From an optimization exercise on the open Yosys and OpenROAD flow, aimed at a short achievable clock period and few clock cycles; shortcuts taken in it are not production practice. In this exercise RTL edits were held to simulation tests only and were not proved equivalent to the original. The series may have gaps, and a smaller design here may also do less where the tests do not look.

Fig. 1: run 1, metal 2
Bar = 100 µm.
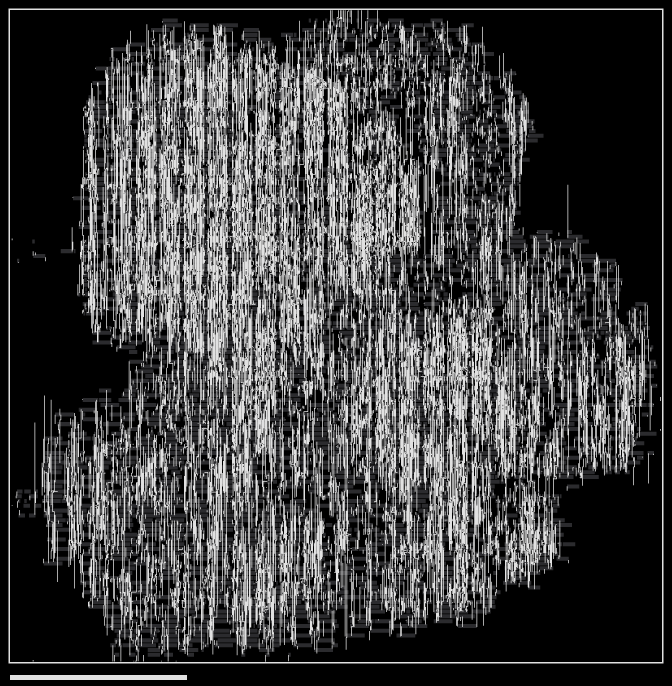
Fig. 2: run 1, sequential cells coloured by netlist name
Bar = 100 µm. Other sequential cells in the stronger grey, the rest of the logic in the fainter grey.
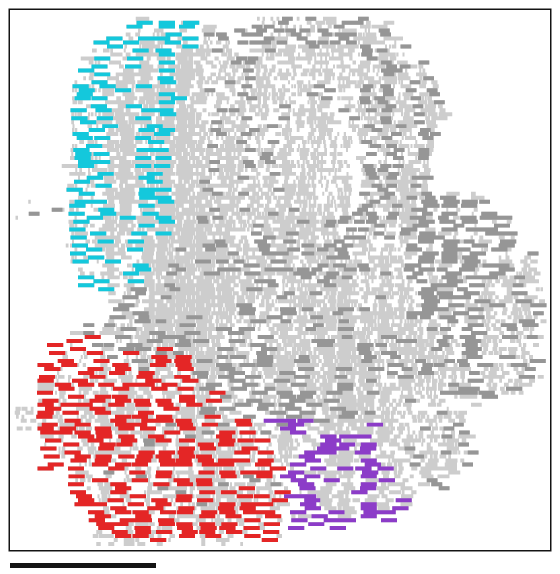
Fig. 3: run 1, sizing map
Bar = 100 µm.
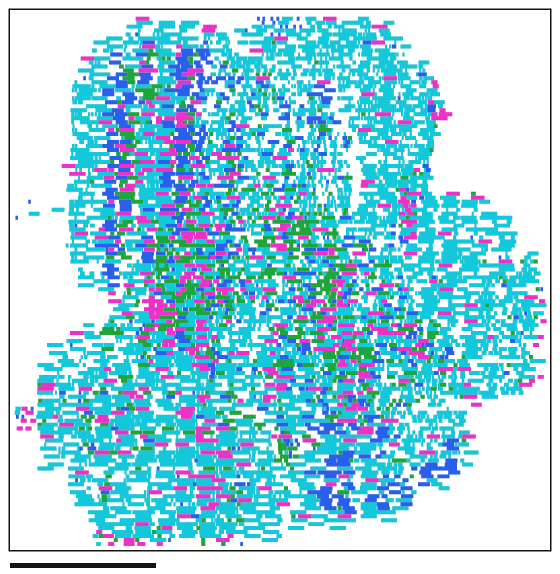
==> flow/design.v <==
`timescale 1ns / 1ps
module TinyMIPS(clk, rst, data_fromRAM, wrEn, addr_toRAM, data_toRAM);
	input clk, rst;
	output reg wrEn;
	input [15:0] data_fromRAM;
	output reg [15:0] data_toRAM;
	output reg [7:0] addr_toRAM;
	reg [15:0] RF [7:0];
	reg [7:0] ar;            
	reg       afetch;        
	reg       wr;            
	reg [15:0] dr;           
	reg [7:0] pcf;           
	reg [7:0] fr;            
	reg       cfetch;        
	reg       csel;          
	reg       pf;            
	reg [15:0] cdat;
	reg [15:0] cd [0:15];
	reg [3:0] ctg [0:15];
	reg [15:0] cvl;
	reg       fv, f_btb;
	reg [7:0] fpc;
	reg [1:0] qn;
	reg [15:0] q0i, q1i;
	reg [7:0] q0p, q1p;
	reg       q0t, q1t, q0b, q1b;
	reg       ev, e_ann;
	reg       e_alu, e_mul, e_ld, e_st, e_sh, e_beq, e_blt, e_bgt, e_pred, e_btb, e_off1, e_off2;
	reg [2:0] ed;
	reg [15:0] eA, eB, eC;
	reg [1:0] cA, cB, cC;    
	reg [1:0] tA, tB, tC;    
	reg       sAr, sAm, sAl, sBr, sBm, sBl, sCr, sCm, sCl;   
	reg       sAe, sBe, sCe;                                 
	reg [7:0] e_pc;
	reg [5:0] e_imm;
	reg       skip_pend;
	reg       misp_r;            
	reg [7:0] redir_r, redir1_r, redir2_r;
	reg       rv, mv, lv;
	reg [2:0] rd_, md, ldd;
	reg [15:0] res_r, mres_r, ld_r;
	reg       memv, wbv;
	reg [2:0] memd, wbd;
	reg       m2v, m3v;
	reg [2:0] m2d, m3d;
	reg [7:0] smc_pc, smc_pc1;
	reg [3:0] bv;
	reg [7:0] bpc0, bpc1, bpc2, bpc3, btg0, btg1, btg2, btg3, btp0, btp1, btp2, btp3;
	reg [1:0] bptr;
	reg       bi_r, bd_r;
	reg [7:0] bi_pc, bi_tg, bi_tp;
	always @* begin
		addr_toRAM = ar;
		wrEn = wr;
		data_toRAM = dr;
	end
	wire [15:0] opA = ({16{sAr}} & res_r) | ({16{sAm}} & mres_r) | ({16{sAl}} & ld_r) | ({16{sAe}} & eA);
	wire [15:0] opB = ({16{sBr}} & res_r) | ({16{sBm}} & mres_r) | ({16{sBl}} & ld_r) | ({16{sBe}} & eB);
	wire [15:0] opC = ({16{sCr}} & res_r) | ({16{sCm}} & mres_r) | ({16{sCl}} & ld_r) | ({16{sCe}} & eC);
	reg e_wait;
	wire evx = ev & ~e_ann;                    
	wire ex_go = evx & ~e_wait & ~smc & ~misp_r;
	wire ex_hold = evx & e_st & wr & (&ar);    
	wire [15:0] sum;
	TinyMIPS_add16 u_add (.a(opB), .b(opC), .s(sum));
	wire sh_zero = (|opC[15:6]) | opC[4];
	wire [15:0] sh = sh_zero ? 16'd0 : (opC[5] ? (opB << opC[3:0]) : (opB >> opC[3:0]));
	wire [15:0] alu = e_sh ? sh : sum;
	wire ex_alu = ex_go & e_alu;
	wire ex_st = ex_go & e_st & ~ex_hold;
	wire ex_ld = ex_go & e_ld;
	wire ex_mem = ex_st | ex_ld;
	wire [7:0] sa = sum[7:0];
	wire tk = (e_beq & (opA == opB)) | (e_blt & (opA < opB)) | (e_bgt & (opA > opB));
	wire e_br = e_beq | e_blt | e_bgt;
	wire [7:0] e_pc1 = e_pc + 8'd1;
	wire [7:0] e_pc2 = e_pc + 8'd2;
	wire [7:0] e_tgt = e_pc + {{2{e_imm[5]}}, e_imm};
	wire [7:0] e_tgt1 = e_pc + {{2{e_imm[5]}}, e_imm} + 8'd1;
	wire [7:0] e_tgt2 = e_pc + {{2{e_imm[5]}}, e_imm} + 8'd2;
	wire [7:0] e_pc3 = e_pc + 8'd3;
	wire taken = tk & ~e_off1 & ~(e_off2 & ~e_pred);
	wire skip_now = ex_go & e_br & tk & e_off2 & ~e_pred;
	wire misp = (ex_go & (e_br ? (taken != e_pred) : e_pred)) | (ev & e_ann & e_pred & ~smc & ~misp_r);
	reg [15:0] mr0, mr1, mr2, mr3, mr4, mr5, mz0r, mz1r;
	wire mw1 = eB[0] & eC[0];
	wire mw2 = eB[1] & eC[0];
	wire mw3 = eB[0] & eC[1];
	wire mw4 = eB[2] & eC[0];
	wire mw5 = eB[1] & eC[1];
	wire mw6 = eB[0] & eC[2];
	wire mw7 = eB[3] & eC[0];
	wire mw8 = eB[2] & eC[1];
	wire mw9 = eB[1] & eC[2];
	wire mw10 = eB[0] & eC[3];
	wire mw11 = eB[4] & eC[0];
	wire mw12 = eB[3] & eC[1];
	wire mw13 = eB[2] & eC[2];
	wire mw14 = eB[1] & eC[3];
	wire mw15 = eB[0] & eC[4];
	wire mw16 = eB[5] & eC[0];
	wire mw17 = eB[4] & eC[1];
	wire mw18 = eB[3] & eC[2];
	wire mw19 = eB[2] & eC[3];
	wire mw20 = eB[1] & eC[4];
	wire mw21 = eB[0] & eC[5];
	wire mw22 = eB[6] & eC[0];
	wire mw23 = eB[5] & eC[1];
	wire mw24 = eB[4] & eC[2];
	wire mw25 = eB[3] & eC[3];
	wire mw26 = eB[2] & eC[4];
	wire mw27 = eB[1] & eC[5];
	wire mw28 = eB[0] & eC[6];
	wire mw29 = eB[7] & eC[0];
	wire mw30 = eB[6] & eC[1];
	wire mw31 = eB[5] & eC[2];
	wire mw32 = eB[4] & eC[3];
	wire mw33 = eB[3] & eC[4];
	wire mw34 = eB[2] & eC[5];
	wire mw35 = eB[1] & eC[6];
	wire mw36 = eB[0] & eC[7];
	wire mw37 = eB[8] & eC[0];
	wire mw38 = eB[7] & eC[1];
	wire mw39 = eB[6] & eC[2];
	wire mw40 = eB[5] & eC[3];
	wire mw41 = eB[4] & eC[4];
	wire mw42 = eB[3] & eC[5];
	wire mw43 = eB[2] & eC[6];
	wire mw44 = eB[1] & eC[7];
	wire mw45 = eB[0] & eC[8];
	wire mw46 = eB[9] & eC[0];
	wire mw47 = eB[8] & eC[1];
	wire mw48 = eB[7] & eC[2];
	wire mw49 = eB[6] & eC[3];
	wire mw50 = eB[5] & eC[4];
	wire mw51 = eB[4] & eC[5];
	wire mw52 = eB[3] & eC[6];
	wire mw53 = eB[2] & eC[7];
	wire mw54 = eB[1] & eC[8];
	wire mw55 = eB[0] & eC[9];
	wire mw56 = eB[10] & eC[0];
	wire mw57 = eB[9] & eC[1];
	wire mw58 = eB[8] & eC[2];
	wire mw59 = eB[7] & eC[3];
	wire mw60 = eB[6] & eC[4];
	wire mw61 = eB[5] & eC[5];
	wire mw62 = eB[4] & eC[6];
	wire mw63 = eB[3] & eC[7];
	wire mw64 = eB[2] & eC[8];
	wire mw65 = eB[1] & eC[9];
	wire mw66 = eB[0] & eC[10];
	wire mw67 = eB[11] & eC[0];
	wire mw68 = eB[10] & eC[1];
	wire mw69 = eB[9] & eC[2];
	wire mw70 = eB[8] & eC[3];
	wire mw71 = eB[7] & eC[4];
	wire mw72 = eB[6] & eC[5];
	wire mw73 = eB[5] & eC[6];
	wire mw74 = eB[4] & eC[7];
	wire mw75 = eB[3] & eC[8];
	wire mw76 = eB[2] & eC[9];
	wire mw77 = eB[1] & eC[10];
	wire mw78 = eB[0] & eC[11];
	wire mw79 = eB[12] & eC[0];
	wire mw80 = eB[11] & eC[1];
	wire mw81 = eB[10] & eC[2];
	wire mw82 = eB[9] & eC[3];
	wire mw83 = eB[8] & eC[4];
	wire mw84 = eB[7] & eC[5];
	wire mw85 = eB[6] & eC[6];
	wire mw86 = eB[5] & eC[7];
	wire mw87 = eB[4] & eC[8];
	wire mw88 = eB[3] & eC[9];
	wire mw89 = eB[2] & eC[10];
	wire mw90 = eB[1] & eC[11];
	wire mw91 = eB[0] & eC[12];
	wire mw92 = eB[13] & eC[0];
	wire mw93 = eB[12] & eC[1];
	wire mw94 = eB[11] & eC[2];
	wire mw95 = eB[10] & eC[3];
	wire mw96 = eB[9] & eC[4];
	wire mw97 = eB[8] & eC[5];
	wire mw98 = eB[7] & eC[6];
	wire mw99 = eB[6] & eC[7];
	wire mw100 = eB[5] & eC[8];
	wire mw101 = eB[4] & eC[9];
	wire mw102 = eB[3] & eC[10];
	wire mw103 = eB[2] & eC[11];
	wire mw104 = eB[1] & eC[12];
	wire mw105 = eB[0] & eC[13];
	wire mw106 = eB[14] & eC[0];
	wire mw107 = eB[13] & eC[1];
	wire mw108 = eB[12] & eC[2];
	wire mw109 = eB[11] & eC[3];
	wire mw110 = eB[10] & eC[4];
	wire mw111 = eB[9] & eC[5];
	wire mw112 = eB[8] & eC[6];
	wire mw113 = eB[7] & eC[7];
	wire mw114 = eB[6] & eC[8];
	wire mw115 = eB[5] & eC[9];
	wire mw116 = eB[4] & eC[10];
	wire mw117 = eB[3] & eC[11];
	wire mw118 = eB[2] & eC[12];
	wire mw119 = eB[1] & eC[13];
	wire mw120 = eB[0] & eC[14];
	wire mw121 = eB[15] & eC[0];
	wire mw122 = eB[14] & eC[1];
	wire mw123 = eB[13] & eC[2];
	wire mw124 = eB[12] & eC[3];
	wire mw125 = eB[11] & eC[4];
	wire mw126 = eB[10] & eC[5];
	wire mw127 = eB[9] & eC[6];
	wire mw128 = eB[8] & eC[7];
	wire mw129 = eB[7] & eC[8];
	wire mw130 = eB[6] & eC[9];
	wire mw131 = eB[5] & eC[10];
	wire mw132 = eB[4] & eC[11];
	wire mw133 = eB[3] & eC[12];
	wire mw134 = eB[2] & eC[13];
	wire mw135 = eB[1] & eC[14];
	wire mw136 = eB[0] & eC[15];
	wire mw137 = mw92 ^ mw93;
	wire mw138 = mw92 & mw93;
	wire mw139 = mw106 ^ mw107 ^ mw108;
	wire mw140 = (mw106 & mw107) | (mw106 & mw108) | (mw107 & mw108);
	wire mw141 = mw109 ^ mw110;
	wire mw142 = mw109 & mw110;
	wire mw143 = mw121 ^ mw122 ^ mw123;
	wire mw144 = (mw121 & mw122) | (mw121 & mw123) | (mw122 & mw123);
	wire mw145 = mw124 ^ mw125 ^ mw126;
	wire mw146 = (mw124 & mw125) | (mw124 & mw126) | (mw125 & mw126);
	wire mw147 = mw127 ^ mw128;
	wire mw148 = mw127 & mw128;
	wire mw149 = mw46 ^ mw47;
	wire mw150 = mw46 & mw47;
	wire mw151 = mw56 ^ mw57 ^ mw58;
	wire mw152 = (mw56 & mw57) | (mw56 & mw58) | (mw57 & mw58);
	wire mw153 = mw59 ^ mw60;
	wire mw154 = mw59 & mw60;
	wire mw155 = mw67 ^ mw68 ^ mw69;
	wire mw156 = (mw67 & mw68) | (mw67 & mw69) | (mw68 & mw69);
	wire mw157 = mw70 ^ mw71 ^ mw72;
	wire mw158 = (mw70 & mw71) | (mw70 & mw72) | (mw71 & mw72);
	wire mw159 = mw73 ^ mw74;
	wire mw160 = mw73 & mw74;
	wire mw161 = mw79 ^ mw80 ^ mw81;
	wire mw162 = (mw79 & mw80) | (mw79 & mw81) | (mw80 & mw81);
	wire mw163 = mw82 ^ mw83 ^ mw84;
	wire mw164 = (mw82 & mw83) | (mw82 & mw84) | (mw83 & mw84);
	wire mw165 = mw85 ^ mw86 ^ mw87;
	wire mw166 = (mw85 & mw86) | (mw85 & mw87) | (mw86 & mw87);
	wire mw167 = mw88 ^ mw89;
	wire mw168 = mw88 & mw89;
	wire mw169 = mw94 ^ mw95 ^ mw96;
	wire mw170 = (mw94 & mw95) | (mw94 & mw96) | (mw95 & mw96);
	wire mw171 = mw97 ^ mw98 ^ mw99;
	wire mw172 = (mw97 & mw98) | (mw97 & mw99) | (mw98 & mw99);
	wire mw173 = mw100 ^ mw101 ^ mw102;
	wire mw174 = (mw100 & mw101) | (mw100 & mw102) | (mw101 & mw102);
	wire mw175 = mw103 ^ mw104 ^ mw105;
	wire mw176 = (mw103 & mw104) | (mw103 & mw105) | (mw104 & mw105);
	wire mw177 = mw111 ^ mw112 ^ mw113;
	wire mw178 = (mw111 & mw112) | (mw111 & mw113) | (mw112 & mw113);
	wire mw179 = mw114 ^ mw115 ^ mw116;
	wire mw180 = (mw114 & mw115) | (mw114 & mw116) | (mw115 & mw116);
	wire mw181 = mw117 ^ mw118 ^ mw119;
	wire mw182 = (mw117 & mw118) | (mw117 & mw119) | (mw118 & mw119);
	wire mw183 = mw120 ^ mw139 ^ mw141;
	wire mw184 = (mw120 & mw139) | (mw120 & mw141) | (mw139 & mw141);
	wire mw185 = mw129 ^ mw130 ^ mw131;
	wire mw186 = (mw129 & mw130) | (mw129 & mw131) | (mw130 & mw131);
	wire mw187 = mw132 ^ mw133 ^ mw134;
	wire mw188 = (mw132 & mw133) | (mw132 & mw134) | (mw133 & mw134);
	wire mw189 = mw135 ^ mw136 ^ mw143;
	wire mw190 = (mw135 & mw136) | (mw135 & mw143) | (mw136 & mw143);
	wire mw191 = mw145 ^ mw147 ^ mw140;
	wire mw192 = (mw145 & mw147) | (mw145 & mw140) | (mw147 & mw140);
	wire mw193 = mw22 ^ mw23;
	wire mw194 = mw22 & mw23;
	wire mw195 = mw29 ^ mw30 ^ mw31;
	wire mw196 = (mw29 & mw30) | (mw29 & mw31) | (mw30 & mw31);
	wire mw197 = mw32 ^ mw33;
	wire mw198 = mw32 & mw33;
	wire mw199 = mw37 ^ mw38 ^ mw39;
	wire mw200 = (mw37 & mw38) | (mw37 & mw39) | (mw38 & mw39);
	wire mw201 = mw40 ^ mw41 ^ mw42;
	wire mw202 = (mw40 & mw41) | (mw40 & mw42) | (mw41 & mw42);
	wire mw203 = mw43 ^ mw44;
	wire mw204 = mw43 & mw44;
	wire mw205 = mw48 ^ mw49 ^ mw50;
	wire mw206 = (mw48 & mw49) | (mw48 & mw50) | (mw49 & mw50);
	wire mw207 = mw51 ^ mw52 ^ mw53;
	wire mw208 = (mw51 & mw52) | (mw51 & mw53) | (mw52 & mw53);
	wire mw209 = mw54 ^ mw55 ^ mw149;
	wire mw210 = (mw54 & mw55) | (mw54 & mw149) | (mw55 & mw149);
	wire mw211 = mw61 ^ mw62 ^ mw63;
	wire mw212 = (mw61 & mw62) | (mw61 & mw63) | (mw62 & mw63);
	wire mw213 = mw64 ^ mw65 ^ mw66;
	wire mw214 = (mw64 & mw65) | (mw64 & mw66) | (mw65 & mw66);
	wire mw215 = mw151 ^ mw153 ^ mw150;
	wire mw216 = (mw151 & mw153) | (mw151 & mw150) | (mw153 & mw150);
	wire mw217 = mw75 ^ mw76 ^ mw77;
	wire mw218 = (mw75 & mw76) | (mw75 & mw77) | (mw76 & mw77);
	wire mw219 = mw78 ^ mw155 ^ mw157;
	wire mw220 = (mw78 & mw155) | (mw78 & mw157) | (mw155 & mw157);
	wire mw221 = mw159 ^ mw152 ^ mw154;
	wire mw222 = (mw159 & mw152) | (mw159 & mw154) | (mw152 & mw154);
	wire mw223 = mw90 ^ mw91 ^ mw161;
	wire mw224 = (mw90 & mw91) | (mw90 & mw161) | (mw91 & mw161);
	wire mw225 = mw163 ^ mw165 ^ mw167;
	wire mw226 = (mw163 & mw165) | (mw163 & mw167) | (mw165 & mw167);
	wire mw227 = mw156 ^ mw158 ^ mw160;
	wire mw228 = (mw156 & mw158) | (mw156 & mw160) | (mw158 & mw160);
	wire mw229 = mw137 ^ mw169 ^ mw171;
	wire mw230 = (mw137 & mw169) | (mw137 & mw171) | (mw169 & mw171);
	wire mw231 = mw173 ^ mw175 ^ mw162;
	wire mw232 = (mw173 & mw175) | (mw173 & mw162) | (mw175 & mw162);
	wire mw233 = mw164 ^ mw166 ^ mw168;
	wire mw234 = (mw164 & mw166) | (mw164 & mw168) | (mw166 & mw168);
	wire mw235 = mw138 ^ mw177 ^ mw179;
	wire mw236 = (mw138 & mw177) | (mw138 & mw179) | (mw177 & mw179);
	wire mw237 = mw181 ^ mw183 ^ mw170;
	wire mw238 = (mw181 & mw183) | (mw181 & mw170) | (mw183 & mw170);
	wire mw239 = mw172 ^ mw174 ^ mw176;
	wire mw240 = (mw172 & mw174) | (mw172 & mw176) | (mw174 & mw176);
	wire mw241 = mw142 ^ mw185 ^ mw187;
	wire mw242 = (mw142 & mw185) | (mw142 & mw187) | (mw185 & mw187);
	wire mw243 = mw189 ^ mw191 ^ mw178;
	wire mw244 = (mw189 & mw191) | (mw189 & mw178) | (mw191 & mw178);
	wire mw245 = mw180 ^ mw182 ^ mw184;
	wire mw246 = (mw180 & mw182) | (mw180 & mw184) | (mw182 & mw184);
	wire [15:0] mq0 = {mw241, mw235, mw229, mw223, mw217, mw211, mw205, mw45, mw34, mw24, mw16, mw11, mw7, mw4, mw2, mw1};
	wire [15:0] mq1 = {mw243, mw237, mw231, mw225, mw219, mw213, mw207, mw199, mw35, mw25, mw17, mw12, mw8, mw5, mw3, 1'b0};
	wire [15:0] mq2 = {mw245, mw239, mw233, mw227, mw221, mw215, mw209, mw201, mw36, mw26, mw18, mw13, mw9, mw6, 1'b0, 1'b0};
	wire [15:0] mq3 = {mw236, mw230, mw224, mw218, mw212, mw206, mw200, mw203, mw195, mw27, mw19, mw14, mw10, 1'b0, 1'b0, 1'b0};
	wire [15:0] mq4 = {mw238, mw232, mw226, mw220, mw214, mw208, mw202, mw196, mw197, mw28, mw20, mw15, 1'b0, 1'b0, 1'b0, 1'b0};
	wire [15:0] mq5 = {mw240, mw234, mw228, mw222, mw216, mw210, mw204, mw198, mw194, mw193, mw21, 1'b0, 1'b0, 1'b0, 1'b0, 1'b0};
	wire mw247 = mr0[4] ^ mr1[4];
	wire mw248 = mr0[4] & mr1[4];
	wire mw249 = mr0[5] ^ mr1[5] ^ mr2[5];
	wire mw250 = (mr0[5] & mr1[5]) | (mr0[5] & mr2[5]) | (mr1[5] & mr2[5]);
	wire mw251 = mr3[5] ^ mr4[5];
	wire mw252 = mr3[5] & mr4[5];
	wire mw253 = mr0[6] ^ mr1[6] ^ mr2[6];
	wire mw254 = (mr0[6] & mr1[6]) | (mr0[6] & mr2[6]) | (mr1[6] & mr2[6]);
	wire mw255 = mr3[6] ^ mr4[6] ^ mr5[6];
	wire mw256 = (mr3[6] & mr4[6]) | (mr3[6] & mr5[6]) | (mr4[6] & mr5[6]);
	wire mw257 = mr0[7] ^ mr1[7] ^ mr2[7];
	wire mw258 = (mr0[7] & mr1[7]) | (mr0[7] & mr2[7]) | (mr1[7] & mr2[7]);
	wire mw259 = mr3[7] ^ mr4[7] ^ mr5[7];
	wire mw260 = (mr3[7] & mr4[7]) | (mr3[7] & mr5[7]) | (mr4[7] & mr5[7]);
	wire mw261 = mr0[8] ^ mr1[8] ^ mr2[8];
	wire mw262 = (mr0[8] & mr1[8]) | (mr0[8] & mr2[8]) | (mr1[8] & mr2[8]);
	wire mw263 = mr3[8] ^ mr4[8] ^ mr5[8];
	wire mw264 = (mr3[8] & mr4[8]) | (mr3[8] & mr5[8]) | (mr4[8] & mr5[8]);
	wire mw265 = mr0[9] ^ mr1[9] ^ mr2[9];
	wire mw266 = (mr0[9] & mr1[9]) | (mr0[9] & mr2[9]) | (mr1[9] & mr2[9]);
	wire mw267 = mr3[9] ^ mr4[9] ^ mr5[9];
	wire mw268 = (mr3[9] & mr4[9]) | (mr3[9] & mr5[9]) | (mr4[9] & mr5[9]);
	wire mw269 = mr0[10] ^ mr1[10] ^ mr2[10];
	wire mw270 = (mr0[10] & mr1[10]) | (mr0[10] & mr2[10]) | (mr1[10] & mr2[10]);
	wire mw271 = mr3[10] ^ mr4[10] ^ mr5[10];
	wire mw272 = (mr3[10] & mr4[10]) | (mr3[10] & mr5[10]) | (mr4[10] & mr5[10]);
	wire mw273 = mr0[11] ^ mr1[11] ^ mr2[11];
	wire mw274 = (mr0[11] & mr1[11]) | (mr0[11] & mr2[11]) | (mr1[11] & mr2[11]);
	wire mw275 = mr3[11] ^ mr4[11] ^ mr5[11];
	wire mw276 = (mr3[11] & mr4[11]) | (mr3[11] & mr5[11]) | (mr4[11] & mr5[11]);
	wire mw277 = mr0[12] ^ mr1[12] ^ mr2[12];
	wire mw278 = (mr0[12] & mr1[12]) | (mr0[12] & mr2[12]) | (mr1[12] & mr2[12]);
	wire mw279 = mr3[12] ^ mr4[12] ^ mr5[12];
	wire mw280 = (mr3[12] & mr4[12]) | (mr3[12] & mr5[12]) | (mr4[12] & mr5[12]);
	wire mw281 = mr0[13] ^ mr1[13] ^ mr2[13];
	wire mw282 = (mr0[13] & mr1[13]) | (mr0[13] & mr2[13]) | (mr1[13] & mr2[13]);
	wire mw283 = mr3[13] ^ mr4[13] ^ mr5[13];
	wire mw284 = (mr3[13] & mr4[13]) | (mr3[13] & mr5[13]) | (mr4[13] & mr5[13]);
	wire mw285 = mr0[14] ^ mr1[14] ^ mr2[14];
	wire mw286 = (mr0[14] & mr1[14]) | (mr0[14] & mr2[14]) | (mr1[14] & mr2[14]);
	wire mw287 = mr3[14] ^ mr4[14] ^ mr5[14];
	wire mw288 = (mr3[14] & mr4[14]) | (mr3[14] & mr5[14]) | (mr4[14] & mr5[14]);
	wire mw289 = mr0[15] ^ mr1[15] ^ mr2[15];
	wire mw290 = (mr0[15] & mr1[15]) | (mr0[15] & mr2[15]) | (mr1[15] & mr2[15]);
	wire mw291 = mr3[15] ^ mr4[15] ^ mr5[15];
	wire mw292 = (mr3[15] & mr4[15]) | (mr3[15] & mr5[15]) | (mr4[15] & mr5[15]);
	wire mw293 = mr0[3] ^ mr1[3];
	wire mw294 = mr0[3] & mr1[3];
	wire mw295 = mr2[4] ^ mr3[4] ^ mr4[4];
	wire mw296 = (mr2[4] & mr3[4]) | (mr2[4] & mr4[4]) | (mr3[4] & mr4[4]);
	wire mw297 = mr5[5] ^ mw249 ^ mw251;
	wire mw298 = (mr5[5] & mw249) | (mr5[5] & mw251) | (mw249 & mw251);
	wire mw299 = mw253 ^ mw255 ^ mw250;
	wire mw300 = (mw253 & mw255) | (mw253 & mw250) | (mw255 & mw250);
	wire mw301 = mw257 ^ mw259 ^ mw254;
	wire mw302 = (mw257 & mw259) | (mw257 & mw254) | (mw259 & mw254);
	wire mw303 = mw261 ^ mw263 ^ mw258;
	wire mw304 = (mw261 & mw263) | (mw261 & mw258) | (mw263 & mw258);
	wire mw305 = mw265 ^ mw267 ^ mw262;
	wire mw306 = (mw265 & mw267) | (mw265 & mw262) | (mw267 & mw262);
	wire mw307 = mw269 ^ mw271 ^ mw266;
	wire mw308 = (mw269 & mw271) | (mw269 & mw266) | (mw271 & mw266);
	wire mw309 = mw273 ^ mw275 ^ mw270;
	wire mw310 = (mw273 & mw275) | (mw273 & mw270) | (mw275 & mw270);
	wire mw311 = mw277 ^ mw279 ^ mw274;
	wire mw312 = (mw277 & mw279) | (mw277 & mw274) | (mw279 & mw274);
	wire mw313 = mw281 ^ mw283 ^ mw278;
	wire mw314 = (mw281 & mw283) | (mw281 & mw278) | (mw283 & mw278);
	wire mw315 = mw285 ^ mw287 ^ mw282;
	wire mw316 = (mw285 & mw287) | (mw285 & mw282) | (mw287 & mw282);
	wire mw317 = mw289 ^ mw291 ^ mw286;
	wire mw318 = (mw289 & mw291) | (mw289 & mw286) | (mw291 & mw286);
	wire mw319 = mr0[2] ^ mr1[2];
	wire mw320 = mr0[2] & mr1[2];
	wire mw321 = mr2[3] ^ mr3[3] ^ mw293;
	wire mw322 = (mr2[3] & mr3[3]) | (mr2[3] & mw293) | (mr3[3] & mw293);
	wire mw323 = mw247 ^ mw295 ^ mw294;
	wire mw324 = (mw247 & mw295) | (mw247 & mw294) | (mw295 & mw294);
	wire mw325 = mw248 ^ mw297 ^ mw296;
	wire mw326 = (mw248 & mw297) | (mw248 & mw296) | (mw297 & mw296);
	wire mw327 = mw252 ^ mw299 ^ mw298;
	wire mw328 = (mw252 & mw299) | (mw252 & mw298) | (mw299 & mw298);
	wire mw329 = mw256 ^ mw301 ^ mw300;
	wire mw330 = (mw256 & mw301) | (mw256 & mw300) | (mw301 & mw300);
	wire mw331 = mw260 ^ mw303 ^ mw302;
	wire mw332 = (mw260 & mw303) | (mw260 & mw302) | (mw303 & mw302);
	wire mw333 = mw264 ^ mw305 ^ mw304;
	wire mw334 = (mw264 & mw305) | (mw264 & mw304) | (mw305 & mw304);
	wire mw335 = mw268 ^ mw307 ^ mw306;
	wire mw336 = (mw268 & mw307) | (mw268 & mw306) | (mw307 & mw306);
	wire mw337 = mw272 ^ mw309 ^ mw308;
	wire mw338 = (mw272 & mw309) | (mw272 & mw308) | (mw309 & mw308);
	wire mw339 = mw276 ^ mw311 ^ mw310;
	wire mw340 = (mw276 & mw311) | (mw276 & mw310) | (mw311 & mw310);
	wire mw341 = mw280 ^ mw313 ^ mw312;
	wire mw342 = (mw280 & mw313) | (mw280 & mw312) | (mw313 & mw312);
	wire mw343 = mw284 ^ mw315 ^ mw314;
	wire mw344 = (mw284 & mw315) | (mw284 & mw314) | (mw315 & mw314);
	wire mw345 = mw288 ^ mw317 ^ mw316;
	wire mw346 = (mw288 & mw317) | (mw288 & mw316) | (mw317 & mw316);
	wire [15:0] mz0 = {mw345, mw343, mw341, mw339, mw337, mw335, mw333, mw331, mw329, mw327, mw325, mw323, mw321, mr2[2], mr0[1], mr0[0]};
	wire [15:0] mz1 = {mw344, mw342, mw340, mw338, mw336, mw334, mw332, mw330, mw328, mw326, mw324, mw322, mw320, mw319, mr1[1], 1'b0};
	wire [15:0] mres;
	TinyMIPS_add16 u_madd (.a(mz0r), .b(mz1r), .s(mres));
	wire [15:0] fdat = csel ? cdat : data_fromRAM;
	wire [3:0] fop = fdat[15:12];
	wire f_stat = fv & (fop == 4'd8 || fop == 4'd9 || fop == 4'd10) & fdat[5] & ~f_btb;
	wire f_pred = f_stat | (fv & f_btb);
	wire [7:0] f_tgt = fpc + {{2{fdat[5]}}, fdat[5:0]};
	wire [7:0] f_tgt1 = fpc + {{2{fdat[5]}}, fdat[5:0]} + 8'd1;
	wire anyf = afetch | cfetch;
	wire cmiss = cfetch & (~(cvl[fr[3:0]] & (ctg[fr[3:0]] == fr[7:4])) | (wr & (fr == ar)));
	wire [3:0] bh = {bv[3] & (bpc3 == fr), bv[2] & (bpc2 == fr), bv[1] & (bpc1 == fr), bv[0] & (bpc0 == fr)};
	wire bhit = anyf & (|bh);
	wire [7:0] bt = ({8{bh[0]}} & btg0) | ({8{bh[1]}} & btg1) | ({8{bh[2]}} & btg2) | ({8{bh[3]}} & btg3);
	wire [7:0] bt1 = ({8{bh[0]}} & btp0) | ({8{bh[1]}} & btp1) | ({8{bh[2]}} & btp2) | ({8{bh[3]}} & btp3);
	wire d_valid = (qn != 2'd0) | fv;
	wire [15:0] di = (qn != 2'd0) ? q0i : fdat;
	wire [7:0] dp = (qn != 2'd0) ? q0p : fpc;
	wire d_pred = (qn != 2'd0) ? q0t : f_pred;
	wire d_btb = (qn != 2'd0) ? q0b : f_btb;
	wire [3:0] op = di[15:12];
	wire [2:0] sA = di[11:9], sB = di[8:6], sC = di[5:3];
	wire is_add = op == 4'd0, is_addi = op == 4'd1, is_mul = op == 4'd2, is_srl = op == 4'd3;
	wire is_ld = op == 4'd4, is_st = op == 4'd5, is_cp = op == 4'd6, is_cpi = op == 4'd7;
	wire is_beq = op == 4'd8, is_blt = op == 4'd9, is_bgt = op == 4'd10;
	wire useA = is_st | is_beq | is_blt | is_bgt;
	wire useB = ~is_cpi & (op <= 4'd10);
	wire useC = is_add | is_mul | is_srl;
	wire [15:0] rA = (rv && rd_ == sA) ? res_r : (mv && md == sA) ? mres_r : (lv && ldd == sA) ? ld_r : RF[sA];
	wire [15:0] rB = (rv && rd_ == sB) ? res_r : (mv && md == sB) ? mres_r : (lv && ldd == sB) ? ld_r : RF[sB];
	wire [15:0] rC = (rv && rd_ == sC) ? res_r : (mv && md == sC) ? mres_r : (lv && ldd == sC) ? ld_r : RF[sC];
	wire exw = evx & (e_alu | e_mul | e_ld);
	wire memw = memv & ~(ex_alu & (ed == memd));
	wire [3:0] fwA = (exw && ed == sA) ? (e_alu ? 4'b0100 : e_mul ? 4'b1101 : 4'b1110) :
	                 (m2v && m2d == sA) ? 4'b1001 : (memw && memd == sA) ? 4'b1010 :
	                 (m3v && m3d == sA) ? 4'b0101 : (wbv && wbd == sA) ? 4'b0110 : 4'b0000;
	wire [3:0] fwB = (exw && ed == sB) ? (e_alu ? 4'b0100 : e_mul ? 4'b1101 : 4'b1110) :
	                 (m2v && m2d == sB) ? 4'b1001 : (memw && memd == sB) ? 4'b1010 :
	                 (m3v && m3d == sB) ? 4'b0101 : (wbv && wbd == sB) ? 4'b0110 : 4'b0000;
	wire [3:0] fwC = (exw && ed == sC) ? (e_alu ? 4'b0100 : e_mul ? 4'b1101 : 4'b1110) :
	                 (m2v && m2d == sC) ? 4'b1001 : (memw && memd == sC) ? 4'b1010 :
	                 (m3v && m3d == sC) ? 4'b0101 : (wbv && wbd == sC) ? 4'b0110 : 4'b0000;
	wire smc = wr & ((ev & (e_pc == ar)) | ((qn != 2'd0) & (q0p == ar)) | ((qn == 2'd2) & (q1p == ar)) |
	                 (fv & (fpc == ar)));
	wire flush = misp_r | smc;
	wire ex_free = ~(evx & (e_wait | ex_hold));
	wire cons = d_valid & ex_free;
	wire pred_redir = f_stat & ~flush;
	wire fv_nf = anyf & ~f_stat & ~cmiss;
	wire [1:0] qn_nf = qn + {1'b0, fv} - {1'b0, cons};
	wire room = (qn_nf == 2'd0) | ((qn_nf == 2'd1) & ~fv_nf);
	wire fetch = ~ex_mem & room;
	wire fill = pf & ~csel;
	wire cfet = ex_mem & room & ~f_stat;
	wire hit_t = cvl[e_tgt[3:0]] & (ctg[e_tgt[3:0]] == e_tgt[7:4]) &
	             ~(fill & (fpc[3:0] == e_tgt[3:0])) & ~(wr & (ar[3:0] == e_tgt[3:0]));
	wire hit_p = cvl[e_pc1[3:0]] & (ctg[e_pc1[3:0]] == e_pc1[7:4]) &
	             ~(fill & (fpc[3:0] == e_pc1[3:0])) & ~(wr & (ar[3:0] == e_pc1[3:0]));
	reg       rhit_r;
	wire credir = misp_r & ~smc & rhit_r;
	wire [7:0] redir = smc ? smc_pc : credir ? redir1_r : redir_r;
	wire [7:0] redir1 = smc ? smc_pc1 : credir ? redir2_r : redir1_r;
	wire [7:0] fa_n = f_stat ? f_tgt : cmiss ? fr : (bhit ? bt : pcf);
	wire [7:0] fa1_n = f_stat ? f_tgt1 : cmiss ? fr + 8'd1 : (bhit ? bt1 : pcf + 8'd1);
	wire b_ins = ex_go & e_br & taken & ~e_btb;
	wire b_del = ex_go & e_br & ~taken & e_btb;
	always @(posedge clk) begin
		if (lv) RF[ldd] <= ld_r;
		if (mv) RF[md] <= mres_r;
		if (rv) RF[rd_] <= res_r;
		res_r <= alu;
		rd_ <= ed;
		mres_r <= mres;
		md <= m3d;
		ld_r <= data_fromRAM;
		ldd <= wbd;
		fpc <= credir ? redir_r : fr;
		memd <= ed;
		wbd <= memd;
		m2d <= ed;
		mr0 <= mq0;
		mr1 <= mq1;
		mr2 <= mq2;
		mr3 <= mq3;
		mr4 <= mq4;
		mr5 <= mq5;
		mz0r <= mz0;
		mz1r <= mz1;
		m3d <= m2d;
		dr <= opA;
		ar <= ex_mem ? sa : (flush ? redir : fa_n);
		fr <= flush ? redir : fa_n;
		cdat <= cd[credir ? redir_r[3:0] : fr[3:0]];
		if (fill) begin
			cd[fpc[3:0]] <= data_fromRAM;
			ctg[fpc[3:0]] <= fpc[7:4];
		end
		redir_r <= (taken & ~e_ann) ? e_tgt : e_pc1;
		redir1_r <= (taken & ~e_ann) ? e_tgt1 : e_pc2;
		redir2_r <= (taken & ~e_ann) ? e_tgt2 : e_pc3;
		rhit_r <= (taken & ~e_ann) ? hit_t : hit_p;
		if (ex_st) begin
			smc_pc <= e_pc1;
			smc_pc1 <= e_pc2;
		end
		f_btb <= bhit & ~credir;
		bi_pc <= e_pc;
		bi_tg <= e_tgt;
		bi_tp <= e_tgt1;
		if (qn == 2'd0 || (qn == 2'd1 && cons)) begin
			q0i <= fdat; q0p <= fpc; q0t <= f_pred; q0b <= f_btb;
		end
		else if (qn == 2'd2 && cons) begin
			q0i <= q1i; q0p <= q1p; q0t <= q1t; q0b <= q1b;
		end
		if (!(qn == 2'd2 && !cons)) begin
			q1i <= fdat; q1p <= fpc; q1t <= f_pred; q1b <= f_btb;
		end
		if (bi_r) begin
			case (bptr)
			2'd0: begin bpc0 <= bi_pc; btg0 <= bi_tg; btp0 <= bi_tp; end
			2'd1: begin bpc1 <= bi_pc; btg1 <= bi_tg; btp1 <= bi_tp; end
			2'd2: begin bpc2 <= bi_pc; btg2 <= bi_tg; btp2 <= bi_tp; end
			default: begin bpc3 <= bi_pc; btg3 <= bi_tg; btp3 <= bi_tp; end
			endcase
		end
		if (ex_free) begin
			e_alu <= is_add | is_addi | is_srl | is_cp | is_cpi;
			e_mul <= is_mul;
			e_ld <= is_ld;
			e_st <= is_st;
			e_sh <= is_srl;
			e_beq <= is_beq;
			e_blt <= is_blt;
			e_bgt <= is_bgt;
			e_pred <= d_pred;
			e_btb <= d_btb;
			e_ann <= skip_now | skip_pend;
			e_off1 <= di[5:0] == 6'd1;
			e_off2 <= di[5:0] == 6'd2;
			ed <= sA;
			cA <= useA ? fwA[3:2] : 2'd0;
			cB <= useB ? fwB[3:2] : 2'd0;
			cC <= useC ? fwC[3:2] : 2'd0;
			tA <= fwA[1:0];
			tB <= fwB[1:0];
			tC <= fwC[1:0];
			e_pc <= dp;
			e_imm <= di[5:0];
		end
		else begin
			if (cA != 2'd0) cA <= cA - 2'd1;
			if (cB != 2'd0) cB <= cB - 2'd1;
			if (cC != 2'd0) cC <= cC - 2'd1;
		end
		eA <= ({16{ex_free}} & rA) | ({16{~ex_free}} & opA);
		eB <= ({16{ex_free}} & (is_cpi ? {7'd0, di[8:0]} : rB)) | ({16{~ex_free}} & opB);
		eC <= ({16{ex_free}} & (useC ? rC : is_addi ? {{10{di[5]}}, di[5:0]} : (is_ld | is_st) ? {10'd0, di[5:0]} : 16'd0)) | ({16{~ex_free}} & opC);
		sAr <= ex_free ? (useA & (fwA == 4'b0100)) : ((cA == 2'd2) & (tA == 2'd0));
		sAm <= ex_free ? (useA & (fwA == 4'b0101)) : ((cA == 2'd2) & (tA == 2'd1));
		sAl <= ex_free ? (useA & (fwA == 4'b0110)) : ((cA == 2'd2) & (tA == 2'd2));
		sBr <= ex_free ? (useB & (fwB == 4'b0100)) : ((cB == 2'd2) & (tB == 2'd0));
		sBm <= ex_free ? (useB & (fwB == 4'b0101)) : ((cB == 2'd2) & (tB == 2'd1));
		sBl <= ex_free ? (useB & (fwB == 4'b0110)) : ((cB == 2'd2) & (tB == 2'd2));
		sCr <= ex_free ? (useC & (fwC == 4'b0100)) : ((cC == 2'd2) & (tC == 2'd0));
		sCm <= ex_free ? (useC & (fwC == 4'b0101)) : ((cC == 2'd2) & (tC == 2'd1));
		sCl <= ex_free ? (useC & (fwC == 4'b0110)) : ((cC == 2'd2) & (tC == 2'd2));
		e_wait <= ex_free ? ((useA & fwA[3]) | (useB & fwB[3]) | (useC & fwC[3]) |
		                     (is_mul & ((useB & (fwB[3:2] == 2'd1)) | (useC & (fwC[3:2] == 2'd1))))) :
		                    ((cA == 2'd3) | (cB == 2'd3) | (cC == 2'd3) | (e_mul & ((cB == 2'd2) | (cC == 2'd2))));
		sAe <= ex_free ? ~(useA & (fwA[3:2] == 2'd1)) : (cA != 2'd2);
		sBe <= ex_free ? ~(useB & (fwB[3:2] == 2'd1)) : (cB != 2'd2);
		sCe <= ex_free ? ~(useC & (fwC[3:2] == 2'd1)) : (cC != 2'd2);
		if (rst) begin
			ar <= 8'd0;
			afetch <= 1'b1;
			cfetch <= 1'b0;
			csel <= 1'b0;
			pf <= 1'b0;
			fr <= 8'd0;
			cvl <= 16'd0;
			wr <= 1'b0;
			pcf <= 8'd1;
			fv <= 1'b0;
			qn <= 2'd0;
			ev <= 1'b0;
			rv <= 1'b0;
			mv <= 1'b0;
			lv <= 1'b0;
			memv <= 1'b0;
			wbv <= 1'b0;
			m2v <= 1'b0;
			m3v <= 1'b0;
			bv <= 4'd0;
			bptr <= 2'd0;
			bi_r <= 1'b0;
			bd_r <= 1'b0;
			skip_pend <= 1'b0;
			misp_r <= 1'b0;
		end
		else begin
			wr <= ex_st;
			afetch <= flush | fetch;
			cfetch <= ~flush & cfet;
			csel <= cfetch | credir;
			pf <= afetch;
			fv <= credir | (~flush & fv_nf);
			if (fill) cvl[fpc[3:0]] <= 1'b1;
			if (wr) cvl[ar[3:0]] <= 1'b0;
			qn <= flush ? 2'd0 : qn_nf;
			pcf <= flush ? redir1 : ((fetch | cfet) ? fa1_n : fa_n);
			if (ex_free | flush)
				ev <= cons & ~flush;
			misp_r <= misp & ~flush;
			rv <= ex_alu;
			mv <= m3v;
			m3v <= m2v & ~(ex_alu && ed == m2d);
			lv <= wbv;
			memv <= ex_ld;
			wbv <= memw;
			m2v <= ex_go & e_mul;
			skip_pend <= (skip_now | skip_pend) & ~cons & ~flush;
			bi_r <= b_ins;
			bd_r <= b_del;
			if (bi_r) begin
				bv[bptr] <= 1'b1;
				bptr <= bptr + 2'd1;
			end
			if (bd_r) begin
				if (bpc0 == bi_pc) bv[0] <= 1'b0;
				if (bpc1 == bi_pc) bv[1] <= 1'b0;
				if (bpc2 == bi_pc) bv[2] <= 1'b0;
				if (bpc3 == bi_pc) bv[3] <= 1'b0;
			end
			if (wr) begin
				if (bpc0 == ar) bv[0] <= 1'b0;
				if (bpc1 == ar) bv[1] <= 1'b0;
				if (bpc2 == ar) bv[2] <= 1'b0;
				if (bpc3 == ar) bv[3] <= 1'b0;
			end
		end
	end
endmodule
module TinyMIPS_add16(a, b, s);
	input [15:0] a, b;
	output [15:0] s;
	wire [15:0] g0 = a & b, p0 = a ^ b;
	wire [15:0] g1, p1, g2, p2, g3, p3, g4;
	genvar i;
	generate for (i = 0; i < 16; i = i + 1) begin : pf
		if (i >= 1) begin : a1
			assign g1[i] = g0[i] | (p0[i] & g0[i-1]);
			assign p1[i] = p0[i] & p0[i-1];
		end else begin : b1
			assign g1[i] = g0[i];
			assign p1[i] = p0[i];
		end
		if (i >= 2) begin : a2
			assign g2[i] = g1[i] | (p1[i] & g1[i-2]);
			assign p2[i] = p1[i] & p1[i-2];
		end else begin : b2
			assign g2[i] = g1[i];
			assign p2[i] = p1[i];
		end
		if (i >= 4) begin : a3
			assign g3[i] = g2[i] | (p2[i] & g2[i-4]);
			assign p3[i] = p2[i] & p2[i-4];
		end else begin : b3
			assign g3[i] = g2[i];
			assign p3[i] = p2[i];
		end
		if (i >= 8) begin : a4
			assign g4[i] = g3[i] | (p3[i] & g3[i-8]);
		end else begin : b4
			assign g4[i] = g3[i];
		end
	end endgenerate
	assign s = p0 ^ {g4[14:0], 1'b0};
endmodule
==> flow/run.sh <==
#!/bin/bash
# synth_recipe.tcl (not shown) runs the flow's synth.tcl, then flattens the netlist and writes it again
# the make line also repeats each setting of config.mk as NAME=value (left out here)
make -C /OpenROAD-flow-scripts/flow DESIGN_CONFIG=/design/flow/config.mk WORK_HOME=/design/flow/orfs CLKGATE_MAP_FILE= SYNTH_SCRIPT=/design/flow/synth_recipe.tcl finish
==> flow/config.mk <==
export PLATFORM = sky130hd
export DESIGN_NAME = TinyMIPS
export DESIGN_NICKNAME = TinyMIPS
export VERILOG_FILES = /design/flow/design.v
export SDC_FILE = /design/flow/constraint.sdc
export NUM_CORES = 4
export LEC_CHECK = 0
export CAP_MARGIN = 20
export CORE_MARGIN = 2
export CORE_UTILIZATION = 40
export SETUP_SLACK_MARGIN = 4.3
export SLEW_MARGIN = 20
==> flow/constraint.sdc <==
create_clock -name core_clock -period 7.0 [get_ports {clk}]
set_input_delay 1.4000 -clock core_clock [delete_from_list [all_inputs] [get_ports {clk}]]
set_output_delay 1.4000 -clock core_clock [all_outputs]
set_load 0.01 [all_outputs]
==> reports/qor.yml, run 1 <==
min_path:
  hold_end: "mz1r[1]"
finish:
  sh_seq_area: 0.393
  layout.cells.non_filler: 7038
  drive_gt1_frac: 0.325
  area_growth_pct: 31.3
  regArea_mm2: 0.0275
  largestClassByArea: "multi-input combinational cells"
sta:
  slew_headroom: 0.136
  worstMarginPinSlew_ns: 1.26
  hold_viol: 0
  setup_violations: 0
floorplanning:
  die_y_um: 369
  io_pins: 43
routing:
  routedWlPerCell_um: 25.7
clock_tree:
  ctsHoldBuffers: 0
placement:
  pre_cts_slack_ns: 1.58
  dpl.hpwl_mm: 107
synth:
  synth_most_common_cell: "edfxtp_1"
  yosysUniqueCellTypes: 77
  ys_top_cells_by_area: "edfxtp_1, dfxtp_1, mux4_2, nand2_1, fa_1"
  syn_area_mm2: 0.0533
  ys_seq_elements: 1039
  synth-simple-area-share: 0.111
critical_path:
  reg2regPathDepth: 12
  worstSetupEndpoint: "pcf[6]"
  crit_arrival_ns: 4.30
status:
  status: "no timing/DRC/antenna violations"
Testbench counts for the RTL of run 1, summed over its fixed seeds: cycles 42,088.
About Fig. 1:
longest straight run: 138 µm
share of all routed wire: 46%
nets with wire on the layer: 4549

About Fig. 2:
[`RF`] cyan | flops: 128
[`cd`] red | flops: 256
[`ctg`] purple | flops: 64 | where: bottom middle
not coloured: 591

About Fig. 3:
[_3 and _4 cells] green | cells: 645
[_6 and larger] magenta | cells: 449
[_2 cells] blue | cells: 622
[_0 and _1 cells] cyan | cells: 3567

run 1: sequential cells by signal, indices dropped and copies added (netlist names), 14 cells and up:
name / cells
mr2: 14
mr1: 15
res_r: 16
mz1r: 15
eC: 16
cdat: 16
eA: 16
mres_r: 16
RF: 128
ctg: 64
mz0r: 16
ld_r: 16
eB: 16
q1i: 16
q0i: 16
dr: 16
cvl: 16
mr0: 16
cd: 256
run 1: layer usage:
metal	share of wire	GRT usage	vias up
li1	-	-	18100
met1	0.40	0.343	20600
met2	0.46	0.403	2181
met3	0.087	0.0412	542
met4	0.057	0.130	2
met5	0.000039	0	-
Fig. 4: run 1, routed metal, one colour a layer
Two of the layers only.
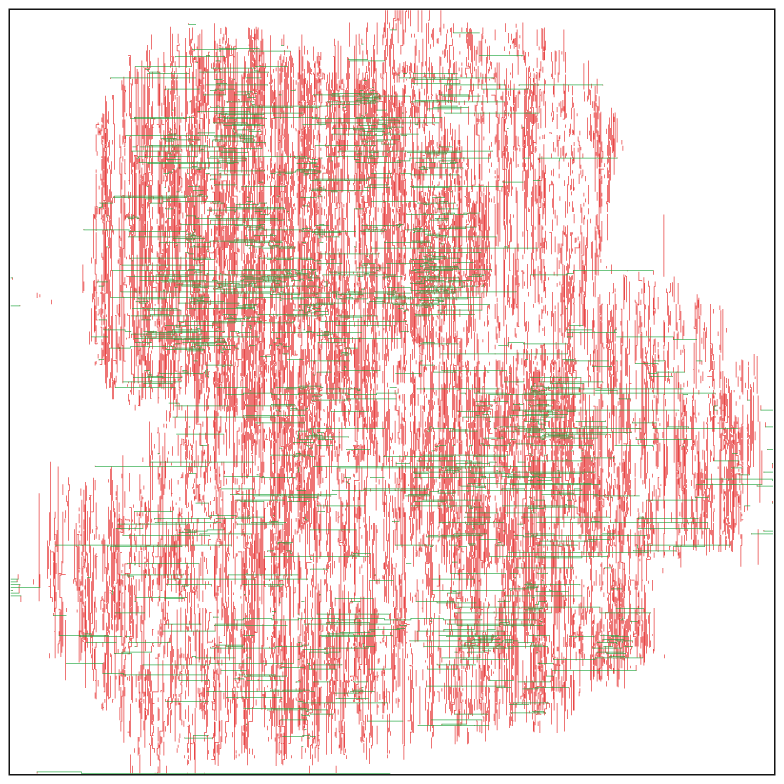

--- run 2 (diff from run 1) ---
--- a/flow/design.v
+++ b/flow/design.v
@@ -73,7 +73,9 @@
 	wire ex_ld = ex_go & e_ld;
 	wire ex_mem = ex_st | ex_ld;
 	wire [7:0] sa = sum[7:0];
-	wire tk = (e_beq & (opA == opB)) | (e_blt & (opA < opB)) | (e_bgt & (opA > opB));
+	wire c_gt, c_lt, c_eq;
+	TinyMIPS_cmp16 u_cmp (.a(opA), .b(opB), .gt(c_gt), .lt(c_lt), .eq(c_eq));
+	wire tk = (e_beq & c_eq) | (e_blt & c_lt) | (e_bgt & c_gt);
 	wire e_br = e_beq | e_blt | e_bgt;
 	wire [7:0] e_pc1 = e_pc + 8'd1;
 	wire [7:0] e_pc2 = e_pc + 8'd2;
@@ -466,20 +468,26 @@
 	wire useA = is_st | is_beq | is_blt | is_bgt;
 	wire useB = ~is_cpi & (op <= 4'd10);
 	wire useC = is_add | is_mul | is_srl;
-	wire [15:0] rA = (rv && rd_ == sA) ? res_r : (mv && md == sA) ? mres_r : (lv && ldd == sA) ? ld_r : RF[sA];
-	wire [15:0] rB = (rv && rd_ == sB) ? res_r : (mv && md == sB) ? mres_r : (lv && ldd == sB) ? ld_r : RF[sB];
-	wire [15:0] rC = (rv && rd_ == sC) ? res_r : (mv && md == sC) ? mres_r : (lv && ldd == sC) ? ld_r : RF[sC];
 	wire exw = evx & (e_alu | e_mul | e_ld);
 	wire memw = memv & ~(ex_alu & (ed == memd));
-	wire [3:0] fwA = (exw && ed == sA) ? (e_alu ? 4'b0100 : e_mul ? 4'b1101 : 4'b1110) :
-	                 (m2v && m2d == sA) ? 4'b1001 : (memw && memd == sA) ? 4'b1010 :
-	                 (m3v && m3d == sA) ? 4'b0101 : (wbv && wbd == sA) ? 4'b0110 : 4'b0000;
-	wire [3:0] fwB = (exw && ed == sB) ? (e_alu ? 4'b0100 : e_mul ? 4'b1101 : 4'b1110) :
-	                 (m2v && m2d == sB) ? 4'b1001 : (memw && memd == sB) ? 4'b1010 :
-	                 (m3v && m3d == sB) ? 4'b0101 : (wbv && wbd == sB) ? 4'b0110 : 4'b0000;
-	wire [3:0] fwC = (exw && ed == sC) ? (e_alu ? 4'b0100 : e_mul ? 4'b1101 : 4'b1110) :
-	                 (m2v && m2d == sC) ? 4'b1001 : (memw && memd == sC) ? 4'b1010 :
-	                 (m3v && m3d == sC) ? 4'b0101 : (wbv && wbd == sC) ? 4'b0110 : 4'b0000;
+	wire [15:0] RFv [0:7];
+	wire [3:0] fwv [0:7];
+	genvar gr;
+	generate for (gr = 0; gr < 8; gr = gr + 1) begin : rfv
+		assign RFv[gr] = (rv && rd_ == gr) ? res_r : (mv && md == gr) ? mres_r : (lv && ldd == gr) ? ld_r : RF[gr];
+		assign fwv[gr] = (exw && ed == gr) ? (e_alu ? 4'b0100 : e_mul ? 4'b1101 : 4'b1110) :
+		                 (m2v && m2d == gr) ? 4'b1001 : (memw && memd == gr) ? 4'b1010 :
+		                 (m3v && m3d == gr) ? 4'b0101 : (wbv && wbd == gr) ? 4'b0110 : 4'b0000;
+	end endgenerate
+	wire [2:0] qA = q0i[11:9], qB = q0i[8:6], qC = q0i[5:3];
+	wire [2:0] fA = fdat[11:9], fB = fdat[8:6], fC = fdat[5:3];
+	wire qsel = qn != 2'd0;
+	wire [15:0] rA = qsel ? RFv[qA] : RFv[fA];
+	wire [15:0] rB = qsel ? RFv[qB] : RFv[fB];
+	wire [15:0] rC = qsel ? RFv[qC] : RFv[fC];
+	wire [3:0] fwA = qsel ? fwv[qA] : fwv[fA];
+	wire [3:0] fwB = qsel ? fwv[qB] : fwv[fB];
+	wire [3:0] fwC = qsel ? fwv[qC] : fwv[fC];
 	wire smc = wr & ((ev & (e_pc == ar)) | ((qn != 2'd0) & (q0p == ar)) | ((qn == 2'd2) & (q1p == ar)) |
 	                 (fv & (fpc == ar)));
 	wire flush = misp_r | smc;
@@ -492,12 +500,7 @@
 	wire fetch = ~ex_mem & room;
 	wire fill = pf & ~csel;
 	wire cfet = ex_mem & room & ~f_stat;
-	wire hit_t = cvl[e_tgt[3:0]] & (ctg[e_tgt[3:0]] == e_tgt[7:4]) &
-	             ~(fill & (fpc[3:0] == e_tgt[3:0])) & ~(wr & (ar[3:0] == e_tgt[3:0]));
-	wire hit_p = cvl[e_pc1[3:0]] & (ctg[e_pc1[3:0]] == e_pc1[7:4]) &
-	             ~(fill & (fpc[3:0] == e_pc1[3:0])) & ~(wr & (ar[3:0] == e_pc1[3:0]));
-	reg       rhit_r;
-	wire credir = misp_r & ~smc & rhit_r;
+	wire credir = misp_r & ~smc & cvl[redir_r[3:0]] & (ctg[redir_r[3:0]] == redir_r[7:4]);
 	wire [7:0] redir = smc ? smc_pc : credir ? redir1_r : redir_r;
 	wire [7:0] redir1 = smc ? smc_pc1 : credir ? redir2_r : redir1_r;
 	wire [7:0] fa_n = f_stat ? f_tgt : cmiss ? fr : (bhit ? bt : pcf);
@@ -505,9 +508,14 @@
 	wire b_ins = ex_go & e_br & taken & ~e_btb;
 	wire b_del = ex_go & e_br & ~taken & e_btb;
 	always @(posedge clk) begin
-		if (lv) RF[ldd] <= ld_r;
-		if (mv) RF[md] <= mres_r;
-		if (rv) RF[rd_] <= res_r;
+		RF[0] <= RFv[0];
+		RF[1] <= RFv[1];
+		RF[2] <= RFv[2];
+		RF[3] <= RFv[3];
+		RF[4] <= RFv[4];
+		RF[5] <= RFv[5];
+		RF[6] <= RFv[6];
+		RF[7] <= RFv[7];
 		res_r <= alu;
 		rd_ <= ed;
 		mres_r <= mres;
@@ -538,7 +546,6 @@
 		redir_r <= (taken & ~e_ann) ? e_tgt : e_pc1;
 		redir1_r <= (taken & ~e_ann) ? e_tgt1 : e_pc2;
 		redir2_r <= (taken & ~e_ann) ? e_tgt2 : e_pc3;
-		rhit_r <= (taken & ~e_ann) ? hit_t : hit_p;
 		if (ex_st) begin
 			smc_pc <= e_pc1;
 			smc_pc1 <= e_pc2;
@@ -717,3 +724,30 @@
 	end endgenerate
 	assign s = p0 ^ {g4[14:0], 1'b0};
 endmodule
+module TinyMIPS_cmp16(a, b, gt, lt, eq);
+	input [15:0] a, b;
+	output gt, lt, eq;
+	wire [15:0] g0 = a & ~b, l0 = ~a & b, e0 = ~(a ^ b);
+	wire [7:0] g1, l1, e1;
+	wire [3:0] g2, l2, e2;
+	wire [1:0] g3, l3, e3;
+	genvar i;
+	generate for (i = 0; i < 8; i = i + 1) begin : c1
+		assign g1[i] = g0[2*i+1] | (e0[2*i+1] & g0[2*i]);
+		assign l1[i] = l0[2*i+1] | (e0[2*i+1] & l0[2*i]);
+		assign e1[i] = e0[2*i+1] & e0[2*i];
+	end endgenerate
+	generate for (i = 0; i < 4; i = i + 1) begin : c2
+		assign g2[i] = g1[2*i+1] | (e1[2*i+1] & g1[2*i]);
+		assign l2[i] = l1[2*i+1] | (e1[2*i+1] & l1[2*i]);
+		assign e2[i] = e1[2*i+1] & e1[2*i];
+	end endgenerate
+	generate for (i = 0; i < 2; i = i + 1) begin : c3
+		assign g3[i] = g2[2*i+1] | (e2[2*i+1] & g2[2*i]);
+		assign l3[i] = l2[2*i+1] | (e2[2*i+1] & l2[2*i]);
+		assign e3[i] = e2[2*i+1] & e2[2*i];
+	end endgenerate
+	assign gt = g3[1] | (e3[1] & g3[0]);
+	assign lt = l3[1] | (e3[1] & l3[0]);
+	assign eq = e3[1] & e3[0];
+endmodule
Fig. 5: run 2, routed metal, one colour a layer
Two of the layers only.
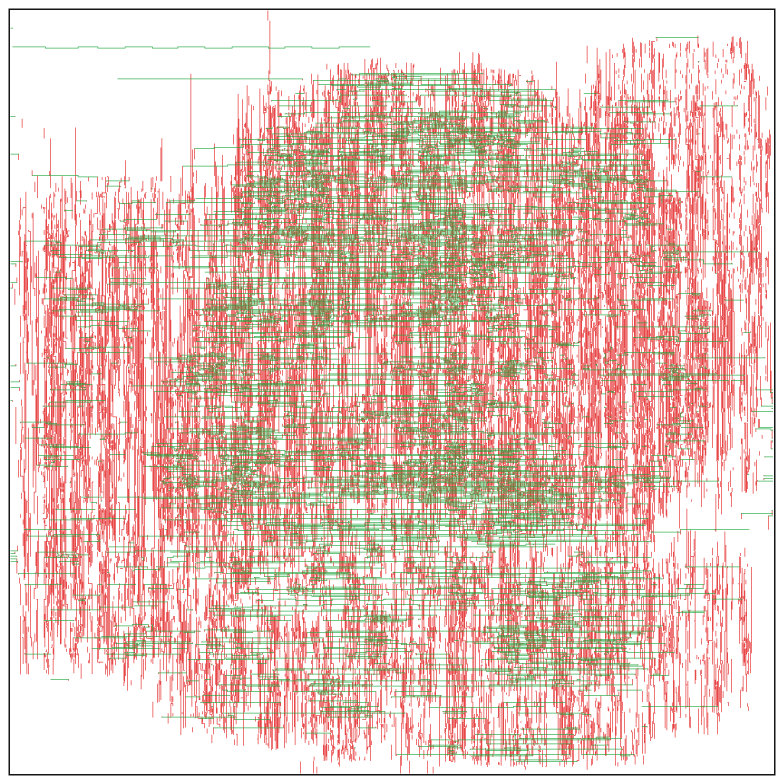
[metal 3] green | wire length: 41.9 mm
[metal 2] red | wire length: 119 mm

==> run 2 against run 1 <==
Against the previous run: sequential share of layout area is 6.2 points lower; non-clock buffer count is 291 higher; area after synthesis is 10% higher; synthesized cell count is 34% higher; routed wire length is 63% higher; still clean on timing, DRC and antenna; first-iteration DRC count is 82% higher; clock-buffer cell count is 10 higher; cell area is 13% higher; utilization is 1.2 points higher.
==> reports/qor.yml, run 2 <==
status:
  status: "no timing/DRC/antenna violations"
finish:
  regArea_mm2: 0.0262
  area_growth_pct: 34.6
  final_net_count: 7131
  signal_buffers: 944
  layout.cells.non_filler: 8926
  largestClassByArea: "multi-input combinational cells"
  clk_share: 0.0490
  sh_seq_area: 0.331
  drive_gt1_frac: 0.327
  largest_reg_flops: 256
critical_path:
  worst_r2r_endpoint: "ar[3]"
  crit_arrival_ns: 4.40
  reg2regPathDepth: 15
global_routing:
  use_met1: 0.493
  grt-ovfl-total: 0
  met3_usage: 0.129
  grt-busiest-layer: "met2"
  grt_use_met2: 0.530
placement:
  dp_cells: 8005
  pre_cts_slack_ns: 1.23
  dpl.hpwl_mm: 178
floorplanning:
  die_y_um: 388
  io_pins: 43
  die_area_mm2: 0.150
synth:
  synth_most_common_cell: "nand2_1"
  ys_seq_elements: 1038
  yosysUniqueCellTypes: 88
  syn_area_mm2: 0.0589
  ys_top_cells_by_area: "edfxtp_1, dfxtp_1, nand2_1, nor2_1, mux2i_1"
  ys_seq_area_frac: 0.443
  synth-edff-count: 526
  synth_top_family_by_area: "compound AO/OA/AOI/OAI gates"
  synthMuxAreaShare: 0.0684
  synth-simple-area-share: 0.145
  synthArstFlopShare: 0
routing:
  top_layer_used: "met5"
  ant_nets: 0
  drt-met1-wl_mm: 111
  drc_errors: 0
  wl_met2_mm: 119
  vias_per_cell: 6.57
  wl_met3_mm: 41.9
  routedWlPerCell_um: 33.0
sta:
  slew_headroom: 0.222
  period_share: 0.543
  hold_viol: 0
  setup_violations: 0
  worstMarginPinSlew_ns: 1.16
Testbench counts for the RTL of run 2, summed over its fixed seeds: cycles 42,078.
Fig. 6: run 2, metal 2
Bar = 100 µm.
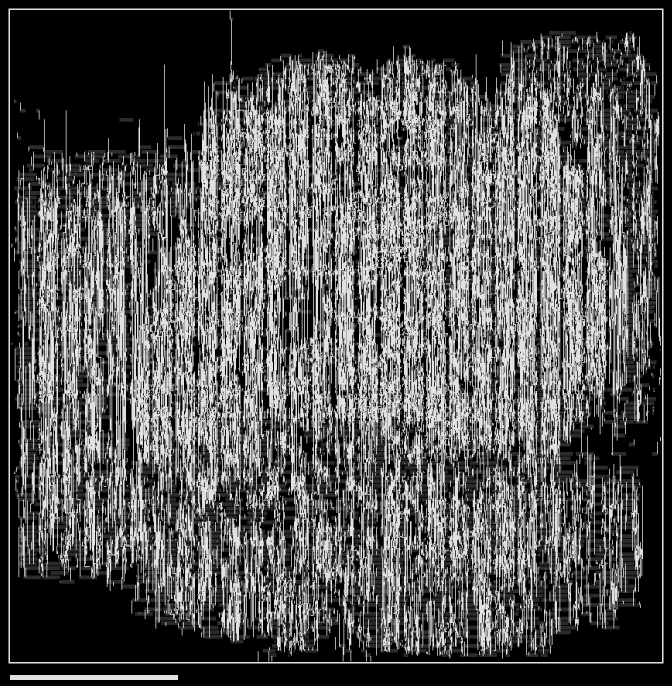
longest straight run: 149 µm
main direction: vertical
wire length on this layer: 119 mm

-- run 2: cell types whose count changed after synthesis, moves of 81 or more --
cell / delta
a211oi_1: +89
o21ai_0: +191
nor2_1: +235
nand2_1: +299
a21oi_1: +97
edfxtp_1: -128
clkbuf_1: +138
mux2i_1: +81
dfxtp_1: +127
mux4_2: -93
inv_1: +81
-- run 2: worst max path at each step --
stage,start,to,depth (start not counted)
2_1_floorplan,data_fromRAM[3],pcf[6],18
3_3_place_gp,data_fromRAM[11],sAm,10
3_5_place_dp,data_fromRAM[4],sCr,11
4_1_cts,redir2_r[0],cdat[8],16
5_1_grt,redir2_r[0],cdat[14],14
6_report,redir2_r[0],ar[3],15
-- run 2: cell families after synthesis --
family / Yosys count
flops: 1038
mux: 317
buf+inv: 804
simple gates: 1949
compound gates: 1739
xor+xnor: 269
fa+ha+maj: 209
-- run 2: timing repair --
| action | CTS | global route |
|---|---|---|
| gates cloned | 41 | 8 |
| hold buffers | 0 | 0 |
| pin swaps | 305 | 263 |
| buffers inserted | 498 | 153 |
| endpoints found under the setup margin | 425 | 266 |
| endpoints found under the hold margin | 0 | 0 |
| resized for setup | 1357 | 503 |
--- run 3 (diff from run 2) ---
--- a/flow/design.v
+++ b/flow/design.v
@@ -37,7 +37,7 @@
 	reg [5:0] e_imm;
 	reg       skip_pend;
 	reg       misp_r;            
-	reg [7:0] redir_r, redir1_r, redir2_r;
+	reg [7:0] redir_r, redir1_r;
 	reg       rv, mv, lv;
 	reg [2:0] rd_, md, ldd;
 	reg [15:0] res_r, mres_r, ld_r;
@@ -81,8 +81,6 @@
 	wire [7:0] e_pc2 = e_pc + 8'd2;
 	wire [7:0] e_tgt = e_pc + {{2{e_imm[5]}}, e_imm};
 	wire [7:0] e_tgt1 = e_pc + {{2{e_imm[5]}}, e_imm} + 8'd1;
-	wire [7:0] e_tgt2 = e_pc + {{2{e_imm[5]}}, e_imm} + 8'd2;
-	wire [7:0] e_pc3 = e_pc + 8'd3;
 	wire taken = tk & ~e_off1 & ~(e_off2 & ~e_pred);
 	wire skip_now = ex_go & e_br & tk & e_off2 & ~e_pred;
 	wire misp = (ex_go & (e_br ? (taken != e_pred) : e_pred)) | (ev & e_ann & e_pred & ~smc & ~misp_r);
@@ -500,9 +498,8 @@
 	wire fetch = ~ex_mem & room;
 	wire fill = pf & ~csel;
 	wire cfet = ex_mem & room & ~f_stat;
-	wire credir = misp_r & ~smc & cvl[redir_r[3:0]] & (ctg[redir_r[3:0]] == redir_r[7:4]);
-	wire [7:0] redir = smc ? smc_pc : credir ? redir1_r : redir_r;
-	wire [7:0] redir1 = smc ? smc_pc1 : credir ? redir2_r : redir1_r;
+	wire [7:0] redir = smc ? smc_pc : redir_r;
+	wire [7:0] redir1 = smc ? smc_pc1 : redir1_r;
 	wire [7:0] fa_n = f_stat ? f_tgt : cmiss ? fr : (bhit ? bt : pcf);
 	wire [7:0] fa1_n = f_stat ? f_tgt1 : cmiss ? fr + 8'd1 : (bhit ? bt1 : pcf + 8'd1);
 	wire b_ins = ex_go & e_br & taken & ~e_btb;
@@ -522,7 +519,7 @@
 		md <= m3d;
 		ld_r <= data_fromRAM;
 		ldd <= wbd;
-		fpc <= credir ? redir_r : fr;
+		fpc <= fr;
 		memd <= ed;
 		wbd <= memd;
 		m2d <= ed;
@@ -538,19 +535,18 @@
 		dr <= opA;
 		ar <= ex_mem ? sa : (flush ? redir : fa_n);
 		fr <= flush ? redir : fa_n;
-		cdat <= cd[credir ? redir_r[3:0] : fr[3:0]];
+		cdat <= cd[fr[3:0]];
 		if (fill) begin
 			cd[fpc[3:0]] <= data_fromRAM;
 			ctg[fpc[3:0]] <= fpc[7:4];
 		end
 		redir_r <= (taken & ~e_ann) ? e_tgt : e_pc1;
 		redir1_r <= (taken & ~e_ann) ? e_tgt1 : e_pc2;
-		redir2_r <= (taken & ~e_ann) ? e_tgt2 : e_pc3;
 		if (ex_st) begin
 			smc_pc <= e_pc1;
 			smc_pc1 <= e_pc2;
 		end
-		f_btb <= bhit & ~credir;
+		f_btb <= bhit;
 		bi_pc <= e_pc;
 		bi_tg <= e_tgt;
 		bi_tp <= e_tgt1;
@@ -649,9 +645,9 @@
 			wr <= ex_st;
 			afetch <= flush | fetch;
 			cfetch <= ~flush & cfet;
-			csel <= cfetch | credir;
+			csel <= cfetch;
 			pf <= afetch;
-			fv <= credir | (~flush & fv_nf);
+			fv <= ~flush & fv_nf;
 			if (fill) cvl[fpc[3:0]] <= 1'b1;
 			if (wr) cvl[ar[3:0]] <= 1'b0;
 			qn <= flush ? 2'd0 : qn_nf;
==> run 3 against run 2 <==
Against the previous run: still clean; non-clock buffer count is 64 lower; cell count is 8.0% lower; synthesized cell count is 11% lower; fmax is 1.2% lower; hold slack hardly changed; highest routed layer unchanged.
==> reports/qor.yml, run 3 <==
synth:
  synthArstFlopShare: 0
  yosysUniqueCellTypes: 101
  syn_area_mm2: 0.0569
  ys_seq_area_frac: 0.455
  ys_seq_elements: 1031
  ys_top_cells_by_area: "edfxtp_1, dfxtp_1, mux4_2, mux2i_1, a21oi_1"
  synth_most_common_cell: "edfxtp_1"
  synth-edff-count: 526
global_routing:
  met3_usage: 0.107
  grt-busiest-layer: "met2"
status:
  status: "no timing/DRC/antenna violations"
routing:
  ant_nets: 0
  drt-met1-wl_mm: 103
  vias_per_cell: 6.56
  routedWlPerCell_um: 33.0
sta:
  worstMarginPinSlew_ns: 1.22
  slew_headroom: 0.189
  period_share: 0.549
critical_path:
  cp.depth: 15
  worstSetupEndpoint: "pcf[5]"
finish:
  regArea_mm2: 0.0261
  largestClassByArea: "multi-input combinational cells"
  signal_buffers: 880
  sh_seq_area: 0.344
  layout.cells.non_filler: 8208
placement:
  dpl.hpwl_mm: 169
Testbench counts for the RTL of run 3, summed over its fixed seeds: cycles 42,685.
[run 3: changes by cell type in the layout (fill, tap and decap cells not counted), moves of 24 or more]
cell / previous run / this run
a31oi_1: 77 / 35
o21ai_1: 101 / 66
nand3_1: 113 / 82
mux4_2: 64 / 126
nand2_1: 733 / 390
o21ai_0: 159 / 135
a211oi_2: 86 / 57
a211oi_1: 125 / 159
nor2_1: 518 / 423
[run 3: kinds of logic (layout without fill, tap and decap cells)]
kind of cell / after synthesis / in the layout / share of synthesized area
other: 0 / 9 / 0
adders and majority gates: 206 / 206 / 0.0561
and+or+nand+nor: 1460 / 1466 / 0.119
xor gates and xnor gates: 253 / 253 / 0.0389
muxes: 374 / 374 / 0.0944
AOI/OAI and AO/OA: 1574 / 1576 / 0.185
buffers and inverters: 755 / 1403 / 0.0514
DFF: 1031 / 1031 / 0.455
[run 3: repair_timing]
| item | in CTS | in global routing |
|---|---|---|
| buffers inserted | 454 | 164 |
| endpoints found under the setup margin | 432 | 222 |
| resized for setup | 1214 | 394 |
| pin swaps | 280 | 244 |
| gates cloned | 23 | 9 |
Fig. 7: run 3, sizing map
Bar = 100 µm.
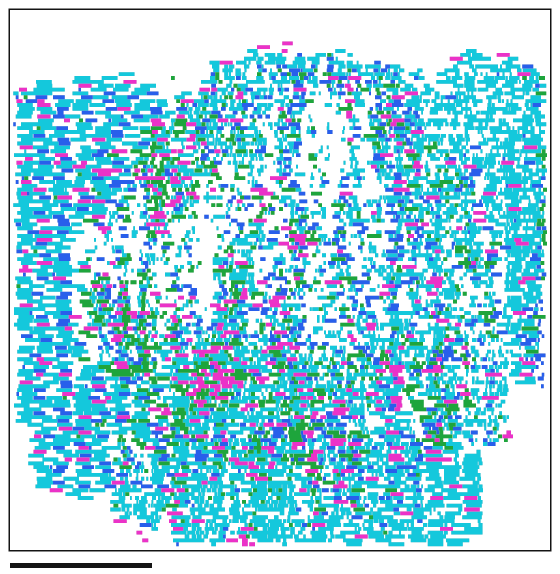
[_3 and _4 cells] green | cells: 859
[_0 and _1 cells] cyan | cells: 4149
[_2 cells] blue | cells: 840
[_6 and larger] magenta | cells: 461

Fig. 8: run 3, routed metal, one colour a layer
Two of the layers only.
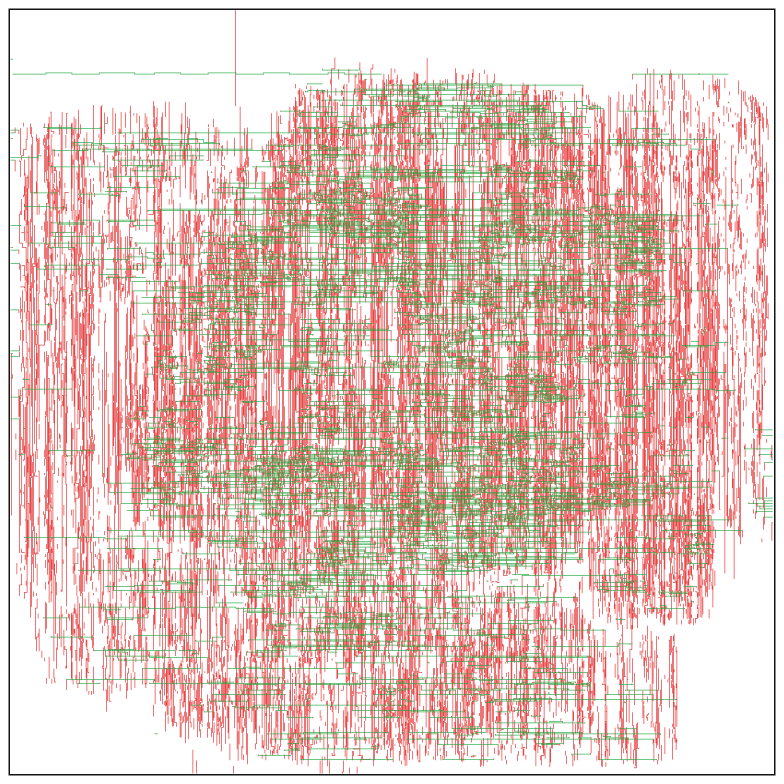
[metal 2] red | wire length: 113 mm
[metal 3] green | wire length: 34.6 mm

-- separate check: timing with driven ports --
Ports are ideal in the flow. The routed layouts listed here were re-timed in OpenROAD. Step 1 (the two cells are an assumption about what drives the block):
set clk [get_ports {clk}]
set_driving_cell -lib_cell sky130_fd_sc_hd__clkbuf_16 $clk
set_driving_cell -lib_cell sky130_fd_sc_hd__buf_2 [delete_from_list [all_inputs] $clk]
Step 2 times the ports against the registers' clock, not the clock port: input delays grow and output delays shrink by t, the midpoint of the rising clock arrivals with the driver on. a / b / c = ideal / step 1 / step 2; a / b = the first two.
run	shift t [ns]	setup slack, ns	worst register clock-pin slew, ns
run 1	0.820	3.377 / 3.408 / 2.588	0.07 / 0.07
run 2	0.833	3.200 / 3.200 / 2.594	0.07 / 0.07
run 3	0.833	3.154 / 3.154 / 2.463	0.07 / 0.07
After both steps every run listed still meets setup and hold. For run 1, which loses most, drivers alone change the setup slack by +0.031 ns; drivers and shift together by -0.789 ns.
